This design comes from an exercise in tuning for small area and a short achievable clock period on the open sky130 flow, not from production work. The series may have gaps, and a smaller design here may also do less where the tests do not look. Function was not checked in any run shown here: the RTL went through the layout flow alone.

[design/flow/run.sh]
#!/bin/bash
# synth_recipe.tcl (not shown) runs the flow's synth.tcl, then flattens the netlist and writes it again
# the make line also repeats each setting of config.mk as NAME=value (left out here)
make -C /OpenROAD-flow-scripts/flow DESIGN_CONFIG=/design/flow/config.mk WORK_HOME=/design/flow/orfs CLKGATE_MAP_FILE= SYNTH_SCRIPT=/design/flow/synth_recipe.tcl finish
[design/flow/config.mk]
export PLATFORM = sky130hd
export DESIGN_NAME = prng
export DESIGN_NICKNAME = prng
export VERILOG_FILES = /design/flow/design.v
export SDC_FILE = /design/flow/constraint.sdc
export NUM_CORES = 4
export LEC_CHECK = 0
export CAP_MARGIN = 20
export CORE_MARGIN = 2
export CORE_UTILIZATION = 40
export SETUP_SLACK_MARGIN = 2.5
export SLEW_MARGIN = 20
export SYNTH_HIERARCHICAL = 1
[design/flow/constraint.sdc]
create_clock -name core_clock -period 7.0 [get_ports {clk}]
set_input_delay 1.4000 -clock core_clock [delete_from_list [all_inputs] [get_ports {clk}]]
set_output_delay 1.4000 -clock core_clock [all_outputs]
set_load 0.01 [all_outputs]
[design/flow/design.v]
module prng (
    input logic [31:0] seed,
    output logic [31:0] rand_num,
    input logic clk,
    input logic rst
);
    logic [31:0] state;
    wire [30:0] x = state[30:0];
    wire [30:0] xn = ~state[30:0];
    wire [30:0] nxt;
    wire s1;
    wire c2;
    wire s3;
    wire c4;
    wire s5;
    wire c6;
    wire s7;
    wire c8;
    wire s9;
    wire c10;
    wire s11;
    wire c12;
    wire s13;
    wire c14;
    wire s15;
    wire c16;
    wire s17;
    wire c18;
    wire s19;
    wire c20;
    wire s21;
    wire c22;
    wire s23;
    wire c24;
    wire s25;
    wire c26;
    wire s27;
    wire c28;
    wire s29;
    wire c30;
    wire s31;
    wire c32;
    wire s33;
    wire c34;
    wire s35;
    wire c36;
    wire s37;
    wire c38;
    wire s39;
    wire c40;
    wire s41;
    wire c42;
    wire s43;
    wire c44;
    wire s45;
    wire c46;
    wire s47;
    wire c48;
    wire s49;
    wire c50;
    wire s51;
    wire c52;
    wire s53;
    wire c54;
    wire s55;
    wire c56;
    wire s57;
    wire c58;
    wire s59;
    wire c60;
    wire s61;
    wire c62;
    wire s63;
    wire c64;
    wire s65;
    wire c66;
    wire s67;
    wire c68;
    wire s69;
    wire c70;
    wire s71;
    wire c72;
    wire s73;
    wire c74;
    wire s75;
    wire c76;
    wire s77;
    wire c78;
    wire s79;
    wire c80;
    wire s81;
    wire c82;
    wire s83;
    wire c84;
    wire s85;
    wire c86;
    wire s87;
    wire c88;
    wire s89;
    wire c90;
    wire s91;
    wire c92;
    wire s93;
    wire c94;
    wire s95;
    wire c96;
    wire s97;
    wire c98;
    wire s99;
    wire c100;
    wire s101;
    wire c102;
    wire s103;
    wire c104;
    wire s105;
    wire c106;
    wire s107;
    wire c108;
    wire s109;
    wire c110;
    wire s111;
    wire c112;
    wire s113;
    wire c114;
    wire s115;
    wire c116;
    wire s117;
    wire c118;
    wire s119;
    wire c120;
    wire s121;
    wire c122;
    wire s123;
    wire c124;
    wire s125;
    wire c126;
    wire s127;
    wire c128;
    wire s129;
    wire c130;
    wire s131;
    wire c132;
    wire s133;
    wire c134;
    wire s135;
    wire c136;
    wire s137;
    wire c138;
    wire s139;
    wire c140;
    wire s141;
    wire c142;
    wire s143;
    wire c144;
    wire s145;
    wire c146;
    wire s147;
    wire c148;
    wire s149;
    wire c150;
    wire s151;
    wire c152;
    wire s153;
    wire c154;
    wire s155;
    wire c156;
    wire s157;
    wire c158;
    wire s159;
    wire c160;
    wire s161;
    wire c162;
    wire s163;
    wire c164;
    wire s165;
    wire c166;
    wire s167;
    wire c168;
    wire s169;
    wire c170;
    wire s171;
    wire c172;
    wire s173;
    wire c174;
    wire s175;
    wire c176;
    wire s177;
    wire c178;
    wire s179;
    wire c180;
    wire s181;
    wire c182;
    wire s183;
    wire c184;
    wire s185;
    wire c186;
    wire s187;
    wire c188;
    wire s189;
    wire c190;
    wire s191;
    wire c192;
    wire s193;
    wire c194;
    wire s195;
    wire c196;
    wire s197;
    wire c198;
    wire s199;
    wire c200;
    wire s201;
    wire c202;
    wire s203;
    wire c204;
    wire s205;
    wire c206;
    wire s207;
    wire c208;
    wire s209;
    wire c210;
    wire s211;
    wire c212;
    wire s213;
    wire c214;
    wire s215;
    wire c216;
    wire s217;
    wire c218;
    wire s219;
    wire c220;
    wire s221;
    wire c222;
    wire s223;
    wire c224;
    wire s225;
    wire c226;
    wire s227;
    wire c228;
    wire s229;
    wire c230;
    wire s231;
    wire c232;
    wire s233;
    wire c234;
    wire s235;
    wire c236;
    wire s237;
    wire c238;
    wire s239;
    wire c240;
    wire s241;
    wire c242;
    wire s243;
    wire c244;
    wire s245;
    wire c246;
    wire s247;
    wire c248;
    wire s249;
    wire c250;
    wire s251;
    wire c252;
    wire s253;
    wire c254;
    wire s255;
    wire c256;
    wire s257;
    wire c258;
    wire s259;
    wire c260;
    wire s261;
    wire c262;
    wire s263;
    wire c264;
    wire s265;
    wire c266;
    wire s267;
    wire c268;
    wire s269;
    wire c270;
    wire s271;
    wire c272;
    wire s273;
    wire c274;
    wire s275;
    wire c276;
    wire s277;
    wire c278;
    wire s279;
    wire c280;
    wire s281;
    wire c282;
    wire s283;
    wire c284;
    wire s285;
    wire c286;
    wire s287;
    wire c288;
    wire s289;
    wire c290;
    wire s291;
    wire s292;
    wire s293;
    wire s294;
    wire s295;
    wire s296;
    wire s297;
    wire s298;
    wire s299;
    wire s300;
    assign s1 = 1'b0 ^ ~x[2] ^ x[0];
    assign c2 = (1'b0 & ~x[2]) | (1'b0 & x[0]) | (~x[2] & x[0]);
    assign s3 = 1'b0 ^ ~x[3] ^ x[1];
    assign c4 = (1'b0 & ~x[3]) | (1'b0 & x[1]) | (~x[3] & x[1]);
    fa u_s5 (.a(~x[4]), .b(x[2]), .c(x[0]), .s(s5), .co(c6));
    fa u_s7 (.a(~x[5]), .b(x[3]), .c(x[1]), .s(s7), .co(c8));
    assign s9 = 1'b0 ^ ~x[6] ^ x[4];
    assign c10 = (1'b0 & ~x[6]) | (1'b0 & x[4]) | (~x[6] & x[4]);
    fa u_s11 (.a(x[2]), .b(c8), .c(s9), .s(s11), .co(c12));
    fa u_s13 (.a(~x[7]), .b(x[5]), .c(x[3]), .s(s13), .co(c14));
    fa u_s15 (.a(~x[0]), .b(c10), .c(s13), .s(s15), .co(c16));
    fa u_s17 (.a(~x[8]), .b(x[6]), .c(x[4]), .s(s17), .co(c18));
    fa u_s19 (.a(~x[1]), .b(c14), .c(s17), .s(s19), .co(c20));
    assign s21 = 1'b0 ^ ~x[9] ^ x[7];
    assign c22 = (1'b0 & ~x[9]) | (1'b0 & x[7]) | (~x[9] & x[7]);
    fa u_s23 (.a(x[5]), .b(~x[2]), .c(x[0]), .s(s23), .co(c24));
    fa u_s25 (.a(c18), .b(s21), .c(s23), .s(s25), .co(c26));
    fa u_s27 (.a(~x[10]), .b(x[8]), .c(x[6]), .s(s27), .co(c28));
    fa u_s29 (.a(~x[3]), .b(x[1]), .c(c22), .s(s29), .co(c30));
    fa u_s31 (.a(c24), .b(s27), .c(c26), .s(s31), .co(c32));
    fa u_s33 (.a(~x[11]), .b(x[9]), .c(x[7]), .s(s33), .co(c34));
    fa u_s35 (.a(~x[4]), .b(x[2]), .c(c28), .s(s35), .co(c36));
    fa u_s37 (.a(s33), .b(c30), .c(s35), .s(s37), .co(c38));
    assign s39 = 1'b0 ^ ~x[12] ^ x[10];
    assign c40 = (1'b0 & ~x[12]) | (1'b0 & x[10]) | (~x[12] & x[10]);
    fa u_s41 (.a(x[8]), .b(~x[5]), .c(x[3]), .s(s41), .co(c42));
    fa u_s43 (.a(~x[0]), .b(c34), .c(s39), .s(s43), .co(c44));
    fa u_s45 (.a(s41), .b(c36), .c(s43), .s(s45), .co(c46));
    assign s47 = 1'b0 ^ ~x[13] ^ x[11];
    assign c48 = (1'b0 & ~x[13]) | (1'b0 & x[11]) | (~x[13] & x[11]);
    fa u_s49 (.a(x[9]), .b(~x[6]), .c(x[4]), .s(s49), .co(c50));
    fa u_s51 (.a(~x[1]), .b(c40), .c(c42), .s(s51), .co(c52));
    fa u_s53 (.a(s47), .b(s49), .c(c44), .s(s53), .co(c54));
    fa u_s55 (.a(s51), .b(c46), .c(s53), .s(s55), .co(c56));
    fa u_s57 (.a(~x[14]), .b(x[12]), .c(x[10]), .s(s57), .co(c58));
    fa u_s59 (.a(x[7]), .b(~x[5]), .c(x[2]), .s(s59), .co(c60));
    fa u_s61 (.a(~x[0]), .b(c48), .c(c50), .s(s61), .co(c62));
    fa u_s63 (.a(s57), .b(~s59), .c(c52), .s(s63), .co(c64));
    fa u_s65 (.a(s61), .b(c54), .c(s63), .s(s65), .co(c66));
    fa u_s67 (.a(~x[15]), .b(x[13]), .c(x[11]), .s(s67), .co(c68));
    fa u_s69 (.a(x[8]), .b(~x[6]), .c(x[3]), .s(s69), .co(c70));
    fa u_s71 (.a(x[1]), .b(~c58), .c(c60), .s(s71), .co(c72));
    fa u_s73 (.a(s67), .b(~s69), .c(c62), .s(s73), .co(c74));
    fa u_s75 (.a(~s71), .b(c64), .c(s73), .s(s75), .co(c76));
    fa u_s77 (.a(~x[16]), .b(x[14]), .c(x[12]), .s(s77), .co(c78));
    fa u_s79 (.a(x[9]), .b(~x[7]), .c(x[4]), .s(s79), .co(c80));
    fa u_s81 (.a(x[2]), .b(~c68), .c(c70), .s(s81), .co(c82));
    fa u_s83 (.a(~s77), .b(s79), .c(c72), .s(s83), .co(c84));
    fa u_s85 (.a(s81), .b(~c74), .c(s83), .s(s85), .co(c86));
    assign s87 = 1'b0 ^ ~x[17] ^ x[15];
    assign c88 = (1'b0 & ~x[17]) | (1'b0 & x[15]) | (~x[17] & x[15]);
    fa u_s89 (.a(x[13]), .b(~x[10]), .c(x[8]), .s(s89), .co(c90));
    fa u_s91 (.a(x[5]), .b(x[3]), .c(~x[0]), .s(s91), .co(c92));
    fa u_s93 (.a(c78), .b(~c80), .c(s87), .s(s93), .co(c94));
    fa u_s95 (.a(~s89), .b(s91), .c(c82), .s(s95), .co(c96));
    fa u_s97 (.a(~s93), .b(c84), .c(s95), .s(s97), .co(c98));
    fa u_s99 (.a(~x[18]), .b(x[16]), .c(x[14]), .s(s99), .co(c100));
    fa u_s101 (.a(x[11]), .b(~x[9]), .c(x[6]), .s(s101), .co(c102));
    fa u_s103 (.a(~x[4]), .b(x[1]), .c(c88), .s(s103), .co(c104));
    fa u_s105 (.a(c90), .b(~c92), .c(s99), .s(s105), .co(c106));
    fa u_s107 (.a(~s101), .b(c94), .c(s103), .s(s107), .co(c108));
    fa u_s109 (.a(s105), .b(~c96), .c(s107), .s(s109), .co(c110));
    fa u_s111 (.a(~x[19]), .b(x[17]), .c(x[15]), .s(s111), .co(c112));
    fa u_s113 (.a(x[12]), .b(~x[10]), .c(x[7]), .s(s113), .co(c114));
    fa u_s115 (.a(x[5]), .b(~x[2]), .c(x[0]), .s(s115), .co(c116));
    fa u_s117 (.a(c100), .b(~c102), .c(s111), .s(s117), .co(c118));
    fa u_s119 (.a(s113), .b(s115), .c(~c104), .s(s119), .co(c120));
    fa u_s121 (.a(c106), .b(s117), .c(c108), .s(s121), .co(c122));
    fa u_s123 (.a(~s119), .b(c110), .c(s121), .s(s123), .co(c124));
    fa u_s125 (.a(~x[20]), .b(x[18]), .c(x[16]), .s(s125), .co(c126));
    fa u_s127 (.a(x[13]), .b(~x[11]), .c(x[8]), .s(s127), .co(c128));
    fa u_s129 (.a(x[6]), .b(~x[3]), .c(x[1]), .s(s129), .co(c130));
    fa u_s131 (.a(~c112), .b(c114), .c(c116), .s(s131), .co(c132));
    fa u_s133 (.a(~s125), .b(s127), .c(s129), .s(s133), .co(c134));
    fa u_s135 (.a(~c118), .b(s131), .c(s133), .s(s135), .co(c136));
    fa u_s137 (.a(c120), .b(s135), .c(~c122), .s(s137), .co(c138));
    fa u_s139 (.a(~x[21]), .b(x[19]), .c(x[17]), .s(s139), .co(c140));
    fa u_s141 (.a(x[14]), .b(~x[12]), .c(x[9]), .s(s141), .co(c142));
    fa u_s143 (.a(x[7]), .b(~x[4]), .c(x[2]), .s(s143), .co(c144));
    fa u_s145 (.a(~c126), .b(c128), .c(c130), .s(s145), .co(c146));
    fa u_s147 (.a(~s139), .b(s141), .c(s143), .s(s147), .co(c148));
    fa u_s149 (.a(c132), .b(c134), .c(s145), .s(s149), .co(c150));
    fa u_s151 (.a(s147), .b(c136), .c(s149), .s(s151), .co(c152));
    assign s153 = 1'b0 ^ ~x[22] ^ x[20];
    assign c154 = (1'b0 & ~x[22]) | (1'b0 & x[20]) | (~x[22] & x[20]);
    fa u_s155 (.a(x[18]), .b(~x[15]), .c(x[13]), .s(s155), .co(c156));
    fa u_s157 (.a(x[10]), .b(x[8]), .c(~x[5]), .s(s157), .co(c158));
    fa u_s159 (.a(~x[3]), .b(x[0]), .c(c140), .s(s159), .co(c160));
    fa u_s161 (.a(c142), .b(c144), .c(~s153), .s(s161), .co(c162));
    fa u_s163 (.a(~s155), .b(s157), .c(c146), .s(s163), .co(c164));
    fa u_s165 (.a(c148), .b(~s159), .c(s161), .s(s165), .co(c166));
    fa u_s167 (.a(c150), .b(s163), .c(s165), .s(s167), .co(c168));
    fa u_s169 (.a(~x[23]), .b(x[21]), .c(x[19]), .s(s169), .co(c170));
    fa u_s171 (.a(x[16]), .b(~x[14]), .c(x[11]), .s(s171), .co(c172));
    fa u_s173 (.a(x[9]), .b(~x[6]), .c(x[4]), .s(s173), .co(c174));
    fa u_s175 (.a(x[1]), .b(c154), .c(c156), .s(s175), .co(c176));
    fa u_s177 (.a(c158), .b(~s169), .c(s171), .s(s177), .co(c178));
    fa u_s179 (.a(s173), .b(~c160), .c(c162), .s(s179), .co(c180));
    fa u_s181 (.a(~s175), .b(s177), .c(c164), .s(s181), .co(c182));
    fa u_s183 (.a(c166), .b(s179), .c(s181), .s(s183), .co(c184));
    fa u_s185 (.a(~x[24]), .b(x[22]), .c(x[20]), .s(s185), .co(c186));
    fa u_s187 (.a(x[17]), .b(~x[15]), .c(x[12]), .s(s187), .co(c188));
    fa u_s189 (.a(x[10]), .b(~x[7]), .c(x[5]), .s(s189), .co(c190));
    fa u_s191 (.a(x[2]), .b(c170), .c(~c172), .s(s191), .co(c192));
    fa u_s193 (.a(c174), .b(~s185), .c(s187), .s(s193), .co(c194));
    fa u_s195 (.a(s189), .b(~c176), .c(c178), .s(s195), .co(c196));
    fa u_s197 (.a(~s191), .b(s193), .c(c180), .s(s197), .co(c198));
    fa u_s199 (.a(s195), .b(c182), .c(s197), .s(s199), .co(c200));
    fa u_s201 (.a(~x[25]), .b(x[23]), .c(x[21]), .s(s201), .co(c202));
    fa u_s203 (.a(x[18]), .b(~x[16]), .c(x[13]), .s(s203), .co(c204));
    fa u_s205 (.a(x[11]), .b(~x[8]), .c(x[6]), .s(s205), .co(c206));
    fa u_s207 (.a(x[3]), .b(~x[0]), .c(c186), .s(s207), .co(c208));
    fa u_s209 (.a(c188), .b(c190), .c(~s201), .s(s209), .co(c210));
    fa u_s211 (.a(s203), .b(s205), .c(~c192), .s(s211), .co(c212));
    fa u_s213 (.a(c194), .b(~s207), .c(s209), .s(s213), .co(c214));
    fa u_s215 (.a(c196), .b(s211), .c(s213), .s(s215), .co(c216));
    fa u_s217 (.a(c198), .b(s215), .c(c200), .s(s217), .co(c218));
    fa u_s219 (.a(~x[26]), .b(x[24]), .c(x[22]), .s(s219), .co(c220));
    fa u_s221 (.a(x[19]), .b(~x[17]), .c(x[14]), .s(s221), .co(c222));
    fa u_s223 (.a(x[12]), .b(~x[9]), .c(x[7]), .s(s223), .co(c224));
    fa u_s225 (.a(x[4]), .b(~x[1]), .c(c202), .s(s225), .co(c226));
    fa u_s227 (.a(c204), .b(c206), .c(~s219), .s(s227), .co(c228));
    fa u_s229 (.a(s221), .b(s223), .c(~c208), .s(s229), .co(c230));
    fa u_s231 (.a(c210), .b(~s225), .c(s227), .s(s231), .co(c232));
    fa u_s233 (.a(c212), .b(s229), .c(c214), .s(s233), .co(c234));
    fa u_s235 (.a(s231), .b(c216), .c(s233), .s(s235), .co(c236));
    fa u_s237 (.a(~x[27]), .b(x[25]), .c(x[23]), .s(s237), .co(c238));
    fa u_s239 (.a(x[20]), .b(~x[18]), .c(x[15]), .s(s239), .co(c240));
    fa u_s241 (.a(x[13]), .b(~x[10]), .c(x[8]), .s(s241), .co(c242));
    fa u_s243 (.a(x[5]), .b(~x[2]), .c(c220), .s(s243), .co(c244));
    fa u_s245 (.a(c222), .b(c224), .c(~s237), .s(s245), .co(c246));
    fa u_s247 (.a(s239), .b(s241), .c(~c226), .s(s247), .co(c248));
    fa u_s249 (.a(c228), .b(~s243), .c(s245), .s(s249), .co(c250));
    fa u_s251 (.a(c230), .b(s247), .c(c232), .s(s251), .co(c252));
    fa u_s253 (.a(s249), .b(c234), .c(s251), .s(s253), .co(c254));
    fa u_s255 (.a(~x[28]), .b(x[26]), .c(x[24]), .s(s255), .co(c256));
    fa u_s257 (.a(x[21]), .b(~x[19]), .c(x[16]), .s(s257), .co(c258));
    fa u_s259 (.a(x[14]), .b(~x[11]), .c(x[9]), .s(s259), .co(c260));
    fa u_s261 (.a(x[6]), .b(~x[3]), .c(c238), .s(s261), .co(c262));
    fa u_s263 (.a(c240), .b(c242), .c(~s255), .s(s263), .co(c264));
    fa u_s265 (.a(s257), .b(s259), .c(~c244), .s(s265), .co(c266));
    fa u_s267 (.a(c246), .b(~s261), .c(s263), .s(s267), .co(c268));
    fa u_s269 (.a(c248), .b(s265), .c(c250), .s(s269), .co(c270));
    fa u_s271 (.a(s267), .b(c252), .c(s269), .s(s271), .co(c272));
    fa u_s273 (.a(~x[29]), .b(x[27]), .c(x[25]), .s(s273), .co(c274));
    fa u_s275 (.a(x[22]), .b(~x[20]), .c(x[17]), .s(s275), .co(c276));
    fa u_s277 (.a(x[15]), .b(~x[12]), .c(x[10]), .s(s277), .co(c278));
    fa u_s279 (.a(x[7]), .b(~x[4]), .c(c256), .s(s279), .co(c280));
    fa u_s281 (.a(c258), .b(c260), .c(~s273), .s(s281), .co(c282));
    fa u_s283 (.a(s275), .b(s277), .c(~c262), .s(s283), .co(c284));
    fa u_s285 (.a(c264), .b(~s279), .c(s281), .s(s285), .co(c286));
    fa u_s287 (.a(c266), .b(s283), .c(c268), .s(s287), .co(c288));
    fa u_s289 (.a(s285), .b(c270), .c(s287), .s(s289), .co(c290));
    assign s291 = ~x[30] ^ x[28] ^ x[26];
    assign s292 = x[23] ^ ~x[21] ^ x[18];
    assign s293 = x[16] ^ ~x[13] ^ x[11];
    assign s294 = ~x[8] ^ x[5] ^ x[0];
    assign s295 = ~c274 ^ c276 ^ c278;
    assign s296 = ~s291 ^ s292 ^ s293;
    assign s297 = s294 ^ ~c280 ^ c282;
    assign s298 = s295 ^ s296 ^ c284;
    assign s299 = c286 ^ s297 ^ s298;
    assign s300 = c288 ^ s299 ^ c290;
    wire [30:0] ra, rb;
    assign ra[0] = ~1'b0;
    assign rb[0] = x[0];
    assign ra[1] = x[1];
    assign rb[1] = 1'b0;
    assign ra[2] = ~s1;
    assign rb[2] = 1'b0;
    assign ra[3] = ~c2;
    assign rb[3] = ~s3;
    assign ra[4] = ~c4;
    assign rb[4] = ~s5;
    assign ra[5] = ~c6;
    assign rb[5] = ~s7;
    assign ra[6] = ~s11;
    assign rb[6] = 1'b0;
    assign ra[7] = ~c12;
    assign rb[7] = ~s15;
    assign ra[8] = ~c16;
    assign rb[8] = ~s19;
    assign ra[9] = ~c20;
    assign rb[9] = ~s25;
    assign ra[10] = ~s29;
    assign rb[10] = ~s31;
    assign ra[11] = ~c32;
    assign rb[11] = ~s37;
    assign ra[12] = ~c38;
    assign rb[12] = ~s45;
    assign ra[13] = ~s55;
    assign rb[13] = 1'b0;
    assign ra[14] = ~c56;
    assign rb[14] = ~s65;
    assign ra[15] = ~c66;
    assign rb[15] = ~s75;
    assign ra[16] = ~c76;
    assign rb[16] = s85;
    assign ra[17] = c86;
    assign rb[17] = s97;
    assign ra[18] = c98;
    assign rb[18] = ~s109;
    assign ra[19] = ~s123;
    assign rb[19] = 1'b0;
    assign ra[20] = ~c124;
    assign rb[20] = s137;
    assign ra[21] = s151;
    assign rb[21] = c138;
    assign ra[22] = c152;
    assign rb[22] = s167;
    assign ra[23] = c168;
    assign rb[23] = s183;
    assign ra[24] = c184;
    assign rb[24] = s199;
    assign ra[25] = s217;
    assign rb[25] = 1'b0;
    assign ra[26] = s235;
    assign rb[26] = c218;
    assign ra[27] = c236;
    assign rb[27] = s253;
    assign ra[28] = c254;
    assign rb[28] = s271;
    assign ra[29] = c272;
    assign rb[29] = s289;
    assign ra[30] = s300;
    assign rb[30] = 1'b0;
    wire [30:0] g0 = ra & rb;
    wire [30:0] p0 = ra ^ rb;
    wire gg1 = g0[1] | (p0[1] & g0[0]);
    wire gg2 = g0[3] | (p0[3] & g0[2]);
    wire pp2 = p0[3] & p0[2];
    wire gg3 = g0[5] | (p0[5] & g0[4]);
    wire pp3 = p0[5] & p0[4];
    wire gg4 = g0[7] | (p0[7] & g0[6]);
    wire pp4 = p0[7] & p0[6];
    wire gg5 = g0[9] | (p0[9] & g0[8]);
    wire pp5 = p0[9] & p0[8];
    wire gg6 = g0[11] | (p0[11] & g0[10]);
    wire pp6 = p0[11] & p0[10];
    wire gg7 = g0[13] | (p0[13] & g0[12]);
    wire pp7 = p0[13] & p0[12];
    wire gg8 = g0[15] | (p0[15] & g0[14]);
    wire pp8 = p0[15] & p0[14];
    wire gg9 = g0[17] | (p0[17] & g0[16]);
    wire pp9 = p0[17] & p0[16];
    wire gg10 = g0[19] | (p0[19] & g0[18]);
    wire pp10 = p0[19] & p0[18];
    wire gg11 = g0[21] | (p0[21] & g0[20]);
    wire pp11 = p0[21] & p0[20];
    wire gg12 = g0[23] | (p0[23] & g0[22]);
    wire pp12 = p0[23] & p0[22];
    wire gg13 = g0[25] | (p0[25] & g0[24]);
    wire pp13 = p0[25] & p0[24];
    wire gg14 = g0[27] | (p0[27] & g0[26]);
    wire pp14 = p0[27] & p0[26];
    wire gg15 = g0[29] | (p0[29] & g0[28]);
    wire pp15 = p0[29] & p0[28];
    wire gg16 = gg2 | (pp2 & gg1);
    wire gg17 = gg4 | (pp4 & gg3);
    wire pp17 = pp4 & pp3;
    wire gg18 = gg6 | (pp6 & gg5);
    wire pp18 = pp6 & pp5;
    wire gg19 = gg8 | (pp8 & gg7);
    wire pp19 = pp8 & pp7;
    wire gg20 = gg10 | (pp10 & gg9);
    wire pp20 = pp10 & pp9;
    wire gg21 = gg12 | (pp12 & gg11);
    wire pp21 = pp12 & pp11;
    wire gg22 = gg14 | (pp14 & gg13);
    wire pp22 = pp14 & pp13;
    wire gg23 = gg17 | (pp17 & gg16);
    wire gg24 = gg19 | (pp19 & gg18);
    wire pp24 = pp19 & pp18;
    wire gg25 = gg21 | (pp21 & gg20);
    wire pp25 = pp21 & pp20;
    wire gg26 = gg24 | (pp24 & gg23);
    wire gg27 = gg25 | (pp25 & gg26);
    wire gg28 = gg18 | (pp18 & gg23);
    wire gg29 = gg20 | (pp20 & gg26);
    wire gg30 = gg22 | (pp22 & gg27);
    wire gg31 = gg3 | (pp3 & gg16);
    wire gg32 = gg5 | (pp5 & gg23);
    wire gg33 = gg7 | (pp7 & gg28);
    wire gg34 = gg9 | (pp9 & gg26);
    wire gg35 = gg11 | (pp11 & gg29);
    wire gg36 = gg13 | (pp13 & gg27);
    wire gg37 = gg15 | (pp15 & gg30);
    wire gg38 = g0[2] | (p0[2] & gg1);
    wire gg39 = g0[4] | (p0[4] & gg16);
    wire gg40 = g0[6] | (p0[6] & gg31);
    wire gg41 = g0[8] | (p0[8] & gg23);
    wire gg42 = g0[10] | (p0[10] & gg32);
    wire gg43 = g0[12] | (p0[12] & gg28);
    wire gg44 = g0[14] | (p0[14] & gg33);
    wire gg45 = g0[16] | (p0[16] & gg26);
    wire gg46 = g0[18] | (p0[18] & gg34);
    wire gg47 = g0[20] | (p0[20] & gg29);
    wire gg48 = g0[22] | (p0[22] & gg35);
    wire gg49 = g0[24] | (p0[24] & gg27);
    wire gg50 = g0[26] | (p0[26] & gg36);
    wire gg51 = g0[28] | (p0[28] & gg30);
    wire gg52 = g0[30] | (p0[30] & gg37);
    assign nxt[0] = p0[0];
    assign nxt[1] = p0[1] ^ g0[0];
    assign nxt[2] = p0[2] ^ gg1;
    assign nxt[3] = p0[3] ^ gg38;
    assign nxt[4] = p0[4] ^ gg16;
    assign nxt[5] = p0[5] ^ gg39;
    assign nxt[6] = p0[6] ^ gg31;
    assign nxt[7] = p0[7] ^ gg40;
    assign nxt[8] = p0[8] ^ gg23;
    assign nxt[9] = p0[9] ^ gg41;
    assign nxt[10] = p0[10] ^ gg32;
    assign nxt[11] = p0[11] ^ gg42;
    assign nxt[12] = p0[12] ^ gg28;
    assign nxt[13] = p0[13] ^ gg43;
    assign nxt[14] = p0[14] ^ gg33;
    assign nxt[15] = p0[15] ^ gg44;
    assign nxt[16] = p0[16] ^ gg26;
    assign nxt[17] = p0[17] ^ gg45;
    assign nxt[18] = p0[18] ^ gg34;
    assign nxt[19] = p0[19] ^ gg46;
    assign nxt[20] = p0[20] ^ gg29;
    assign nxt[21] = p0[21] ^ gg47;
    assign nxt[22] = p0[22] ^ gg35;
    assign nxt[23] = p0[23] ^ gg48;
    assign nxt[24] = p0[24] ^ gg27;
    assign nxt[25] = p0[25] ^ gg49;
    assign nxt[26] = p0[26] ^ gg36;
    assign nxt[27] = p0[27] ^ gg50;
    assign nxt[28] = p0[28] ^ gg30;
    assign nxt[29] = p0[29] ^ gg51;
    assign nxt[30] = p0[30] ^ gg37;
    always_ff @(posedge clk) begin
        if (rst) begin
            state <= seed;
        end else begin
            state <= {1'b0, nxt};
        end
        rand_num <= state;
    end
endmodule
module fa (
    input  logic a,
    input  logic b,
    input  logic c,
    output logic s,
    output logic co
);
    assign s = a ^ b ^ c;
    assign co = (a & b) | (a & c) | (b & c);
endmodule
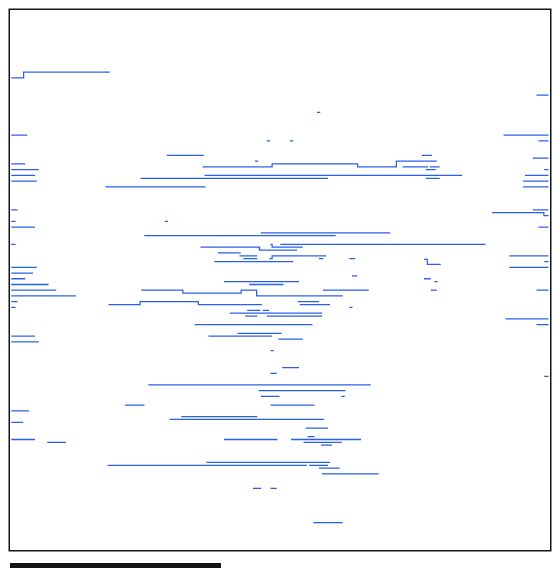
*Metal 3, run 1*
Bar = 50 um.
The wires run mostly horizontal. The layer carries 1180 um of wire. The longest straight run is 60.7 um. 92 nets have wire on it. The layer holds 7.1% of the routed length.
routed wire length: 16600 um
grt met3 use: 0.0609

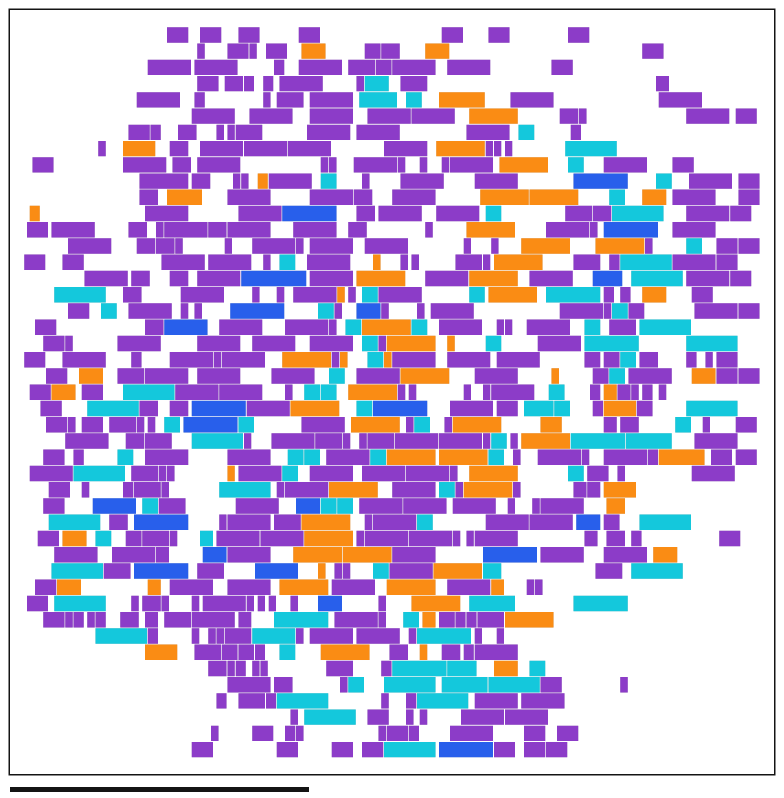
*Drive-strength map, run 1*
Bar = 50 um.
Key: orange = drive 2 [cells 71, share 11%]; blue = drive 6 and up [cells 21, share 3.3%]; cyan = drive 3 to 4 [cells 93, share 15%]; purple = drive 1 or less [cells 451, share 71%]
fin area: 8200 um2
Non-clk bufs: 120
Area Growth Syn to Fin: 33.5%

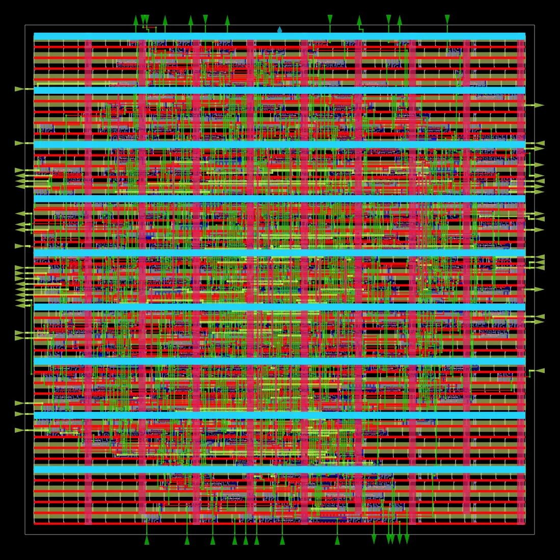
*The whole layout, all layers, run 1*
Die X: 128 um
post-layout util: 0.543

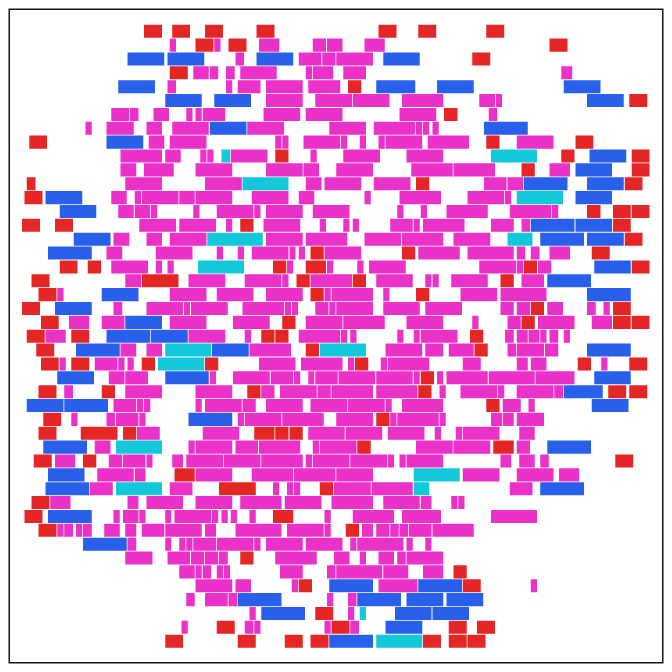
*Cells colored by class, run 1*
Key: red = other buffers and delay cells [cells 120, share of their area 14%]; blue = flops [cells 64, share of their area 17%]; magenta = all other logic [cells 436, share of their area 64%]; cyan = clock drivers and dummy loads [cells 16, share of their area 4.2%]
Rows: 45
Core Area: 15100 um2
register fraction of the total cell area: 0.168

-- run 1: per-module statistics from Yosys (local to each module, per instance) --
module / cells / flip-flops and latches
fa: 1 / 0
prng: 369 / 64
-- run 1: per-layer routing --
metal / vias up / track usage / wire (um)
met2: 165 / 0.360 / 7880
met5: - / 0 / 0
li1: 1802 / - / -
met1: 2061 / 0.293 / 6940
met3: 38 / 0.0609 / 1180
met4: 0 / 0.0911 / 624
-- run 1: area by class of cell --
class | instances | area, um2 | area share
clock buffer | 13 | 293 | 0.0357
sequential | 64 | 1380 | 0.168
inverter | 109 | 427 | 0.0520
multi-input combinational | 327 | 4710 | 0.574
tap | 188 | 235 | 0.0287
clock inverter | 3 | 43.8 | 0.00534
timing repair buffer | 120 | 1110 | 0.136
-- run 1: cells in the mapped netlist (all sizes together) (2+ instances only) --
cell,count,area share
nand2b,2,0.0020
buf,2,0.0012
o221ai,2,0.0039
o21bai,2,0.0024
mux2,11,0.020
xor2,7,0.010
nor2,2,0.0012
inv,109,0.067
a21oi,8,0.0065
nor2b,2,0.0020
ha,34,0.069
a221oi,2,0.0039
a21o,4,0.0049
o21a,3,0.0037
a31oi,2,0.0020
xnor2,25,0.037
nand3,3,0.0024
dfxtp,64,0.21
fa,149,0.49
nand2,24,0.015
or2,2,0.0020
or3,2,0.0020
and2,3,0.0031
clkbuf,4,0.0026
o21ai,22,0.018
-- run 1: sequential cells by signal, summed over array words and instances, names as in the netlist --
name	count
state	32
rand_num	32
-- run 1: worst paths after layout --
check        depth (start not counted)            to  slack (ns)
min                                  0  rand_num[31]        0.32
max reg2reg                         14     state[28]        2.27
max                                 14     state[28]        2.27
min reg2reg                          0  rand_num[31]        0.32
-- run 1: critical path: stages (launching register included) --
cell and delay [ns]:
dfxtp_4 0.36, buf_6 0.13, fa_2 0.39, fa_2 0.36, fa_2 0.35, fa_1 0.46, fa_2 0.36, fa_2 0.62
nand2_2 0.07, or3_1 0.32, o221ai_2 0.17, nand2b_4 0.19, a31o_4 0.16, fa_1 0.40, mux2_2 0.26
-- run 1: timing repair --
action                                  CTS  global route
endpoints found under the setup margin   15            16
buffers inserted                         36            19
pin swaps                                17            17
gates resized for setup                  57            36
==> impl_metrics.yaml, run 1 <==
timing:
  slew_viol_final: 0
  fin_ws_ns: 2.27
  rsz0062_at_grt: "yes"
  fin_hold_ws_ns: 0.325
  finalSetupTns_ns: 0
  timing.final.crit_share: 0.675
  maxSlewHeadroom: 0.367
  timing.fmax_mhz: 212
  hold_viol: 0
  worstMarginPinSlew_ns: 0.950
  period_minus_slack_ns: 4.73
  worst_clock_skew_ns: 0.00577
cts:
  htreeDepth: 3
  cts_hold_buf: 0
  cts_tree: "yes"
  cts_buffers: 9
  cts_sinks: 64
worst_setup_path:
  cp-end-kind: "register"
  startpoint_type: "register"
  worstReg2RegStart: "state[7]"
  cp.required_ns: 7.24
  crit_type: "register to register"
  cp_max_fo: 4
  worstSetupStartpoint: "state[7]"
  critPathArrivalTime_ns: 4.96
layout:
  mostFrequentLayoutCells: "fa_1 (113), inv_1 (95), clkdlybuf4s50_1 (64), buf_4 (47), dfxtp_1 (37)"
  final_common_cell: "fa_1"
  stdcell_count: 824
  drive_above_1_share: 0.291
  diodes: 0
  fin_nets: 848
route:
  drt-pass1-iter-count: 5
  drtIter0Drc: 144
  ant_nets: 0
  vias: 4066
  drc: 0
global_route:
  antenna_found_initial: 0
  grt_pass1_wl_um: 26400
  grt_max_degree: 54
  grt_pass1_vias: 4656
  gr-total-overflow: 0
yosys:
  synthCells: 506
  synth-async-reset-ratio: 0
  syn_area_um2: 6140
  ys_ff_latch: 64
  muxShareOfSynthArea: 0.0202
  avgSynthCellArea_um2: 12.1
  synth-edff-count: 0
  synth-adder-area-share: 0.555
  yosys_warnings: 7
  synth_cell_types: 45
  synth_simple_gate_area_frac: 0.0379
  syn_nets: 723
  ys_seq_area_frac: 0.209
  synth_compound_area_frac: 0.0576
placed_design:
  dp.final_hpwl_um: 12700
  pre_cts_ws_ns: 1.90
  gp_congestion: 0.957
  dp_cells: 753
  portBuffers: 65
  placed_area_um2: 7070
run_status:
  outcome: "finished clean"
hold_path:
  hold_path_class: "register to register"
run:
  cap_violations: 0
die:
  die-area_um2: 16400
--- run 2 (diff from run 1) ---
--- a/design/flow/design.v
+++ b/design/flow/design.v
@@ -567,47 +567,93 @@
     wire pp15 = p0[29] & p0[28];
-    wire gg16 = gg2 | (pp2 & gg1);
-    wire gg17 = gg4 | (pp4 & gg3);
-    wire pp17 = pp4 & pp3;
-    wire gg18 = gg6 | (pp6 & gg5);
-    wire pp18 = pp6 & pp5;
-    wire gg19 = gg8 | (pp8 & gg7);
-    wire pp19 = pp8 & pp7;
-    wire gg20 = gg10 | (pp10 & gg9);
-    wire pp20 = pp10 & pp9;
-    wire gg21 = gg12 | (pp12 & gg11);
-    wire pp21 = pp12 & pp11;
-    wire gg22 = gg14 | (pp14 & gg13);
-    wire pp22 = pp14 & pp13;
-    wire gg23 = gg17 | (pp17 & gg16);
-    wire gg24 = gg19 | (pp19 & gg18);
-    wire pp24 = pp19 & pp18;
-    wire gg25 = gg21 | (pp21 & gg20);
-    wire pp25 = pp21 & pp20;
-    wire gg26 = gg24 | (pp24 & gg23);
-    wire gg27 = gg25 | (pp25 & gg26);
-    wire gg28 = gg18 | (pp18 & gg23);
-    wire gg29 = gg20 | (pp20 & gg26);
-    wire gg30 = gg22 | (pp22 & gg27);
-    wire gg31 = gg3 | (pp3 & gg16);
-    wire gg32 = gg5 | (pp5 & gg23);
-    wire gg33 = gg7 | (pp7 & gg28);
-    wire gg34 = gg9 | (pp9 & gg26);
-    wire gg35 = gg11 | (pp11 & gg29);
-    wire gg36 = gg13 | (pp13 & gg27);
-    wire gg37 = gg15 | (pp15 & gg30);
-    wire gg38 = g0[2] | (p0[2] & gg1);
-    wire gg39 = g0[4] | (p0[4] & gg16);
-    wire gg40 = g0[6] | (p0[6] & gg31);
-    wire gg41 = g0[8] | (p0[8] & gg23);
-    wire gg42 = g0[10] | (p0[10] & gg32);
-    wire gg43 = g0[12] | (p0[12] & gg28);
-    wire gg44 = g0[14] | (p0[14] & gg33);
-    wire gg45 = g0[16] | (p0[16] & gg26);
-    wire gg46 = g0[18] | (p0[18] & gg34);
-    wire gg47 = g0[20] | (p0[20] & gg29);
-    wire gg48 = g0[22] | (p0[22] & gg35);
-    wire gg49 = g0[24] | (p0[24] & gg27);
-    wire gg50 = g0[26] | (p0[26] & gg36);
-    wire gg51 = g0[28] | (p0[28] & gg30);
-    wire gg52 = g0[30] | (p0[30] & gg37);
+    wire gg16 = g0[2] | (p0[2] & gg1);
+    wire gg17 = gg2 | (pp2 & gg1);
+    wire gg18 = g0[6] | (p0[6] & gg3);
+    wire pp18 = p0[6] & pp3;
+    wire gg19 = gg4 | (pp4 & gg3);
+    wire pp19 = pp4 & pp3;
+    wire gg20 = g0[10] | (p0[10] & gg5);
+    wire pp20 = p0[10] & pp5;
+    wire gg21 = gg6 | (pp6 & gg5);
+    wire pp21 = pp6 & pp5;
+    wire gg22 = g0[14] | (p0[14] & gg7);
+    wire pp22 = p0[14] & pp7;
+    wire gg23 = gg8 | (pp8 & gg7);
+    wire pp23 = pp8 & pp7;
+    wire gg24 = g0[18] | (p0[18] & gg9);
+    wire pp24 = p0[18] & pp9;
+    wire gg25 = gg10 | (pp10 & gg9);
+    wire pp25 = pp10 & pp9;
+    wire gg26 = g0[22] | (p0[22] & gg11);
+    wire pp26 = p0[22] & pp11;
+    wire gg27 = gg12 | (pp12 & gg11);
+    wire pp27 = pp12 & pp11;
+    wire gg28 = g0[26] | (p0[26] & gg13);
+    wire pp28 = p0[26] & pp13;
+    wire gg29 = gg14 | (pp14 & gg13);
+    wire pp29 = pp14 & pp13;
+    wire gg30 = g0[30] | (p0[30] & gg15);
+    wire pp30 = p0[30] & pp15;
+    wire gg31 = g0[4] | (p0[4] & gg17);
+    wire gg32 = gg3 | (pp3 & gg17);
+    wire gg33 = gg18 | (pp18 & gg17);
+    wire gg34 = gg19 | (pp19 & gg17);
+    wire gg35 = g0[12] | (p0[12] & gg21);
+    wire pp35 = p0[12] & pp21;
+    wire gg36 = gg7 | (pp7 & gg21);
+    wire pp36 = pp7 & pp21;
+    wire gg37 = gg22 | (pp22 & gg21);
+    wire pp37 = pp22 & pp21;
+    wire gg38 = gg23 | (pp23 & gg21);
+    wire pp38 = pp23 & pp21;
+    wire gg39 = g0[20] | (p0[20] & gg25);
+    wire pp39 = p0[20] & pp25;
+    wire gg40 = gg11 | (pp11 & gg25);
+    wire pp40 = pp11 & pp25;
+    wire gg41 = gg26 | (pp26 & gg25);
+    wire pp41 = pp26 & pp25;
+    wire gg42 = gg27 | (pp27 & gg25);
+    wire pp42 = pp27 & pp25;
+    wire gg43 = g0[28] | (p0[28] & gg29);
+    wire pp43 = p0[28] & pp29;
+    wire gg44 = gg15 | (pp15 & gg29);
+    wire pp44 = pp15 & pp29;
+    wire gg45 = gg30 | (pp30 & gg29);
+    wire pp45 = pp30 & pp29;
+    wire gg46 = g0[8] | (p0[8] & gg34);
+    wire gg47 = gg5 | (pp5 & gg34);
+    wire gg48 = gg20 | (pp20 & gg34);
+    wire gg49 = gg21 | (pp21 & gg34);
+    wire gg50 = gg35 | (pp35 & gg34);
+    wire gg51 = gg36 | (pp36 & gg34);
+    wire gg52 = gg37 | (pp37 & gg34);
+    wire gg53 = gg38 | (pp38 & gg34);
+    wire gg54 = g0[24] | (p0[24] & gg42);
+    wire pp54 = p0[24] & pp42;
+    wire gg55 = gg13 | (pp13 & gg42);
+    wire pp55 = pp13 & pp42;
+    wire gg56 = gg28 | (pp28 & gg42);
+    wire pp56 = pp28 & pp42;
+    wire gg57 = gg29 | (pp29 & gg42);
+    wire pp57 = pp29 & pp42;
+    wire gg58 = gg43 | (pp43 & gg42);
+    wire pp58 = pp43 & pp42;
+    wire gg59 = gg44 | (pp44 & gg42);
+    wire pp59 = pp44 & pp42;
+    wire gg60 = gg45 | (pp45 & gg42);
+    wire pp60 = pp45 & pp42;
+    wire gg61 = g0[16] | (p0[16] & gg53);
+    wire gg62 = gg9 | (pp9 & gg53);
+    wire gg63 = gg24 | (pp24 & gg53);
+    wire gg64 = gg25 | (pp25 & gg53);
+    wire gg65 = gg39 | (pp39 & gg53);
+    wire gg66 = gg40 | (pp40 & gg53);
+    wire gg67 = gg41 | (pp41 & gg53);
+    wire gg68 = gg42 | (pp42 & gg53);
+    wire gg69 = gg54 | (pp54 & gg53);
+    wire gg70 = gg55 | (pp55 & gg53);
+    wire gg71 = gg56 | (pp56 & gg53);
+    wire gg72 = gg57 | (pp57 & gg53);
+    wire gg73 = gg58 | (pp58 & gg53);
+    wire gg74 = gg59 | (pp59 & gg53);
+    wire gg75 = gg60 | (pp60 & gg53);
     assign nxt[0] = p0[0];
@@ -615,30 +661,30 @@
     assign nxt[2] = p0[2] ^ gg1;
-    assign nxt[3] = p0[3] ^ gg38;
-    assign nxt[4] = p0[4] ^ gg16;
-    assign nxt[5] = p0[5] ^ gg39;
-    assign nxt[6] = p0[6] ^ gg31;
-    assign nxt[7] = p0[7] ^ gg40;
-    assign nxt[8] = p0[8] ^ gg23;
-    assign nxt[9] = p0[9] ^ gg41;
-    assign nxt[10] = p0[10] ^ gg32;
-    assign nxt[11] = p0[11] ^ gg42;
-    assign nxt[12] = p0[12] ^ gg28;
-    assign nxt[13] = p0[13] ^ gg43;
-    assign nxt[14] = p0[14] ^ gg33;
-    assign nxt[15] = p0[15] ^ gg44;
-    assign nxt[16] = p0[16] ^ gg26;
-    assign nxt[17] = p0[17] ^ gg45;
-    assign nxt[18] = p0[18] ^ gg34;
-    assign nxt[19] = p0[19] ^ gg46;
-    assign nxt[20] = p0[20] ^ gg29;
-    assign nxt[21] = p0[21] ^ gg47;
-    assign nxt[22] = p0[22] ^ gg35;
-    assign nxt[23] = p0[23] ^ gg48;
-    assign nxt[24] = p0[24] ^ gg27;
-    assign nxt[25] = p0[25] ^ gg49;
-    assign nxt[26] = p0[26] ^ gg36;
-    assign nxt[27] = p0[27] ^ gg50;
-    assign nxt[28] = p0[28] ^ gg30;
-    assign nxt[29] = p0[29] ^ gg51;
-    assign nxt[30] = p0[30] ^ gg37;
+    assign nxt[3] = p0[3] ^ gg16;
+    assign nxt[4] = p0[4] ^ gg17;
+    assign nxt[5] = p0[5] ^ gg31;
+    assign nxt[6] = p0[6] ^ gg32;
+    assign nxt[7] = p0[7] ^ gg33;
+    assign nxt[8] = p0[8] ^ gg34;
+    assign nxt[9] = p0[9] ^ gg46;
+    assign nxt[10] = p0[10] ^ gg47;
+    assign nxt[11] = p0[11] ^ gg48;
+    assign nxt[12] = p0[12] ^ gg49;
+    assign nxt[13] = p0[13] ^ gg50;
+    assign nxt[14] = p0[14] ^ gg51;
+    assign nxt[15] = p0[15] ^ gg52;
+    assign nxt[16] = p0[16] ^ gg53;
+    assign nxt[17] = p0[17] ^ gg61;
+    assign nxt[18] = p0[18] ^ gg62;
+    assign nxt[19] = p0[19] ^ gg63;
+    assign nxt[20] = p0[20] ^ gg64;
+    assign nxt[21] = p0[21] ^ gg65;
+    assign nxt[22] = p0[22] ^ gg66;
+    assign nxt[23] = p0[23] ^ gg67;
+    assign nxt[24] = p0[24] ^ gg68;
+    assign nxt[25] = p0[25] ^ gg69;
+    assign nxt[26] = p0[26] ^ gg70;
+    assign nxt[27] = p0[27] ^ gg71;
+    assign nxt[28] = p0[28] ^ gg72;
+    assign nxt[29] = p0[29] ^ gg73;
+    assign nxt[30] = p0[30] ^ gg74;
     always_ff @(posedge clk) begin
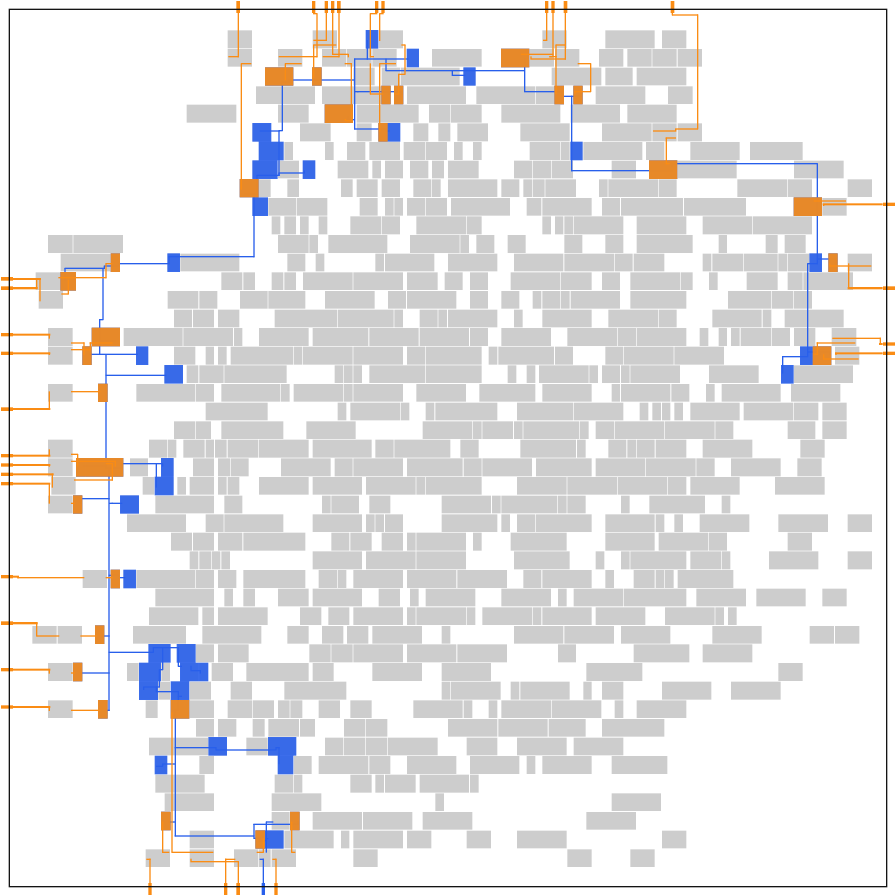
*Nets reached from selected ports, run 2*
Key: blue = rst [bits 1, direction input, end cells 64, buffers 2, wire 464 um]; orange = seed [bits 32, direction input, end cells 32, buffers 32, wire 469 um]
io pins: 66
IO Port Bufs: 65

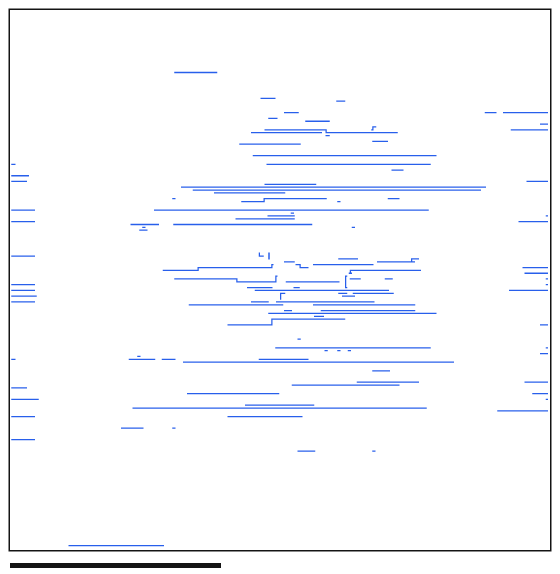
*Metal 3, run 2*
Bar = 50 um.
routed wire length: 16300 um
via count: 4288
grt met3 use: 0.0530

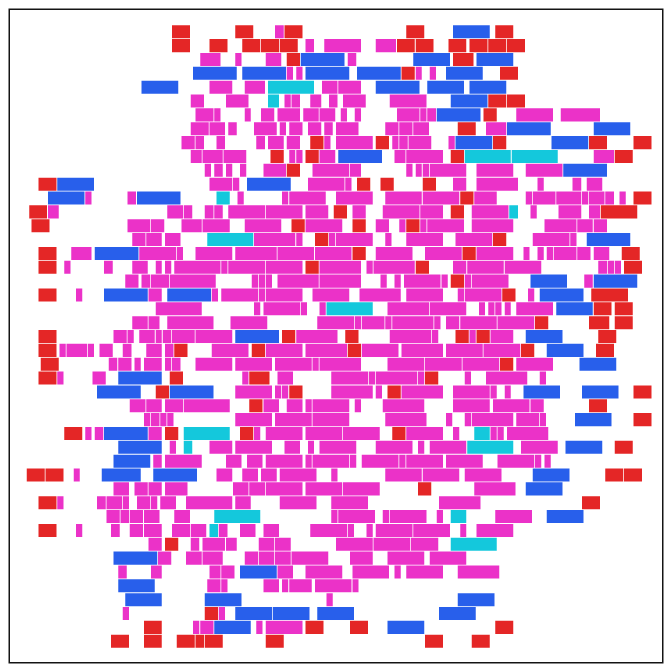
*Cells colored by class, run 2*
Key: blue = flops [cells 64, share of their area 18%]; cyan = clock drivers and dummy loads [cells 16, share of their area 3.5%]; magenta = all other logic [cells 463, share of their area 65%]; red = other buffers and delay cells [cells 119, share of their area 14%]
fin area: 8080 um2
post-layout util: 0.533
register fraction of the total cell area: 0.171
Core Area: 15100 um2

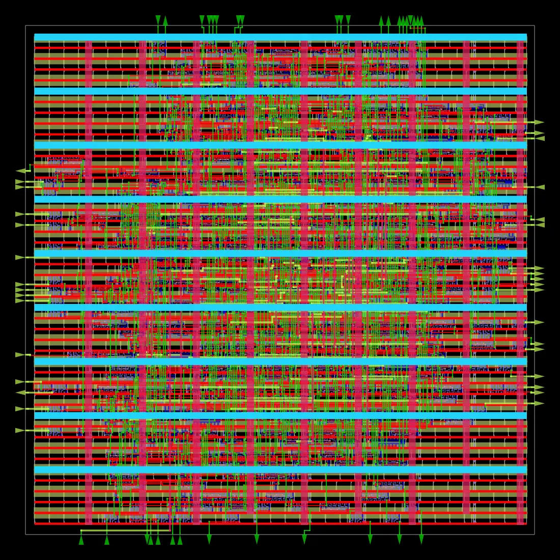
*The whole layout, all layers, run 2*
Non-Filler Instances: 850
Die X: 128 um
die span in y: 128 um

==> run 2 against run 1 <==
Still clean. Register-to-register slack improved by 0.18 ns. Final area fell by 1.5%. Worst hold slack improved by 0.0062 ns.
==> impl_metrics.yaml, run 2 <==
timing:
  maxSlewHeadroom: 0.607
  timing.final.crit_share: 0.650
  final-setup-viol-count: 0
  timing.fmax_mhz: 220
  worst_clock_skew_ns: 0.00625
  slew_viol_final: 0
  fin_hold_ws_ns: 0.331
  rsz0062_at_grt: "yes"
  fin_ws_ns: 2.45
  hold_viol: 0
  worstMarginPinSlew_ns: 0.589
  finalSetupTns_ns: 0
  period_minus_slack_ns: 4.55
yosys:
  synthTopCellsByCount: "fa_1 (140), inv_1 (107), dfxtp_1 (64), ha_1 (33), nand2_1 (31)"
  ys_seq_area_frac: 0.208
  synthCells: 534
  avgSynthCellArea_um2: 11.5
  syn_area_um2: 6150
  ys_ff_latch: 64
  synth_top_area_share: 0.455
  yosys_warnings: 7
  yosysMostFrequentCell: "fa_1"
  synth-edff-count: 0
  synth_cell_types: 45
  synth_top_cell_by_area: "fa_1"
  syn_nets: 741
  synth_flop_cell: "dfxtp_1"
  synth-async-reset-ratio: 0
  yosys-top-cells-area: "fa_1 (46%), dfxtp_1 (21%), ha_1 (6.7%)"
layout:
  area_growth_pct: 31.3
  drive_above_1_share: 0.263
  mostFrequentLayoutCells: "fa_1 (113), inv_1 (89), clkdlybuf4s50_1 (64), buf_4 (49), dfxtp_1 (37)"
  diodes: 0
  final_common_cell: "fa_1"
  reg_top3: "rand_num: 32 flops, state: 32 flops"
  fin_nets: 864
route:
  via_per_inst: 5.04
  drt-met1-wl_um: 6620
  top_layer: "met4"
  drc: 0
  drtIter0Drc: 177
  wl_per_cell_um: 19.2
  ant_nets: 0
  met2_length_um: 7780
  drt-pass1-iter-count: 4
  wl_met3_um: 1320
global_route:
  gr-total-overflow: 0
  grt_max_degree: 65
  grt_pass1_wl_um: 25600
  grt.total_usage: 0.218
  antenna_found_initial: 0
  grt_pass1_vias: 4582
worst_setup_path:
  cp.required_ns: 7.27
  slowest_delay_ns: 0.62
  startpoint_type: "register"
  cp-end-kind: "register"
  crit_slowest_cell: "fa_2"
  crit_family: "adder cells"
  crit_chain: "buf_4 > fa_1 > inv_1 > fa_2 > fa_2 > fa_1 > ha_4 > and2_4 > a221o_1 > a221o_1 > or2_4 > a2111o_1 > o211ai_1"
  crit_type: "register to register"
  cp_max_fo: 5
  crit_buf_inv: 2
  critPathArrivalTime_ns: 4.82
die:
  initial_core_util: 0.406
  placementRows: 45
  die-area_um2: 16400
cts:
  cts_sinks: 64
  cts_buffers: 9
  clkSlewWorstSetupHoldPaths_ns: 0.06
  cts_hold_buf: 0
  clock_latency_ns: 0.34
  cts_tree: "yes"
  htreeDepth: 3
  clockBufferDepth: 2
  root_buffer: "clkbuf_16"
run_status:
  outcome: "finished clean"
placed_design:
  pre_cts_ws_ns: 1.94
  dp.final_hpwl_um: 12600
  gp_congestion: 0.943
hold_path:
  hold_path_class: "register to register"
run:
  cap_violations: 0
run 2: final timing paths:
path	to	startpoint	slack [ns]	cells past startpoint
min reg2reg	rand_num[31]	state[31]	0.33	0
max	state[30]	state[21]	2.45	13
max reg2reg	state[30]	state[21]	2.45	13
min	rand_num[31]	state[31]	0.33	0
run 2: timing repair:
| action | in CTS | in global routing |
|---|---|---|
| pin swaps | 19 | 12 |
| resized for setup | 59 | 32 |
| gates cloned | 0 | 0 |
| setup endpoints to repair | 14 | 16 |
| setup buffers | 37 | 16 |
run 2: final cells by class:
class	instances	area, um2
sequential	64	1380
inverter	107	433
timing repair buffer	119	1090
tap	188	235
clock inverter	7	46.3
multi-input combinational	356	4670
clock buffer	9	225
fill	1280	7070
run 2: layer usage:
| metal | track usage | vias to the layer above |
|---|---|---|
| met3 | 0.0530 | 44 |
| met4 | 0.0931 | 0 |
| li1 | - | 1932 |
| met5 | 0 | - |
| met1 | 0.289 | 2145 |
| met2 | 0.342 | 167 |
run 2: cells by family (layout without fill, tap and decap cells):
| family | Yosys count | after routing | share of synthesized area |
|---|---|---|---|
| AOI/OAI and AO/OA | 69 | 69 | 0.0764 |
| buffers and inverters | 114 | 242 | 0.0695 |
| adders and majority gates | 173 | 173 | 0.522 |
| and+or+nand+nor | 72 | 72 | 0.0608 |
| xor gates and xnor gates | 35 | 35 | 0.0498 |
| muxes | 7 | 7 | 0.0128 |
| DFF | 64 | 64 | 0.208 |
run 2: through the flow:
stage	utilization	area (um2)	instances
final	0.533	8080	850
after global routing	0.533	8080	850
after CTS	0.519	7860	834
after detailed placement	0.469	7100	781
after global placement	0.469	7100	781
after floorplan	-	6230	534
run 2: per-module statistics from Yosys (local to each module, per instance):
module	flip-flops and latches	copies in the design
fa	0	137
prng	64	1
run 2: worst register-to-register path, delay by kind of cell, from the launching register on:
family	cells	cell delay (ns)
adders and majority gates	5	2.39
AOI/OAI and AO/OA	4	1.11
and+or+nand+nor	2	0.39
DFF	1	0.35
buffers and inverters	2	0.23
--- run 3 (diff from run 2) ---
--- a/design/flow/design.v
+++ b/design/flow/design.v
@@ -539,121 +539,219 @@
     wire gg1 = g0[1] | (p0[1] & g0[0]);
-    wire gg2 = g0[3] | (p0[3] & g0[2]);
-    wire pp2 = p0[3] & p0[2];
-    wire gg3 = g0[5] | (p0[5] & g0[4]);
-    wire pp3 = p0[5] & p0[4];
-    wire gg4 = g0[7] | (p0[7] & g0[6]);
-    wire pp4 = p0[7] & p0[6];
-    wire gg5 = g0[9] | (p0[9] & g0[8]);
-    wire pp5 = p0[9] & p0[8];
-    wire gg6 = g0[11] | (p0[11] & g0[10]);
-    wire pp6 = p0[11] & p0[10];
-    wire gg7 = g0[13] | (p0[13] & g0[12]);
-    wire pp7 = p0[13] & p0[12];
-    wire gg8 = g0[15] | (p0[15] & g0[14]);
-    wire pp8 = p0[15] & p0[14];
-    wire gg9 = g0[17] | (p0[17] & g0[16]);
-    wire pp9 = p0[17] & p0[16];
-    wire gg10 = g0[19] | (p0[19] & g0[18]);
-    wire pp10 = p0[19] & p0[18];
-    wire gg11 = g0[21] | (p0[21] & g0[20]);
-    wire pp11 = p0[21] & p0[20];
-    wire gg12 = g0[23] | (p0[23] & g0[22]);
-    wire pp12 = p0[23] & p0[22];
-    wire gg13 = g0[25] | (p0[25] & g0[24]);
-    wire pp13 = p0[25] & p0[24];
-    wire gg14 = g0[27] | (p0[27] & g0[26]);
-    wire pp14 = p0[27] & p0[26];
-    wire gg15 = g0[29] | (p0[29] & g0[28]);
-    wire pp15 = p0[29] & p0[28];
-    wire gg16 = g0[2] | (p0[2] & gg1);
-    wire gg17 = gg2 | (pp2 & gg1);
-    wire gg18 = g0[6] | (p0[6] & gg3);
-    wire pp18 = p0[6] & pp3;
-    wire gg19 = gg4 | (pp4 & gg3);
-    wire pp19 = pp4 & pp3;
-    wire gg20 = g0[10] | (p0[10] & gg5);
-    wire pp20 = p0[10] & pp5;
-    wire gg21 = gg6 | (pp6 & gg5);
-    wire pp21 = pp6 & pp5;
-    wire gg22 = g0[14] | (p0[14] & gg7);
-    wire pp22 = p0[14] & pp7;
-    wire gg23 = gg8 | (pp8 & gg7);
-    wire pp23 = pp8 & pp7;
-    wire gg24 = g0[18] | (p0[18] & gg9);
-    wire pp24 = p0[18] & pp9;
-    wire gg25 = gg10 | (pp10 & gg9);
-    wire pp25 = pp10 & pp9;
-    wire gg26 = g0[22] | (p0[22] & gg11);
-    wire pp26 = p0[22] & pp11;
-    wire gg27 = gg12 | (pp12 & gg11);
-    wire pp27 = pp12 & pp11;
-    wire gg28 = g0[26] | (p0[26] & gg13);
-    wire pp28 = p0[26] & pp13;
-    wire gg29 = gg14 | (pp14 & gg13);
-    wire pp29 = pp14 & pp13;
-    wire gg30 = g0[30] | (p0[30] & gg15);
-    wire pp30 = p0[30] & pp15;
-    wire gg31 = g0[4] | (p0[4] & gg17);
-    wire gg32 = gg3 | (pp3 & gg17);
-    wire gg33 = gg18 | (pp18 & gg17);
-    wire gg34 = gg19 | (pp19 & gg17);
-    wire gg35 = g0[12] | (p0[12] & gg21);
-    wire pp35 = p0[12] & pp21;
-    wire gg36 = gg7 | (pp7 & gg21);
-    wire pp36 = pp7 & pp21;
-    wire gg37 = gg22 | (pp22 & gg21);
-    wire pp37 = pp22 & pp21;
-    wire gg38 = gg23 | (pp23 & gg21);
-    wire pp38 = pp23 & pp21;
-    wire gg39 = g0[20] | (p0[20] & gg25);
-    wire pp39 = p0[20] & pp25;
-    wire gg40 = gg11 | (pp11 & gg25);
-    wire pp40 = pp11 & pp25;
-    wire gg41 = gg26 | (pp26 & gg25);
-    wire pp41 = pp26 & pp25;
-    wire gg42 = gg27 | (pp27 & gg25);
-    wire pp42 = pp27 & pp25;
-    wire gg43 = g0[28] | (p0[28] & gg29);
-    wire pp43 = p0[28] & pp29;
-    wire gg44 = gg15 | (pp15 & gg29);
-    wire pp44 = pp15 & pp29;
-    wire gg45 = gg30 | (pp30 & gg29);
-    wire pp45 = pp30 & pp29;
-    wire gg46 = g0[8] | (p0[8] & gg34);
-    wire gg47 = gg5 | (pp5 & gg34);
-    wire gg48 = gg20 | (pp20 & gg34);
-    wire gg49 = gg21 | (pp21 & gg34);
-    wire gg50 = gg35 | (pp35 & gg34);
-    wire gg51 = gg36 | (pp36 & gg34);
-    wire gg52 = gg37 | (pp37 & gg34);
-    wire gg53 = gg38 | (pp38 & gg34);
-    wire gg54 = g0[24] | (p0[24] & gg42);
-    wire pp54 = p0[24] & pp42;
-    wire gg55 = gg13 | (pp13 & gg42);
-    wire pp55 = pp13 & pp42;
-    wire gg56 = gg28 | (pp28 & gg42);
-    wire pp56 = pp28 & pp42;
-    wire gg57 = gg29 | (pp29 & gg42);
-    wire pp57 = pp29 & pp42;
-    wire gg58 = gg43 | (pp43 & gg42);
-    wire pp58 = pp43 & pp42;
-    wire gg59 = gg44 | (pp44 & gg42);
-    wire pp59 = pp44 & pp42;
-    wire gg60 = gg45 | (pp45 & gg42);
-    wire pp60 = pp45 & pp42;
-    wire gg61 = g0[16] | (p0[16] & gg53);
-    wire gg62 = gg9 | (pp9 & gg53);
-    wire gg63 = gg24 | (pp24 & gg53);
-    wire gg64 = gg25 | (pp25 & gg53);
-    wire gg65 = gg39 | (pp39 & gg53);
-    wire gg66 = gg40 | (pp40 & gg53);
-    wire gg67 = gg41 | (pp41 & gg53);
-    wire gg68 = gg42 | (pp42 & gg53);
-    wire gg69 = gg54 | (pp54 & gg53);
-    wire gg70 = gg55 | (pp55 & gg53);
-    wire gg71 = gg56 | (pp56 & gg53);
-    wire gg72 = gg57 | (pp57 & gg53);
-    wire gg73 = gg58 | (pp58 & gg53);
-    wire gg74 = gg59 | (pp59 & gg53);
-    wire gg75 = gg60 | (pp60 & gg53);
+    wire gg2 = g0[2] | (p0[2] & g0[1]);
+    wire pp2 = p0[2] & p0[1];
+    wire gg3 = g0[3] | (p0[3] & g0[2]);
+    wire pp3 = p0[3] & p0[2];
+    wire gg4 = g0[4] | (p0[4] & g0[3]);
+    wire pp4 = p0[4] & p0[3];
+    wire gg5 = g0[5] | (p0[5] & g0[4]);
+    wire pp5 = p0[5] & p0[4];
+    wire gg6 = g0[6] | (p0[6] & g0[5]);
+    wire pp6 = p0[6] & p0[5];
+    wire gg7 = g0[7] | (p0[7] & g0[6]);
+    wire pp7 = p0[7] & p0[6];
+    wire gg8 = g0[8] | (p0[8] & g0[7]);
+    wire pp8 = p0[8] & p0[7];
+    wire gg9 = g0[9] | (p0[9] & g0[8]);
+    wire pp9 = p0[9] & p0[8];
+    wire gg10 = g0[10] | (p0[10] & g0[9]);
+    wire pp10 = p0[10] & p0[9];
+    wire gg11 = g0[11] | (p0[11] & g0[10]);
+    wire pp11 = p0[11] & p0[10];
+    wire gg12 = g0[12] | (p0[12] & g0[11]);
+    wire pp12 = p0[12] & p0[11];
+    wire gg13 = g0[13] | (p0[13] & g0[12]);
+    wire pp13 = p0[13] & p0[12];
+    wire gg14 = g0[14] | (p0[14] & g0[13]);
+    wire pp14 = p0[14] & p0[13];
+    wire gg15 = g0[15] | (p0[15] & g0[14]);
+    wire pp15 = p0[15] & p0[14];
+    wire gg16 = g0[16] | (p0[16] & g0[15]);
+    wire pp16 = p0[16] & p0[15];
+    wire gg17 = g0[17] | (p0[17] & g0[16]);
+    wire pp17 = p0[17] & p0[16];
+    wire gg18 = g0[18] | (p0[18] & g0[17]);
+    wire pp18 = p0[18] & p0[17];
+    wire gg19 = g0[19] | (p0[19] & g0[18]);
+    wire pp19 = p0[19] & p0[18];
+    wire gg20 = g0[20] | (p0[20] & g0[19]);
+    wire pp20 = p0[20] & p0[19];
+    wire gg21 = g0[21] | (p0[21] & g0[20]);
+    wire pp21 = p0[21] & p0[20];
+    wire gg22 = g0[22] | (p0[22] & g0[21]);
+    wire pp22 = p0[22] & p0[21];
+    wire gg23 = g0[23] | (p0[23] & g0[22]);
+    wire pp23 = p0[23] & p0[22];
+    wire gg24 = g0[24] | (p0[24] & g0[23]);
+    wire pp24 = p0[24] & p0[23];
+    wire gg25 = g0[25] | (p0[25] & g0[24]);
+    wire pp25 = p0[25] & p0[24];
+    wire gg26 = g0[26] | (p0[26] & g0[25]);
+    wire pp26 = p0[26] & p0[25];
+    wire gg27 = g0[27] | (p0[27] & g0[26]);
+    wire pp27 = p0[27] & p0[26];
+    wire gg28 = g0[28] | (p0[28] & g0[27]);
+    wire pp28 = p0[28] & p0[27];
+    wire gg29 = g0[29] | (p0[29] & g0[28]);
+    wire pp29 = p0[29] & p0[28];
+    wire gg30 = g0[30] | (p0[30] & g0[29]);
+    wire pp30 = p0[30] & p0[29];
+    wire gg31 = gg2 | (pp2 & g0[0]);
+    wire gg32 = gg3 | (pp3 & gg1);
+    wire gg33 = gg4 | (pp4 & gg2);
+    wire pp33 = pp4 & pp2;
+    wire gg34 = gg5 | (pp5 & gg3);
+    wire pp34 = pp5 & pp3;
+    wire gg35 = gg6 | (pp6 & gg4);
+    wire pp35 = pp6 & pp4;
+    wire gg36 = gg7 | (pp7 & gg5);
+    wire pp36 = pp7 & pp5;
+    wire gg37 = gg8 | (pp8 & gg6);
+    wire pp37 = pp8 & pp6;
+    wire gg38 = gg9 | (pp9 & gg7);
+    wire pp38 = pp9 & pp7;
+    wire gg39 = gg10 | (pp10 & gg8);
+    wire pp39 = pp10 & pp8;
+    wire gg40 = gg11 | (pp11 & gg9);
+    wire pp40 = pp11 & pp9;
+    wire gg41 = gg12 | (pp12 & gg10);
+    wire pp41 = pp12 & pp10;
+    wire gg42 = gg13 | (pp13 & gg11);
+    wire pp42 = pp13 & pp11;
+    wire gg43 = gg14 | (pp14 & gg12);
+    wire pp43 = pp14 & pp12;
+    wire gg44 = gg15 | (pp15 & gg13);
+    wire pp44 = pp15 & pp13;
+    wire gg45 = gg16 | (pp16 & gg14);
+    wire pp45 = pp16 & pp14;
+    wire gg46 = gg17 | (pp17 & gg15);
+    wire pp46 = pp17 & pp15;
+    wire gg47 = gg18 | (pp18 & gg16);
+    wire pp47 = pp18 & pp16;
+    wire gg48 = gg19 | (pp19 & gg17);
+    wire pp48 = pp19 & pp17;
+    wire gg49 = gg20 | (pp20 & gg18);
+    wire pp49 = pp20 & pp18;
+    wire gg50 = gg21 | (pp21 & gg19);
+    wire pp50 = pp21 & pp19;
+    wire gg51 = gg22 | (pp22 & gg20);
+    wire pp51 = pp22 & pp20;
+    wire gg52 = gg23 | (pp23 & gg21);
+    wire pp52 = pp23 & pp21;
+    wire gg53 = gg24 | (pp24 & gg22);
+    wire pp53 = pp24 & pp22;
+    wire gg54 = gg25 | (pp25 & gg23);
+    wire pp54 = pp25 & pp23;
+    wire gg55 = gg26 | (pp26 & gg24);
+    wire pp55 = pp26 & pp24;
+    wire gg56 = gg27 | (pp27 & gg25);
+    wire pp56 = pp27 & pp25;
+    wire gg57 = gg28 | (pp28 & gg26);
+    wire pp57 = pp28 & pp26;
+    wire gg58 = gg29 | (pp29 & gg27);
+    wire pp58 = pp29 & pp27;
+    wire gg59 = gg30 | (pp30 & gg28);
+    wire pp59 = pp30 & pp28;
+    wire gg60 = gg33 | (pp33 & g0[0]);
+    wire gg61 = gg34 | (pp34 & gg1);
+    wire gg62 = gg35 | (pp35 & gg31);
+    wire gg63 = gg36 | (pp36 & gg32);
+    wire gg64 = gg37 | (pp37 & gg33);
+    wire pp64 = pp37 & pp33;
+    wire gg65 = gg38 | (pp38 & gg34);
+    wire pp65 = pp38 & pp34;
+    wire gg66 = gg39 | (pp39 & gg35);
+    wire pp66 = pp39 & pp35;
+    wire gg67 = gg40 | (pp40 & gg36);
+    wire pp67 = pp40 & pp36;
+    wire gg68 = gg41 | (pp41 & gg37);
+    wire pp68 = pp41 & pp37;
+    wire gg69 = gg42 | (pp42 & gg38);
+    wire pp69 = pp42 & pp38;
+    wire gg70 = gg43 | (pp43 & gg39);
+    wire pp70 = pp43 & pp39;
+    wire gg71 = gg44 | (pp44 & gg40);
+    wire pp71 = pp44 & pp40;
+    wire gg72 = gg45 | (pp45 & gg41);
+    wire pp72 = pp45 & pp41;
+    wire gg73 = gg46 | (pp46 & gg42);
+    wire pp73 = pp46 & pp42;
+    wire gg74 = gg47 | (pp47 & gg43);
+    wire pp74 = pp47 & pp43;
+    wire gg75 = gg48 | (pp48 & gg44);
+    wire pp75 = pp48 & pp44;
+    wire gg76 = gg49 | (pp49 & gg45);
+    wire pp76 = pp49 & pp45;
+    wire gg77 = gg50 | (pp50 & gg46);
+    wire pp77 = pp50 & pp46;
+    wire gg78 = gg51 | (pp51 & gg47);
+    wire pp78 = pp51 & pp47;
+    wire gg79 = gg52 | (pp52 & gg48);
+    wire pp79 = pp52 & pp48;
+    wire gg80 = gg53 | (pp53 & gg49);
+    wire pp80 = pp53 & pp49;
+    wire gg81 = gg54 | (pp54 & gg50);
+    wire pp81 = pp54 & pp50;
+    wire gg82 = gg55 | (pp55 & gg51);
+    wire pp82 = pp55 & pp51;
+    wire gg83 = gg56 | (pp56 & gg52);
+    wire pp83 = pp56 & pp52;
+    wire gg84 = gg57 | (pp57 & gg53);
+    wire pp84 = pp57 & pp53;
+    wire gg85 = gg58 | (pp58 & gg54);
+    wire pp85 = pp58 & pp54;
+    wire gg86 = gg59 | (pp59 & gg55);
+    wire pp86 = pp59 & pp55;
+    wire gg87 = gg64 | (pp64 & g0[0]);
+    wire gg88 = gg65 | (pp65 & gg1);
+    wire gg89 = gg66 | (pp66 & gg31);
+    wire gg90 = gg67 | (pp67 & gg32);
+    wire gg91 = gg68 | (pp68 & gg60);
+    wire gg92 = gg69 | (pp69 & gg61);
+    wire gg93 = gg70 | (pp70 & gg62);
+    wire gg94 = gg71 | (pp71 & gg63);
+    wire gg95 = gg72 | (pp72 & gg64);
+    wire pp95 = pp72 & pp64;
+    wire gg96 = gg73 | (pp73 & gg65);
+    wire pp96 = pp73 & pp65;
+    wire gg97 = gg74 | (pp74 & gg66);
+    wire pp97 = pp74 & pp66;
+    wire gg98 = gg75 | (pp75 & gg67);
+    wire pp98 = pp75 & pp67;
+    wire gg99 = gg76 | (pp76 & gg68);
+    wire pp99 = pp76 & pp68;
+    wire gg100 = gg77 | (pp77 & gg69);
+    wire pp100 = pp77 & pp69;
+    wire gg101 = gg78 | (pp78 & gg70);
+    wire pp101 = pp78 & pp70;
+    wire gg102 = gg79 | (pp79 & gg71);
+    wire pp102 = pp79 & pp71;
+    wire gg103 = gg80 | (pp80 & gg72);
+    wire pp103 = pp80 & pp72;
+    wire gg104 = gg81 | (pp81 & gg73);
+    wire pp104 = pp81 & pp73;
+    wire gg105 = gg82 | (pp82 & gg74);
+    wire pp105 = pp82 & pp74;
+    wire gg106 = gg83 | (pp83 & gg75);
+    wire pp106 = pp83 & pp75;
+    wire gg107 = gg84 | (pp84 & gg76);
+    wire pp107 = pp84 & pp76;
+    wire gg108 = gg85 | (pp85 & gg77);
+    wire pp108 = pp85 & pp77;
+    wire gg109 = gg86 | (pp86 & gg78);
+    wire pp109 = pp86 & pp78;
+    wire gg110 = gg95 | (pp95 & g0[0]);
+    wire gg111 = gg96 | (pp96 & gg1);
+    wire gg112 = gg97 | (pp97 & gg31);
+    wire gg113 = gg98 | (pp98 & gg32);
+    wire gg114 = gg99 | (pp99 & gg60);
+    wire gg115 = gg100 | (pp100 & gg61);
+    wire gg116 = gg101 | (pp101 & gg62);
+    wire gg117 = gg102 | (pp102 & gg63);
+    wire gg118 = gg103 | (pp103 & gg87);
+    wire gg119 = gg104 | (pp104 & gg88);
+    wire gg120 = gg105 | (pp105 & gg89);
+    wire gg121 = gg106 | (pp106 & gg90);
+    wire gg122 = gg107 | (pp107 & gg91);
+    wire gg123 = gg108 | (pp108 & gg92);
+    wire gg124 = gg109 | (pp109 & gg93);
     assign nxt[0] = p0[0];
@@ -661,30 +759,30 @@
     assign nxt[2] = p0[2] ^ gg1;
-    assign nxt[3] = p0[3] ^ gg16;
-    assign nxt[4] = p0[4] ^ gg17;
-    assign nxt[5] = p0[5] ^ gg31;
-    assign nxt[6] = p0[6] ^ gg32;
-    assign nxt[7] = p0[7] ^ gg33;
-    assign nxt[8] = p0[8] ^ gg34;
-    assign nxt[9] = p0[9] ^ gg46;
-    assign nxt[10] = p0[10] ^ gg47;
-    assign nxt[11] = p0[11] ^ gg48;
-    assign nxt[12] = p0[12] ^ gg49;
-    assign nxt[13] = p0[13] ^ gg50;
-    assign nxt[14] = p0[14] ^ gg51;
-    assign nxt[15] = p0[15] ^ gg52;
-    assign nxt[16] = p0[16] ^ gg53;
-    assign nxt[17] = p0[17] ^ gg61;
-    assign nxt[18] = p0[18] ^ gg62;
-    assign nxt[19] = p0[19] ^ gg63;
-    assign nxt[20] = p0[20] ^ gg64;
-    assign nxt[21] = p0[21] ^ gg65;
-    assign nxt[22] = p0[22] ^ gg66;
-    assign nxt[23] = p0[23] ^ gg67;
-    assign nxt[24] = p0[24] ^ gg68;
-    assign nxt[25] = p0[25] ^ gg69;
-    assign nxt[26] = p0[26] ^ gg70;
-    assign nxt[27] = p0[27] ^ gg71;
-    assign nxt[28] = p0[28] ^ gg72;
-    assign nxt[29] = p0[29] ^ gg73;
-    assign nxt[30] = p0[30] ^ gg74;
+    assign nxt[3] = p0[3] ^ gg31;
+    assign nxt[4] = p0[4] ^ gg32;
+    assign nxt[5] = p0[5] ^ gg60;
+    assign nxt[6] = p0[6] ^ gg61;
+    assign nxt[7] = p0[7] ^ gg62;
+    assign nxt[8] = p0[8] ^ gg63;
+    assign nxt[9] = p0[9] ^ gg87;
+    assign nxt[10] = p0[10] ^ gg88;
+    assign nxt[11] = p0[11] ^ gg89;
+    assign nxt[12] = p0[12] ^ gg90;
+    assign nxt[13] = p0[13] ^ gg91;
+    assign nxt[14] = p0[14] ^ gg92;
+    assign nxt[15] = p0[15] ^ gg93;
+    assign nxt[16] = p0[16] ^ gg94;
+    assign nxt[17] = p0[17] ^ gg110;
+    assign nxt[18] = p0[18] ^ gg111;
+    assign nxt[19] = p0[19] ^ gg112;
+    assign nxt[20] = p0[20] ^ gg113;
+    assign nxt[21] = p0[21] ^ gg114;
+    assign nxt[22] = p0[22] ^ gg115;
+    assign nxt[23] = p0[23] ^ gg116;
+    assign nxt[24] = p0[24] ^ gg117;
+    assign nxt[25] = p0[25] ^ gg118;
+    assign nxt[26] = p0[26] ^ gg119;
+    assign nxt[27] = p0[27] ^ gg120;
+    assign nxt[28] = p0[28] ^ gg121;
+    assign nxt[29] = p0[29] ^ gg122;
+    assign nxt[30] = p0[30] ^ gg123;
     always_ff @(posedge clk) begin
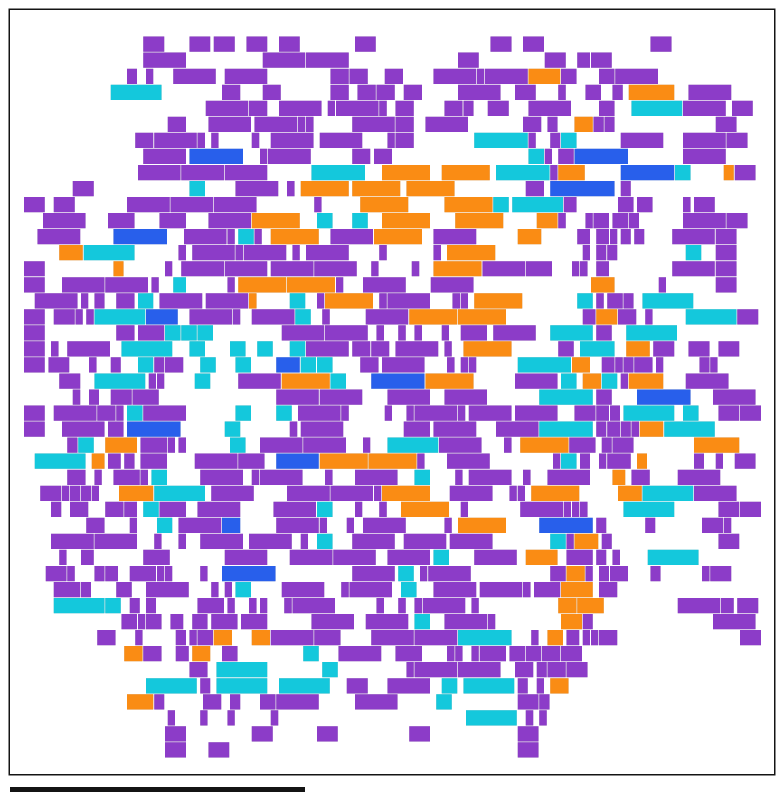
*Drive-strength map, run 3*
Bar = 50 um.
Key: orange = drive 2 [cells 68, share 9.9%]; blue = drive 6 and up [cells 14, share 2.0%]; cyan = drive 3 to 4 [cells 89, share 13%]; purple = drive 1 or less [cells 518, share 75%]
Non-clk bufs: 111
final worst setup slack: 2.59 ns
fin area: 8230 um2
Area Growth Syn to Fin: 30.4%

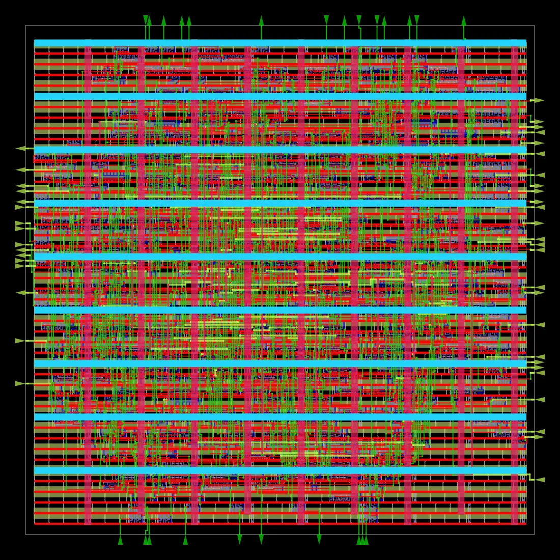
*The whole layout, all layers, run 3*
Die X: 130 um
die span in y: 130 um
die area: 16800 um2
post-layout util: 0.537

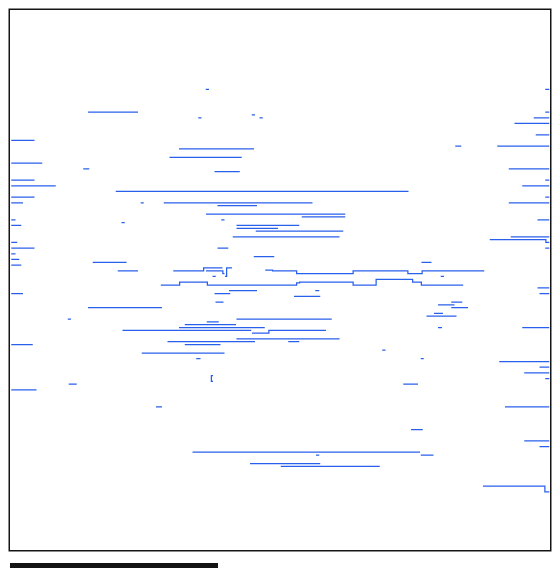
*Metal 3, run 3*
Bar = 50 um.
89 nets have wire on it. The layer carries 1010 um of wire. The wires run mostly horizontal. The longest straight run is 69.9 um.
routed wire length: 18200 um
grt met3 use: 0.0562

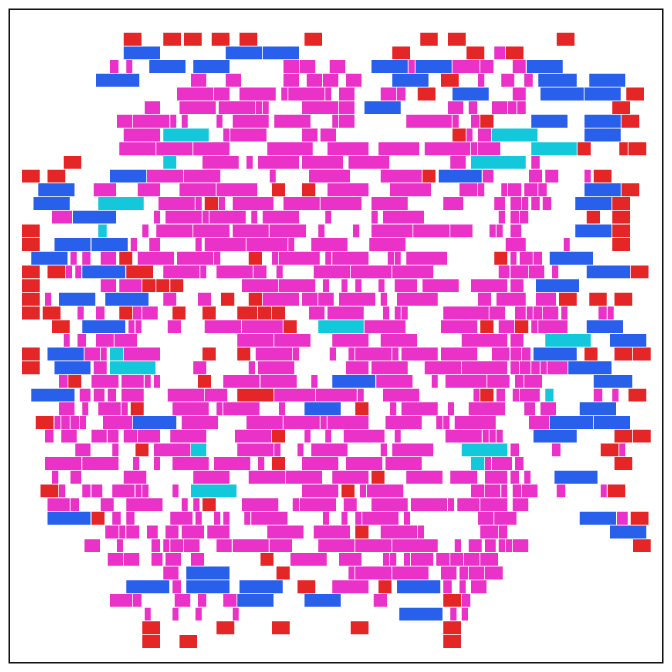
*Cells colored by class, run 3*
Key: blue = flops [cells 64, share of their area 17%]; red = other buffers and delay cells [cells 111, share of their area 13%]; cyan = clock drivers and dummy loads [cells 16, share of their area 3.7%]; magenta = all other logic [cells 498, share of their area 66%]
Core Area: 15300 um2
register fraction of the total cell area: 0.167

==> run 3 against run 2 <==
Final area increased by 1.8%. Highest routed layer unchanged. Critical path type unchanged. Critical path depth is 1 higher. Clock-buffer cell count did not move. First-iteration DRC count is 62% higher. Global-route usage is 1.9 points higher. Cell count rose by 5.9%. Wire length increased by 11%. Clock skew grew 0.00094 ns. Register-to-register slack better by 0.14 ns.
==> impl_metrics.yaml, run 3 <==
global_route:
  use_met2: 0.376
  grt_max_degree: 56
  grt_pass1_wl_um: 28200
  busiest_layer: "met2"
  use_met1: 0.313
  gr-total-overflow: 0
  grt_pass1_vias: 4870
  antenna_found_initial: 0
  grt.total_usage: 0.236
route:
  met2_length_um: 8560
  top_layer: "met4"
  drt-met1-wl_um: 8010
  ant_nets: 0
  vias: 4510
  wl_met3_um: 1010
  drt-pass1-iter-count: 5
  drc: 0
  wl_per_cell_um: 20.2
  via_per_inst: 5.01
  drtIter0Drc: 287
die:
  placementRows: 45
  initial_core_util: 0.412
yosys:
  synthCells: 571
  yosysMostFrequentCell: "fa_1"
  yosys_warnings: 7
  synth_top_area_share: 0.435
  syn_area_um2: 6310
  syn_nets: 774
  synth-edff-count: 0
  ys_ff_latch: 64
  ys_seq_area_frac: 0.203
  synthTopCellsByCount: "fa_1 (137), inv_1 (110), dfxtp_1 (64), nand2_1 (36)"
  synth_cell_types: 51
  yosys-top-cells-area: "fa_1 (43%), dfxtp_1 (20%), inv_1 (6.5%)"
  synth_flop_cell: "dfxtp_1"
worst_setup_path:
  startpoint_type: "register"
  cp.required_ns: 7.20
  critPathArrivalTime_ns: 4.61
  cp-end-kind: "register"
  cp_max_fo: 7
  crit_type: "register to register"
placed_design:
  portBuffers: 65
  gp_congestion: 0.991
  dp_cells: 839
  dp.final_hpwl_um: 13700
cts:
  htreeDepth: 3
  cts_tree: "yes"
  clock_latency_ns: 0.35
  root_buffer: "clkbuf_16"
  clkSlewWorstSetupHoldPaths_ns: 0.06
timing:
  hold_viol: 0
  maxSlewHeadroom: 0.351
  worstMarginPinSlew_ns: 0.973
  timing.final.crit_share: 0.630
  finalSetupTns_ns: 0
  timing.fmax_mhz: 227
  worst_clock_skew_ns: 0.00718
  period_minus_slack_ns: 4.41
layout:
  stdcell_count: 900
  final_common_cell: "fa_1"
  reg_top3: "rand_num: 32 flops, state: 32 flops"
  drive_above_1_share: 0.248
  fin_nets: 887
  diodes: 0
hold_path:
  hold_path_class: "register to register"
run_status:
  outcome: "finished clean"
==> run 3: kinds of logic (layout without fill, tap and decap cells) <==
| logic type | after synthesis | after routing | synth area share |
|---|---|---|---|
| buffers and inverters | 119 | 237 | 0.0710 |
| muxes | 4 | 4 | 0.00714 |
| and+or+nand+nor | 86 | 86 | 0.0675 |
| adders and majority gates | 169 | 169 | 0.498 |
| DFF | 64 | 64 | 0.203 |
| xor gates and xnor gates | 40 | 40 | 0.0556 |
| AOI/OAI and AO/OA | 89 | 89 | 0.0972 |
==> run 3: critical path: stages (launching register included) <==
cell,delay [ns]
dfxtp_4,0.34
buf_4,0.19
fa_2,0.40
fa_1,0.48
fa_2,0.35
fa_1,0.49
fa_1,0.56
ha_4,0.22
a21o_1,0.21
a211oi_2,0.23
a21boi_2,0.19
o31ai_1,0.08
a31oi_1,0.29
xnor2_1,0.16
o21ai_1,0.07
==> run 3: through the flow <==
| stage | hold slack (ns) | util | worst slack (ns) | instance area [um2] |
|---|---|---|---|---|
| after floorplan | 0.310 | - | 2.55 | 6310 |
| after global placement | 0.313 | 0.470 | 1.60 | 7190 |
| after detailed placement | 0.315 | 0.470 | 1.58 | 7190 |
| after CTS | 0.328 | 0.519 | 2.47 | 7950 |
| after global routing | 0.338 | 0.537 | 2.41 | 8230 |
| final | 0.325 | 0.537 | 2.59 | 8230 |
==> run 3: worst paths after layout <==
path	startpoint	endpoint	slack [ns]	depth (start not counted)
worst max-delay path	state[11]	state[30]	2.59	14
worst min-delay path	state[31]	rand_num[31]	0.33	0
worst max register to register	state[11]	state[30]	2.59	14
worst min register to register	state[31]	rand_num[31]	0.33	0
==> run 3: what timing repair did <==
item / 4_1_cts / 5_1_grt
hold buffers: 0 / 0
pin swaps: 14 / 27
resized for setup: 80 / 46
setup buffers: 31 / 14
endpoints found under the setup margin: 14 / 8
endpoints found under the hold margin: 0 / 0
==> run 3: layout make-up <==
cell class	instances	area, um2
clock inverters	7	71.3
well taps	211	264
fillers	1393	7090
clock buffers	9	225
multi-input cells	388	4830
repair buffers	111	1010
inverters	110	445
flip-flops and latches	64	1380
--- run 4 (diff from run 3) ---
--- a/design/flow/config.mk
+++ b/design/flow/config.mk
@@ -9,3 +9,3 @@
 export CORE_MARGIN = 2
-export CORE_UTILIZATION = 40
+export CORE_UTILIZATION = 60
 export SETUP_SLACK_MARGIN = 2.5
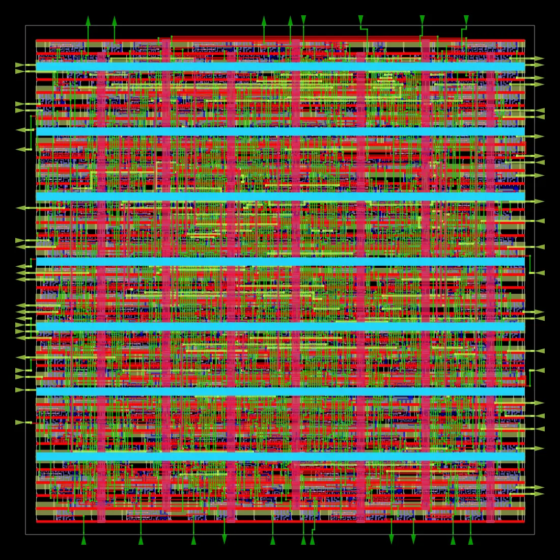
*The whole layout, all layers, run 4*
die span in y: 107 um
Die X: 107 um
routed wire length: 17200 um
Non-Filler Instances: 823
die area: 11300 um2

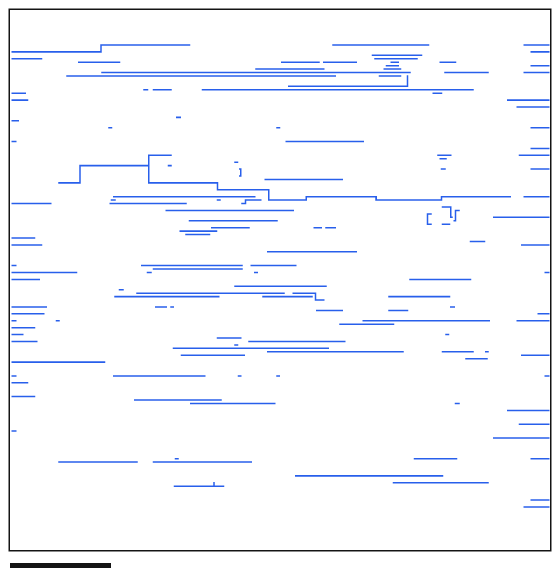
*Metal 3, run 4*
Bar = 20 um.
The wires run mostly horizontal. The layer carries 1300 um of wire. The longest straight run is 60.7 um.
via count: 4560
grt met3 use: 0.0920

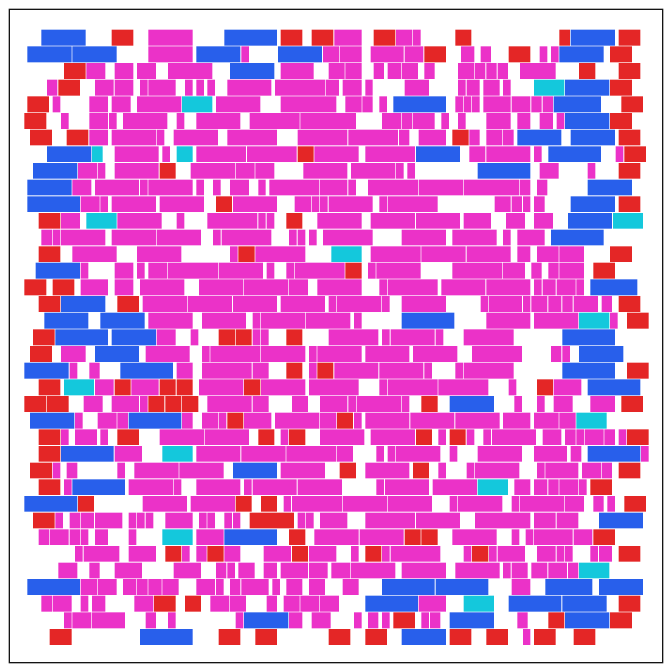
*Cells colored by class, run 4*
Key: magenta = all other logic [cells 498, share of their area 67%]; blue = flops [cells 64, share of their area 18%]; red = other buffers and delay cells [cells 110, share of their area 13%]; cyan = clock drivers and dummy loads [cells 15, share of their area 2.4%]
Rows: 37
post-layout util: 0.778
Core Area: 10300 um2
register fraction of the total cell area: 0.172
fin area: 7990 um2

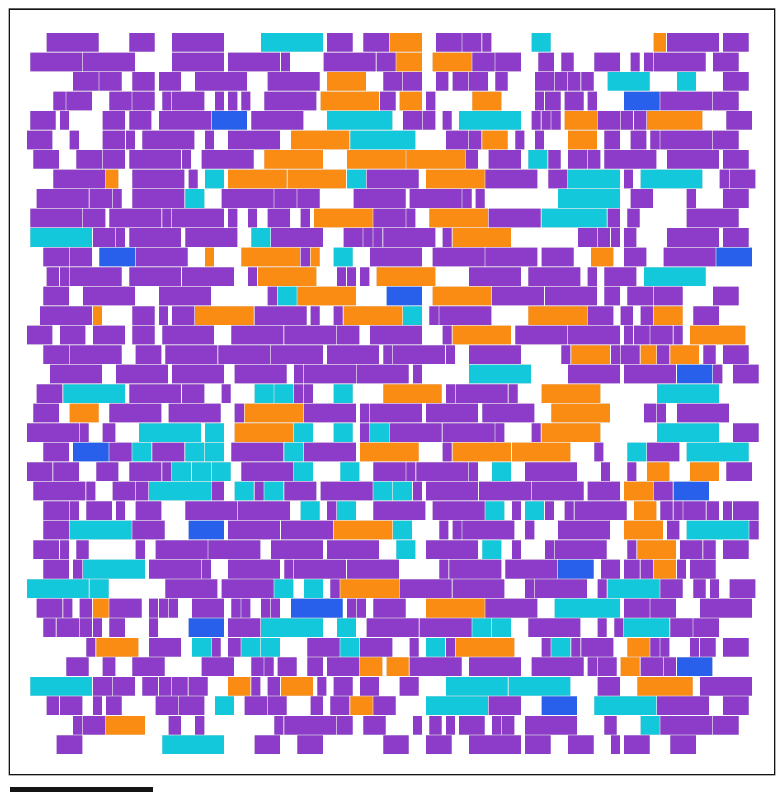
*Drive-strength map, run 4*
Bar = 20 um.
Key: purple = drive 1 or less [cells 515, share 75%]; blue = drive 6 and up [cells 14, share 2.0%]; orange = drive 2 [cells 73, share 11%]; cyan = drive 3 to 4 [cells 85, share 12%]
Non-clk bufs: 110
final worst setup slack: 2.51 ns
Area Growth Syn to Fin: 26.7%

==> run 4 against run 3 <==
Largest cell class unchanged. Clock-buffer cell count grew 4. Non-clock buffer count shrank 1. Sequential share of layout area grew 0.46 points. Critical endpoint unchanged. Core utilization grew 24 points. Fmax shrank 1.7%.
==> impl_metrics.yaml, run 4 <==
worst_setup_path:
  critPathArrivalTime_ns: 4.73
  startpoint_type: "register"
  cp.required_ns: 7.23
  worstReg2RegStart: "state[25]"
  cp-end-kind: "register"
  reg2reg_setup_slack_ns: 2.51
  rr_endpoint: "state[30]"
  cp_max_fo: 5
  crit_type: "register to register"
timing:
  rsz0062_at_grt: "yes"
  final-setup-viol-count: 0
  finalSetupTns_ns: 0
  worst_clock_skew_ns: 0.0109
  worstMarginPinSlew_ns: 0.963
  maxSlewHeadroom: 0.358
  hold_viol: 0
  timing.final.crit_share: 0.642
  slew_viol_final: 0
  fin_hold_ws_ns: 0.340
  period_minus_slack_ns: 4.49
cts:
  clkSlewWorstSetupHoldPaths_ns: 0.07
  htreeDepth: 3
  cts_tree: "yes"
  clock_latency_ns: 0.39
  cts_sinks: 64
  clockBufferDepth: 2
  cts_buffers: 9
yosys:
  synthCells: 571
  synth-edff-count: 0
  synthTopCellsByCount: "fa_1 (137), inv_1 (110), dfxtp_1 (64), nand2_1 (36)"
  ys_ff_latch: 64
  syn_area_um2: 6310
  synth_cell_types: 51
  yosys_warnings: 7
  avgSynthCellArea_um2: 11.0
  syn_nets: 774
  synth_flop_cell: "dfxtp_1"
  synth-async-reset-ratio: 0
  synth_top_area_share: 0.435
  yosysMostFrequentCell: "fa_1"
  yosys-top-cells-area: "fa_1 (43%), dfxtp_1 (20%), inv_1 (6.5%)"
  ys_seq_area_frac: 0.203
run:
  cap_violations: 0
hold_path:
  hold_path_class: "register to register"
  min-delay-start: "state[31]"
  holdPathStages: 0
  whs_endpoint: "rand_num[31]"
layout:
  diodes: 0
  seq_area_um2: 1380
  final_common_cell: "fa_1"
  reg_top3: "rand_num: 32 flops, state: 32 flops"
  drive_above_1_share: 0.250
  fillCellCount: 725
  multi_input_area_um2: 4820
  fin_nets: 886
global_route:
  grt.total_usage: 0.328
  antenna_found_initial: 0
  grt_max_degree: 56
  grt_pass1_wl_um: 26600
  gr-total-overflow: 0
  grt_pass1_vias: 4886
placed_design:
  gp_congestion: 1.03
  dp_cells: 763
  portBuffers: 65
  placed_area_um2: 7090
  dp.final_hpwl_um: 12900
  pre_cts_ws_ns: 1.68
route:
  ant_nets: 0
  via_per_inst: 5.54
  drt-pass1-iter-count: 5
  drtIter0Drc: 325
  drc: 0
die:
  ioPinCount: 66
  initial_core_util: 0.614
run_status:
  outcome: "finished clean"
-- run 4: cell counts after synthesis --
Identical to the previous run, type by type.
-- run 4: worst max-delay path: stages (launching register included) --
cell and delay [ns]:
dfxtp_4 0.37, inv_1 0.08, fa_1 0.54, inv_1 0.05, fa_2 0.44, fa_2 0.59
fa_2 0.44, fa_2 0.37, ha_4 0.19, a21o_1 0.21, a211oi_2 0.24, a21boi_2 0.20
o31ai_1 0.09, a31oi_2 0.29, xnor2_1 0.17, o21ai_1 0.08
-- run 4: kinds of logic (layout without fill, tap and decap cells) --
| logic type | Yosys count | in the layout | share of synthesized area |
|---|---|---|---|
| AOI/OAI and AO/OA | 89 | 89 | 0.0972 |
| xor gates and xnor gates | 40 | 40 | 0.0556 |
| muxes | 4 | 4 | 0.00714 |
| and+or+nand+nor | 86 | 86 | 0.0675 |
| adders and majority gates | 169 | 169 | 0.498 |
| buffers and inverters | 119 | 235 | 0.0710 |
| DFF | 64 | 64 | 0.203 |
-- run 4: worst max path at each step --
stage / from / to / slack, ns
after floorplan: state[12] / state[30] / 2.55
after global placement: state[7] / state[30] / 1.71
after detailed placement: state[7] / state[30] / 1.68
after CTS: state[12] / state[30] / 2.49
after global routing: state[25] / state[30] / 2.38
final: state[25] / state[30] / 2.51
-- run 4: metal layers --
metal / wire, um / GRT usage / vias to the layer above
met2: 8050 / 0.510 / 203
met5: 0 / 0 / -
met3: 1300 / 0.0920 / 45
met1: 7170 / 0.431 / 2283
met4: 671 / 0.150 / 0
li1: - / - / 2029
-- run 4: what timing repair did --
action	CTS	global route
setup buffers	26	19
gates resized for setup	72	52
gates cloned	0	0
hold buffers	0	0
setup endpoints to repair	12	8
pin swaps	3	15
-- run 4: Yosys stat by module (local to each module, per instance) --
module  copies in the design  cells  cell area [um2]  flops+latches
fa                       137      1             20.0              0
prng                       1    434             3560             64
-- run 4: cell type report --
cell class | count | share of cell area
well taps | 136 | 0.0213
clock buffers | 13 | 0.0224
clock inverters | 2 | 0.00157
multi-input cells | 388 | 0.603
inverters | 110 | 0.0554
flip-flops and latches | 64 | 0.172
repair buffers | 110 | 0.125
--- run 5 (diff from run 4) ---
--- a/design/flow/config.mk
+++ b/design/flow/config.mk
@@ -10,3 +10,3 @@
 export CORE_UTILIZATION = 60
-export SETUP_SLACK_MARGIN = 2.5
+export SETUP_SLACK_MARGIN = 3.5
 export SLEW_MARGIN = 20
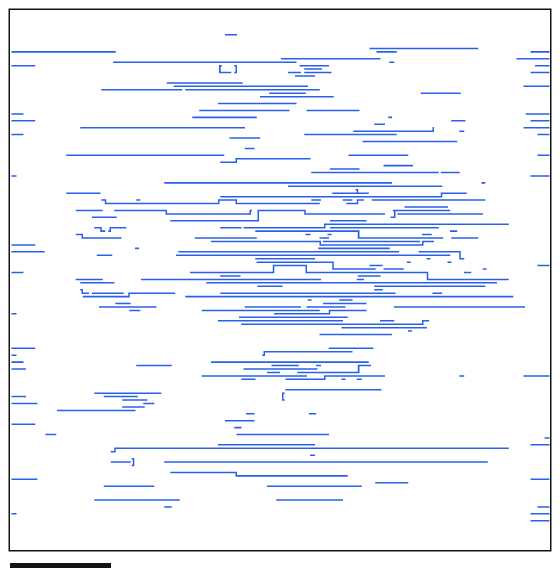
*Metal 3, run 5*
Bar = 20 um.
The longest straight run is 77.5 um. The layer holds 12% of the routed length. 154 nets have wire on it.
via count: 5016
grt met3 use: 0.133
routed wire length: 19800 um

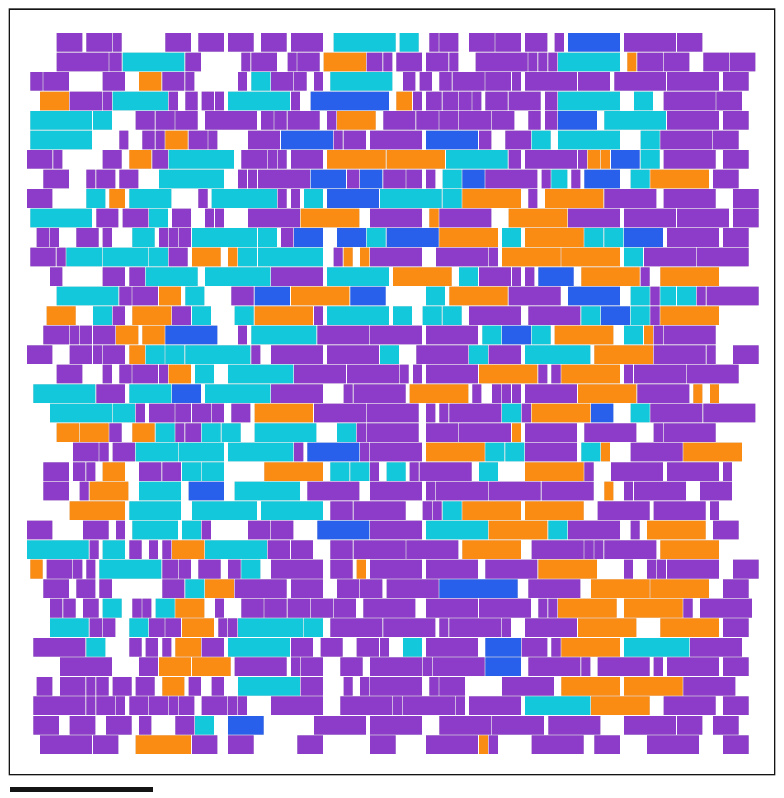
*Drive-strength map, run 5*
Bar = 20 um.
Key: purple = drive 1 or less [cells 471, share 65%]; orange = drive 2 [cells 94, share 13%]; blue = drive 6 and up [cells 31, share 4.3%]; cyan = drive 3 to 4 [cells 129, share 18%]
Area Growth Syn to Fin: 38.3%
final worst setup slack: 2.70 ns
fin area: 8720 um2
Non-clk bufs: 147

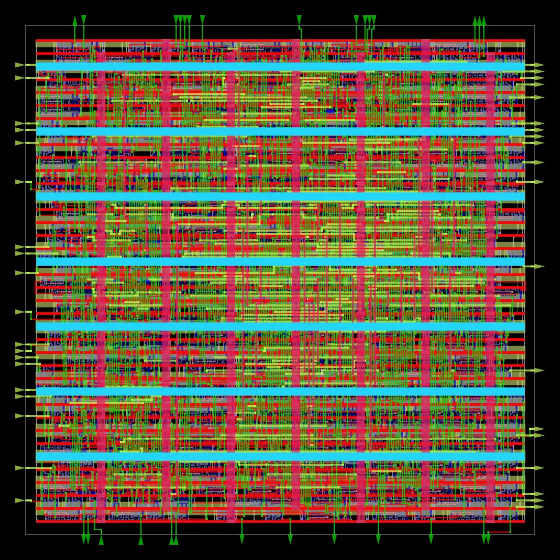
*The whole layout, all layers, run 5*
post-layout util: 0.848
Non-Filler Instances: 861

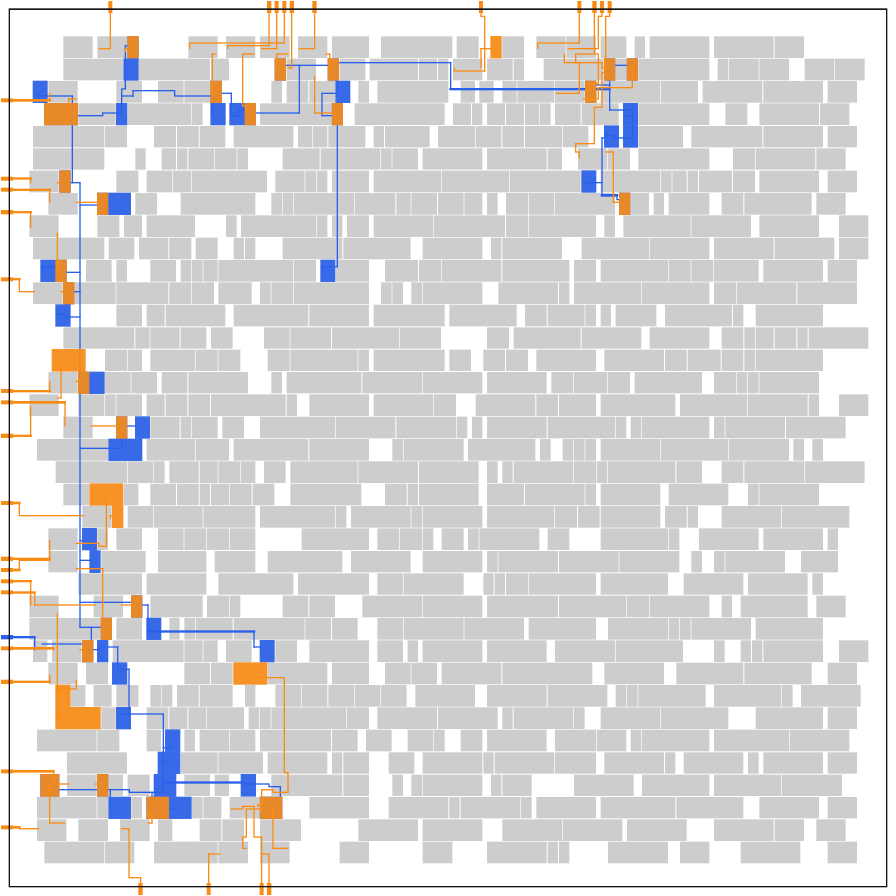
*Nets reached from selected ports, run 5*
Key: orange = seed [bits 32, direction input, end cells 32, buffers 32, wire 424 um]; blue = rst [bits 1, direction input, end cells 55, buffers 1, wire 379 um]

==> run 5 against run 4 <==
Still clean. Critical endpoint is now state[26]. Area after synthesis did not move. Register-to-register slack improved by 0.19 ns. Worst setup slack improved by 0.19 ns.
==> impl_metrics.yaml, run 5 <==
worst_setup_path:
  cp.required_ns: 7.25
  cp_max_fo: 5
  critPathArrivalTime_ns: 4.54
  crit_type: "register to register"
  startpoint_type: "register"
route:
  drc: 0
  top_layer: "met4"
  drt-met1-wl_um: 7380
  wl_met3_um: 2410
  drt-pass1-iter-count: 5
  drtIter0Drc: 448
  met2_length_um: 9330
global_route:
  grt_pass1_wl_um: 28300
  gr-total-overflow: 0
  antenna_found_initial: 0
  grt_pass1_vias: 5112
  grt.total_usage: 0.348
  grt_max_degree: 56
run_status:
  outcome: "finished clean"
yosys:
  synth_flop_cell: "dfxtp_1"
  yosys-top-cells-area: "fa_1 (43%), dfxtp_1 (20%), inv_1 (6.5%)"
  syn_area_um2: 6310
  yosysMostFrequentCell: "fa_1"
  synth_top_cell_by_area: "fa_1"
  avgSynthCellArea_um2: 11.0
  synth_top_area_share: 0.435
  synth-async-reset-ratio: 0
  synthTopCellsByCount: "fa_1 (137), inv_1 (110), dfxtp_1 (64), nand2_1 (36)"
  ys_seq_area_frac: 0.203
  synthCells: 571
  synth-edff-count: 0
  yosys_warnings: 7
  ys_ff_latch: 64
  synth_cell_types: 51
  syn_nets: 774
placed_design:
  dp_cells: 763
  pre_cts_ws_ns: 2.44
  gp_congestion: 0.975
  placed_area_um2: 7380
  dp.final_hpwl_um: 13300
layout:
  drive_above_1_share: 0.350
  mostFrequentLayoutCells: "inv_1 (90), fa_1 (90), buf_4 (65), clkdlybuf4s50_1 (64), fa_2 (47)"
  diodes: 0
  fin_nets: 923
die:
  core_um2: 10300
  die-area_um2: 11300
  placementRows: 37
  die_w_um: 107
  ioPinCount: 66
timing:
  timing.fmax_mhz: 233
  period_minus_slack_ns: 4.30
  maxSlewHeadroom: 0.413
  finalSetupTns_ns: 0
  worstMarginPinSlew_ns: 0.880
  slew_viol_final: 0
  timing.final.crit_share: 0.614
  rsz0062_at_grt: "yes"
  hold_viol: 0
  worst_clock_skew_ns: 0.0124
cts:
  clkSlewWorstSetupHoldPaths_ns: 0.08
  cts_sinks: 64
  clockBufferDepth: 2
  clock_latency_ns: 0.36
  htreeDepth: 3
  root_buffer: "clkbuf_8"
run:
  cap_violations: 0
hold_path:
  hold_path_class: "register to register"
[run 5: cell types whose count changed in the layout (fill, tap and decap cells not counted), sizes merged]
cell / delta
clkinv: +1
clkinvlp: -6
inv: +7
bufinv: +2
buf: +37
clkbuf: -3
[run 5: logic make-up (layout without fill, tap and decap cells)]
kind of cell | Yosys count | after routing | synth area share
AOI/OAI and AO/OA | 89 | 89 | 0.0972
and+or+nand+nor | 86 | 86 | 0.0675
adders and majority gates | 169 | 169 | 0.498
DFF | 64 | 64 | 0.203
buffers and inverters | 119 | 273 | 0.0710
xor gates and xnor gates | 40 | 40 | 0.0556
muxes | 4 | 4 | 0.00714
[run 5: cell type report]
cell class / count / area (um2)
clock buffers: 10 / 128
clock inverters: 6 / 83.8
fillers: 559 / 1560
inverters: 110 / 437
multi-input cells: 388 / 5110
flip-flops and latches: 64 / 1380
well taps: 136 / 170
repair buffers: 147 / 1410
[run 5: per-layer routing]
metal  track usage  vias to the layer above
met5             0                        -
met4         0.103                        0
met3         0.133                       63
met2         0.534                      335
met1         0.466                     2514
li1              -                     2104
[run 5: Yosys stat by module (local to each module, per instance)]
module / flip-flops and latches / cell area, um2
fa: 0 / 20.0
prng: 64 / 3560
[run 5: worst paths after layout]
path,from,to,slack (ns),cells past startpoint
max,state[13],state[26],2.70,14
min,state[31],rand_num[31],0.35,0
max reg2reg,state[13],state[26],2.70,14
min reg2reg,state[31],rand_num[31],0.35,0
[run 5: repair_timing]
item,4_1_cts,5_1_grt
resized for setup,76,38
gates cloned,0,0
setup buffers,58,24
pin swaps,52,46
hold buffers,0,0
setup endpoints to repair,17,19
[run 5: worst max-delay path, stage by stage, from the launching register on]
cell,delay (ns)
dfxtp_4,0.37
buf_12,0.14
fa_1,0.55
inv_2,0.07
fa_2,0.44
fa_2,0.60
fa_1,0.47
ha_4,0.24
a21o_1,0.18
a31o_4,0.22
and2_4,0.16
a211oi_4,0.22
a21bo_2,0.19
xnor2_1,0.06
mux2_2,0.25
--- run 6 (diff from run 5) ---
--- a/design/flow/config.mk
+++ b/design/flow/config.mk
@@ -9,4 +9,4 @@
 export CORE_MARGIN = 2
-export CORE_UTILIZATION = 60
-export SETUP_SLACK_MARGIN = 3.5
+export CORE_UTILIZATION = 40
+export SETUP_SLACK_MARGIN = 1.5
 export SLEW_MARGIN = 20
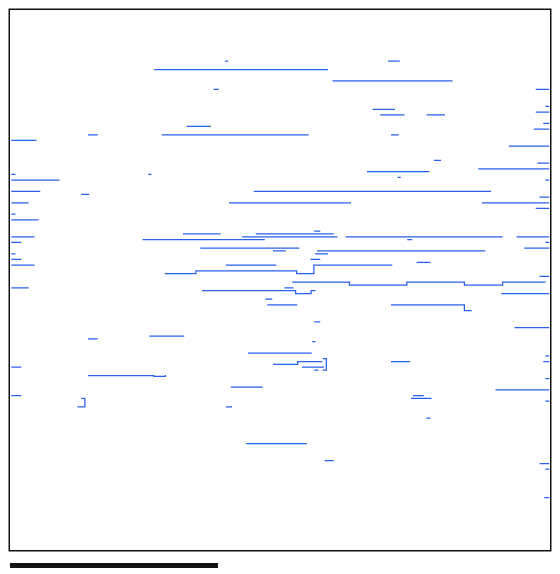
*Metal 3, run 6*
Bar = 50 um.
The longest straight run is 56.6 um. The layer holds 5.4% of the routed length. The wires run mostly horizontal. The layer carries 903 um of wire. 80 nets have wire on it.
via count: 4263
routed wire length: 16900 um
grt met3 use: 0.0396

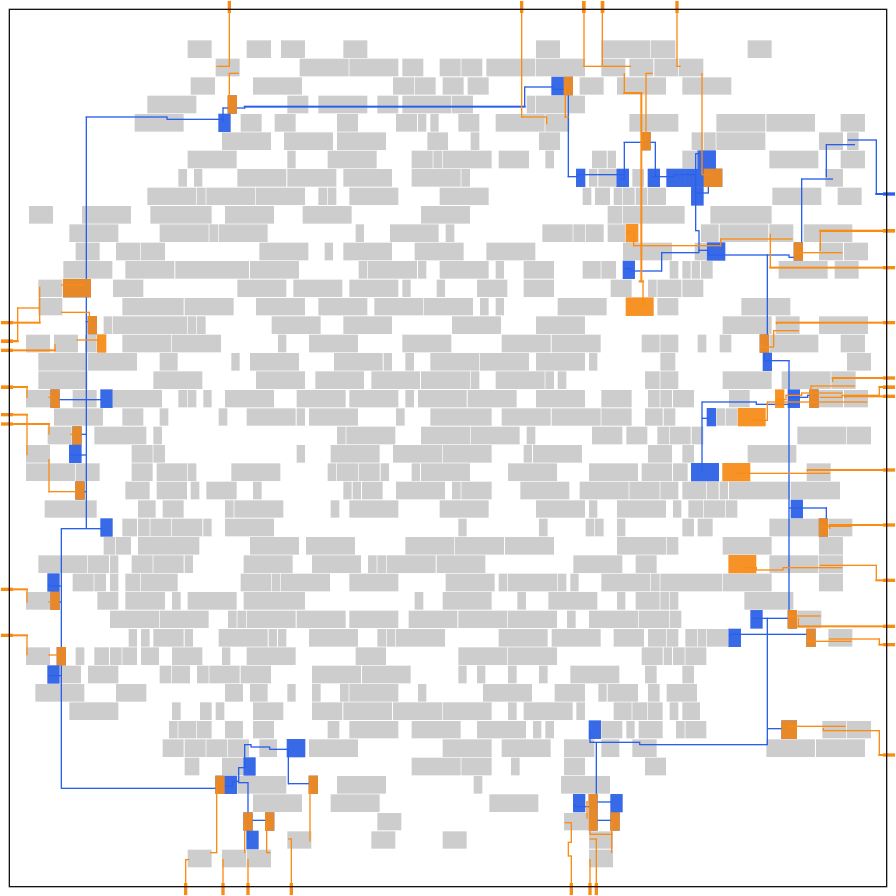
*Nets reached from selected ports, run 6*
Key: blue = rst [bits 1, direction input, end cells 55, buffers 2, wire 586 um]; orange = seed [bits 32, direction input, end cells 32, buffers 32, wire 573 um]

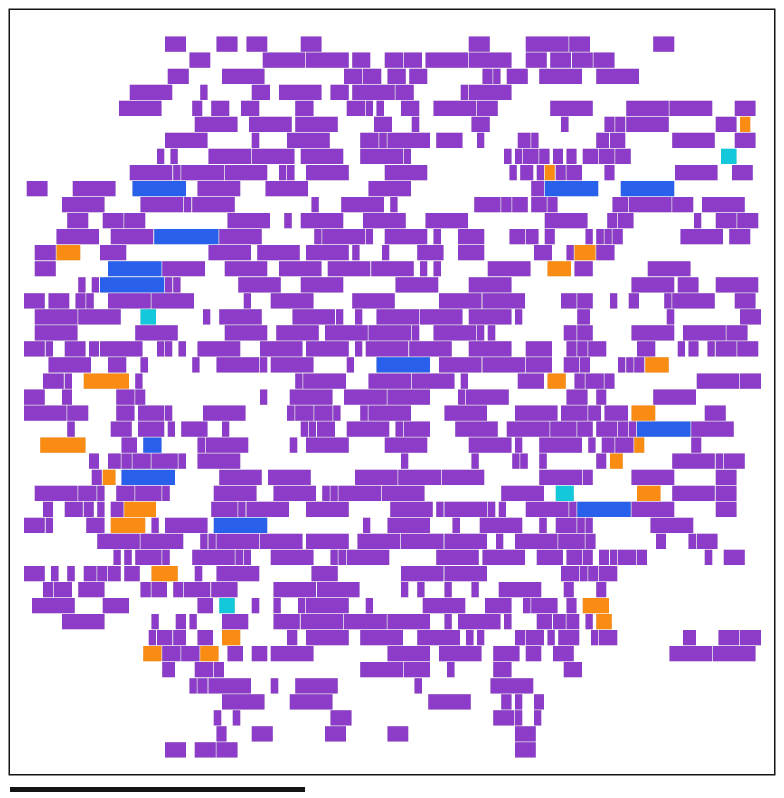
*Drive-strength map, run 6*
Bar = 50 um.
Area Growth Syn to Fin: 19.2%
Non-clk bufs: 67

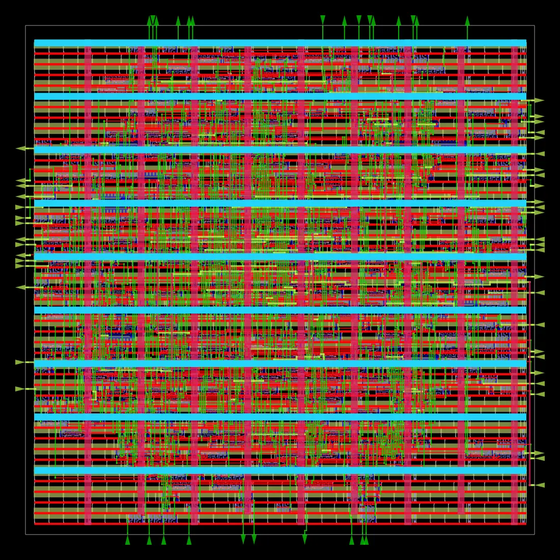
*The whole layout, all layers, run 6*
die span in y: 130 um
die area: 16800 um2
Rows: 45
post-layout util: 0.491
Non-Filler Instances: 856

==> run 6 against run 5 <==
Worst hold slack worse by 0.026 ns. Non-clock buffer count fell by 80. Worst setup slack lost 0.96 ns. First-iteration DRC count down 40%. Global-route usage fell by 13 points.
==> impl_metrics.yaml, run 6 <==
route:
  via_per_inst: 4.98
  wl_met3_um: 903
  drt-pass1-iter-count: 4
  ant_nets: 0
  wl_per_cell_um: 19.7
  drc: 0
  drtIter0Drc: 270
  met2_length_um: 7940
  drt-met1-wl_um: 7620
  top_layer: "met4"
global_route:
  grt_pass1_wl_um: 26600
  antenna_found_initial: 0
  use_met2: 0.353
  use_met1: 0.305
  grt_max_degree: 56
  gr-total-overflow: 0
  grt.total_usage: 0.221
  busiest_layer: "met2"
  grt_pass1_vias: 4617
yosys:
  synthTopCellsByCount: "fa_1 (137), inv_1 (110), dfxtp_1 (64), nand2_1 (36)"
  synthCells: 571
  synth-async-reset-ratio: 0
  yosys-top-cells-area: "fa_1 (43%), dfxtp_1 (20%), inv_1 (6.5%)"
  yosysMostFrequentCell: "fa_1"
  syn_nets: 774
  synth_top_cell_by_area: "fa_1"
  synth-edff-count: 0
  synth_top_area_share: 0.435
  avgSynthCellArea_um2: 11.0
  ys_seq_area_frac: 0.203
  synth_cell_types: 51
  ys_ff_latch: 64
  yosys_warnings: 7
  syn_area_um2: 6310
  synth_flop_cell: "dfxtp_1"
timing:
  timing.fmax_mhz: 190
  finalSetupTns_ns: 0
  worst_clock_skew_ns: 0.00772
  hold_viol: 0
  fin_hold_ws_ns: 0.326
  slew_viol_final: 0
  rsz0062_at_grt: "no"
  maxSlewHeadroom: 0.496
  timing.final.crit_share: 0.750
  fin_ws_ns: 1.75
  worstMarginPinSlew_ns: 0.755
  final-setup-viol-count: 0
  period_minus_slack_ns: 5.25
cts:
  clkSlewWorstSetupHoldPaths_ns: 0.06
  cts_tree: "yes"
  htreeDepth: 3
  root_buffer: "clkbuf_16"
  cts_sinks: 64
  cts_hold_buf: 0
  cts_buffers: 9
  clock_latency_ns: 0.35
  clockBufferDepth: 2
worst_setup_path:
  crit_type: "register to register"
  cp_max_fo: 8
  cp.required_ns: 7.24
  cp-end-kind: "register"
  startpoint_type: "register"
  critPathArrivalTime_ns: 5.49
layout:
  fin_nets: 843
  diodes: 0
  reg_top3: "rand_num: 32 flops, state: 32 flops"
  drive_above_1_share: 0.0589
  final_common_cell: "fa_1"
  mostFrequentLayoutCells: "fa_1 (137), inv_1 (110), clkdlybuf4s50_1 (64), dfxtp_1 (62), nand2_1 (36)"
placed_design:
  pre_cts_ws_ns: 1.74
  dp.final_hpwl_um: 13600
  portBuffers: 65
  dp_cells: 840
  gp_congestion: 0.955
die:
  ioPinCount: 66
  initial_core_util: 0.412
  die_w_um: 130
  core_um2: 15300
hold_path:
  hold_path_class: "register to register"
run_status:
  outcome: "finished clean"
run:
  cap_violations: 0
[run 6: cell count changes in the layout (fill, tap and decap cells not counted), sizes merged]
| cell | before | now |
|---|---|---|
| buf | 83 | 3 |
| clkbuf | 10 | 9 |
| clkinv | 2 | 3 |
| clkinvlp | 3 | 1 |
| inv | 109 | 111 |
[run 6: area by class of cell]
cell class	instances	area, um2
fill	1412	7800
multi-input combinational	388	4580
sequential	64	1280
timing repair buffer	67	661
inverter	110	413
tap	211	264
clock buffer	9	225
clock inverter	7	95.1
[run 6: cells by family (layout without fill, tap and decap cells)]
kind of cell,after synthesis,after routing,share of synthesized area
adder cells (fa/ha/maj),169,169,0.498
buffers and inverters,119,193,0.0710
AO/OA/AOI/OAI,89,89,0.0972
AND/OR/NAND/NOR,86,86,0.0675
flip-flops,64,64,0.203
XOR/XNOR,40,40,0.0556
multiplexers,4,4,0.00714
[run 6: final timing paths]
path | slack, ns | end | from | cells past startpoint
min reg2reg | 0.33 | rand_num[31] | state[31] | 0
max | 1.75 | state[26] | state[11] | 14
min | 0.33 | rand_num[31] | state[31] | 0
max reg2reg | 1.75 | state[26] | state[11] | 14
[run 6: metrics by stage]
stage,instance area (um2)
5_1_grt,7520
2_1_floorplan,6310
3_5_place_dp,7200
6_report,7520
4_1_cts,7520
3_3_place_gp,7200
[run 6: repair_timing]
item	CTS	global route
endpoints found under the setup margin	0	1
buffers inserted	0	0
resized for setup	0	2
[run 6: worst max-delay path: stages, from the launching register on]
cell      delay (ns)
dfxtp_1         0.73
inv_1           0.30
fa_1            0.48
fa_1            0.45
fa_1            0.41
fa_1            0.52
fa_1            0.43
ha_1            0.36
a21o_1          0.20
a31o_2          0.25
and2_1          0.16
a211oi_1        0.33
a21bo_2         0.21
xnor2_1         0.05
mux2_2          0.26
[run 6: per-module statistics from Yosys (local to each module, per instance)]
| module | cell area (um2) | cells inside | flip-flops and latches | copies in the design |
|---|---|---|---|---|
| prng | 3560 | 434 | 64 | 1 |
| fa | 20.0 | 1 | 0 | 137 |

==> notes/layouts.md <==
Pictures saved along the way, in no particular order.

Nets reached from selected ports.
Plate I
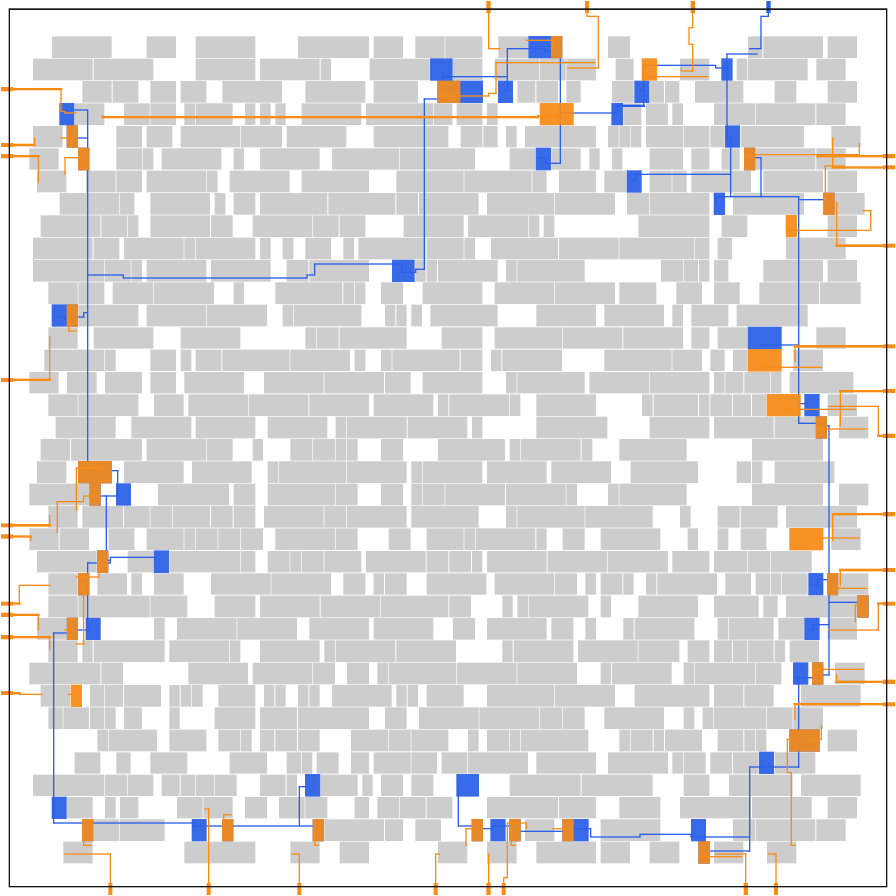
Plate II
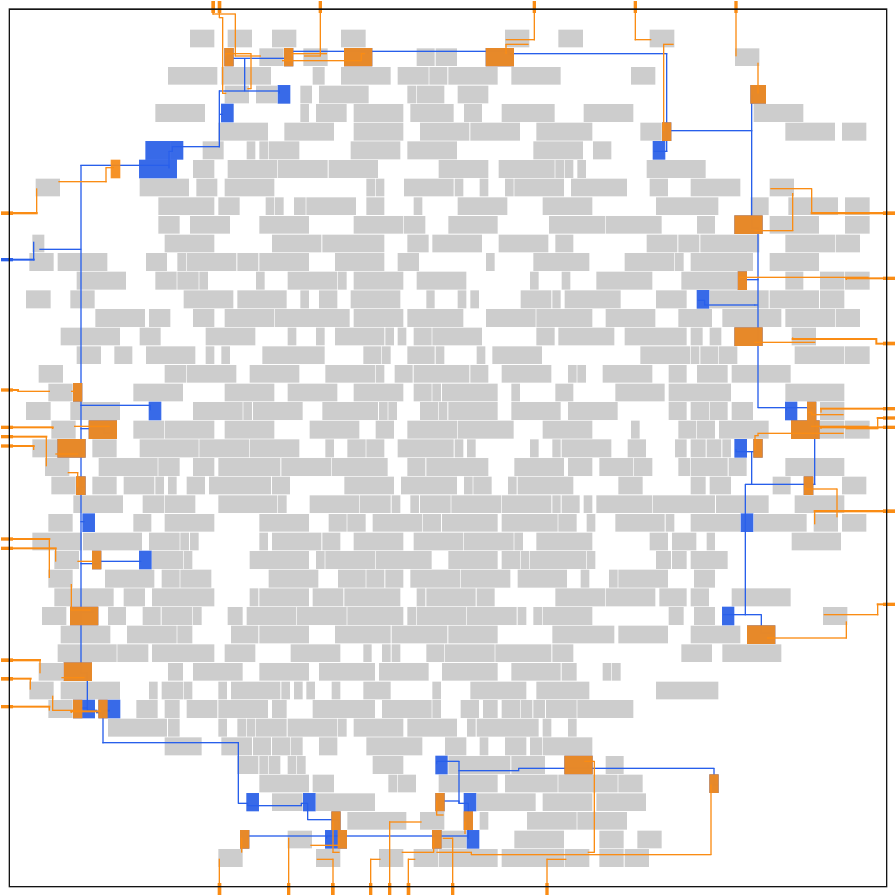
Plate III
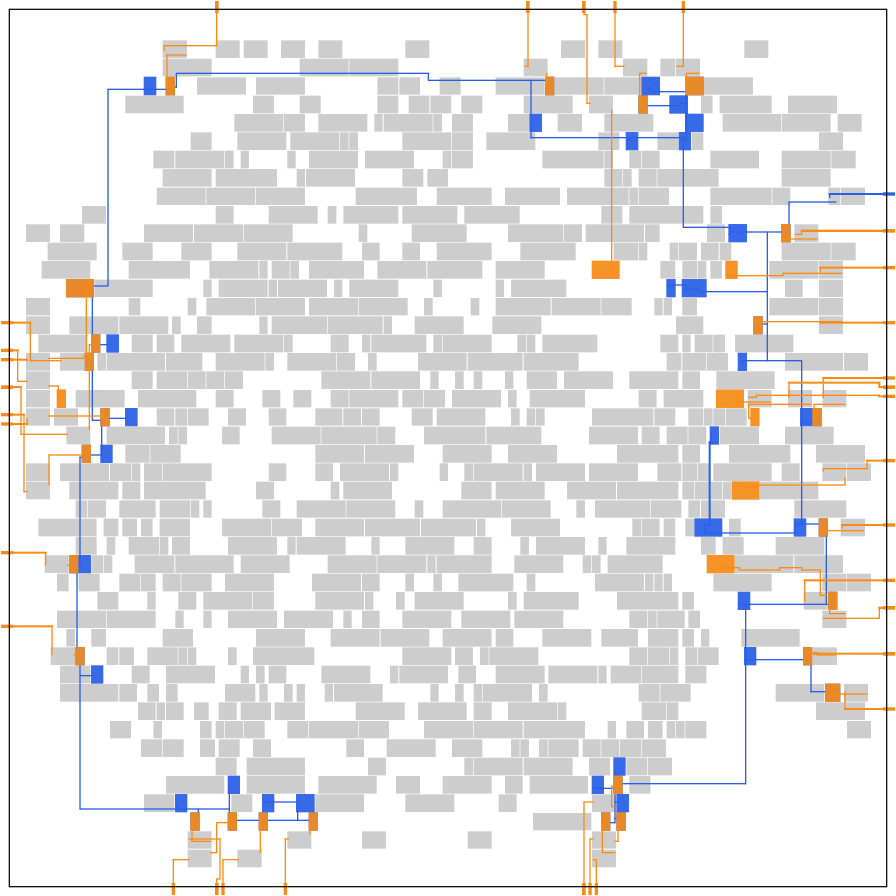
Run 4 is Plate I.
Run 1 is Plate II.
Run 3 is Plate III.

[separate check: timing with driven ports]
No port has a modelled driver above. Below, the same layouts with a new extraction and two added sets of constraints. Step 1 assumes that a clkbuf_16 drives the clock port and a buf_2 every other input. Step 2, shift: input delay + t, output delay - t, t = (earliest + latest rising clock arrival at the registers) / 2. This alone moves slack from input paths to output paths. Three values: ideal, step 1, step 2; two values: the first two.
run | t (ns) | slack for setup (ns) | latest minus earliest clock arrival (ns)
run 1 | 0.386 | 2.273 / 2.273 / 2.273 | 0.007 / 0.006
run 2 | 0.382 | 2.451 / 2.451 / 2.451 | 0.006 / 0.006
run 3 | 0.387 | 2.587 / 2.587 / 2.587 | 0.008 / 0.008
run 4 | 0.419 | 2.509 / 2.509 / 2.509 | 0.011 / 0.011
run 5 | 0.391 | 2.704 / 2.704 / 2.704 | 0.013 / 0.013
run 6 | 0.389 | 1.747 / 1.747 / 1.747 | 0.008 / 0.008
After both steps every run listed still meets setup and hold.
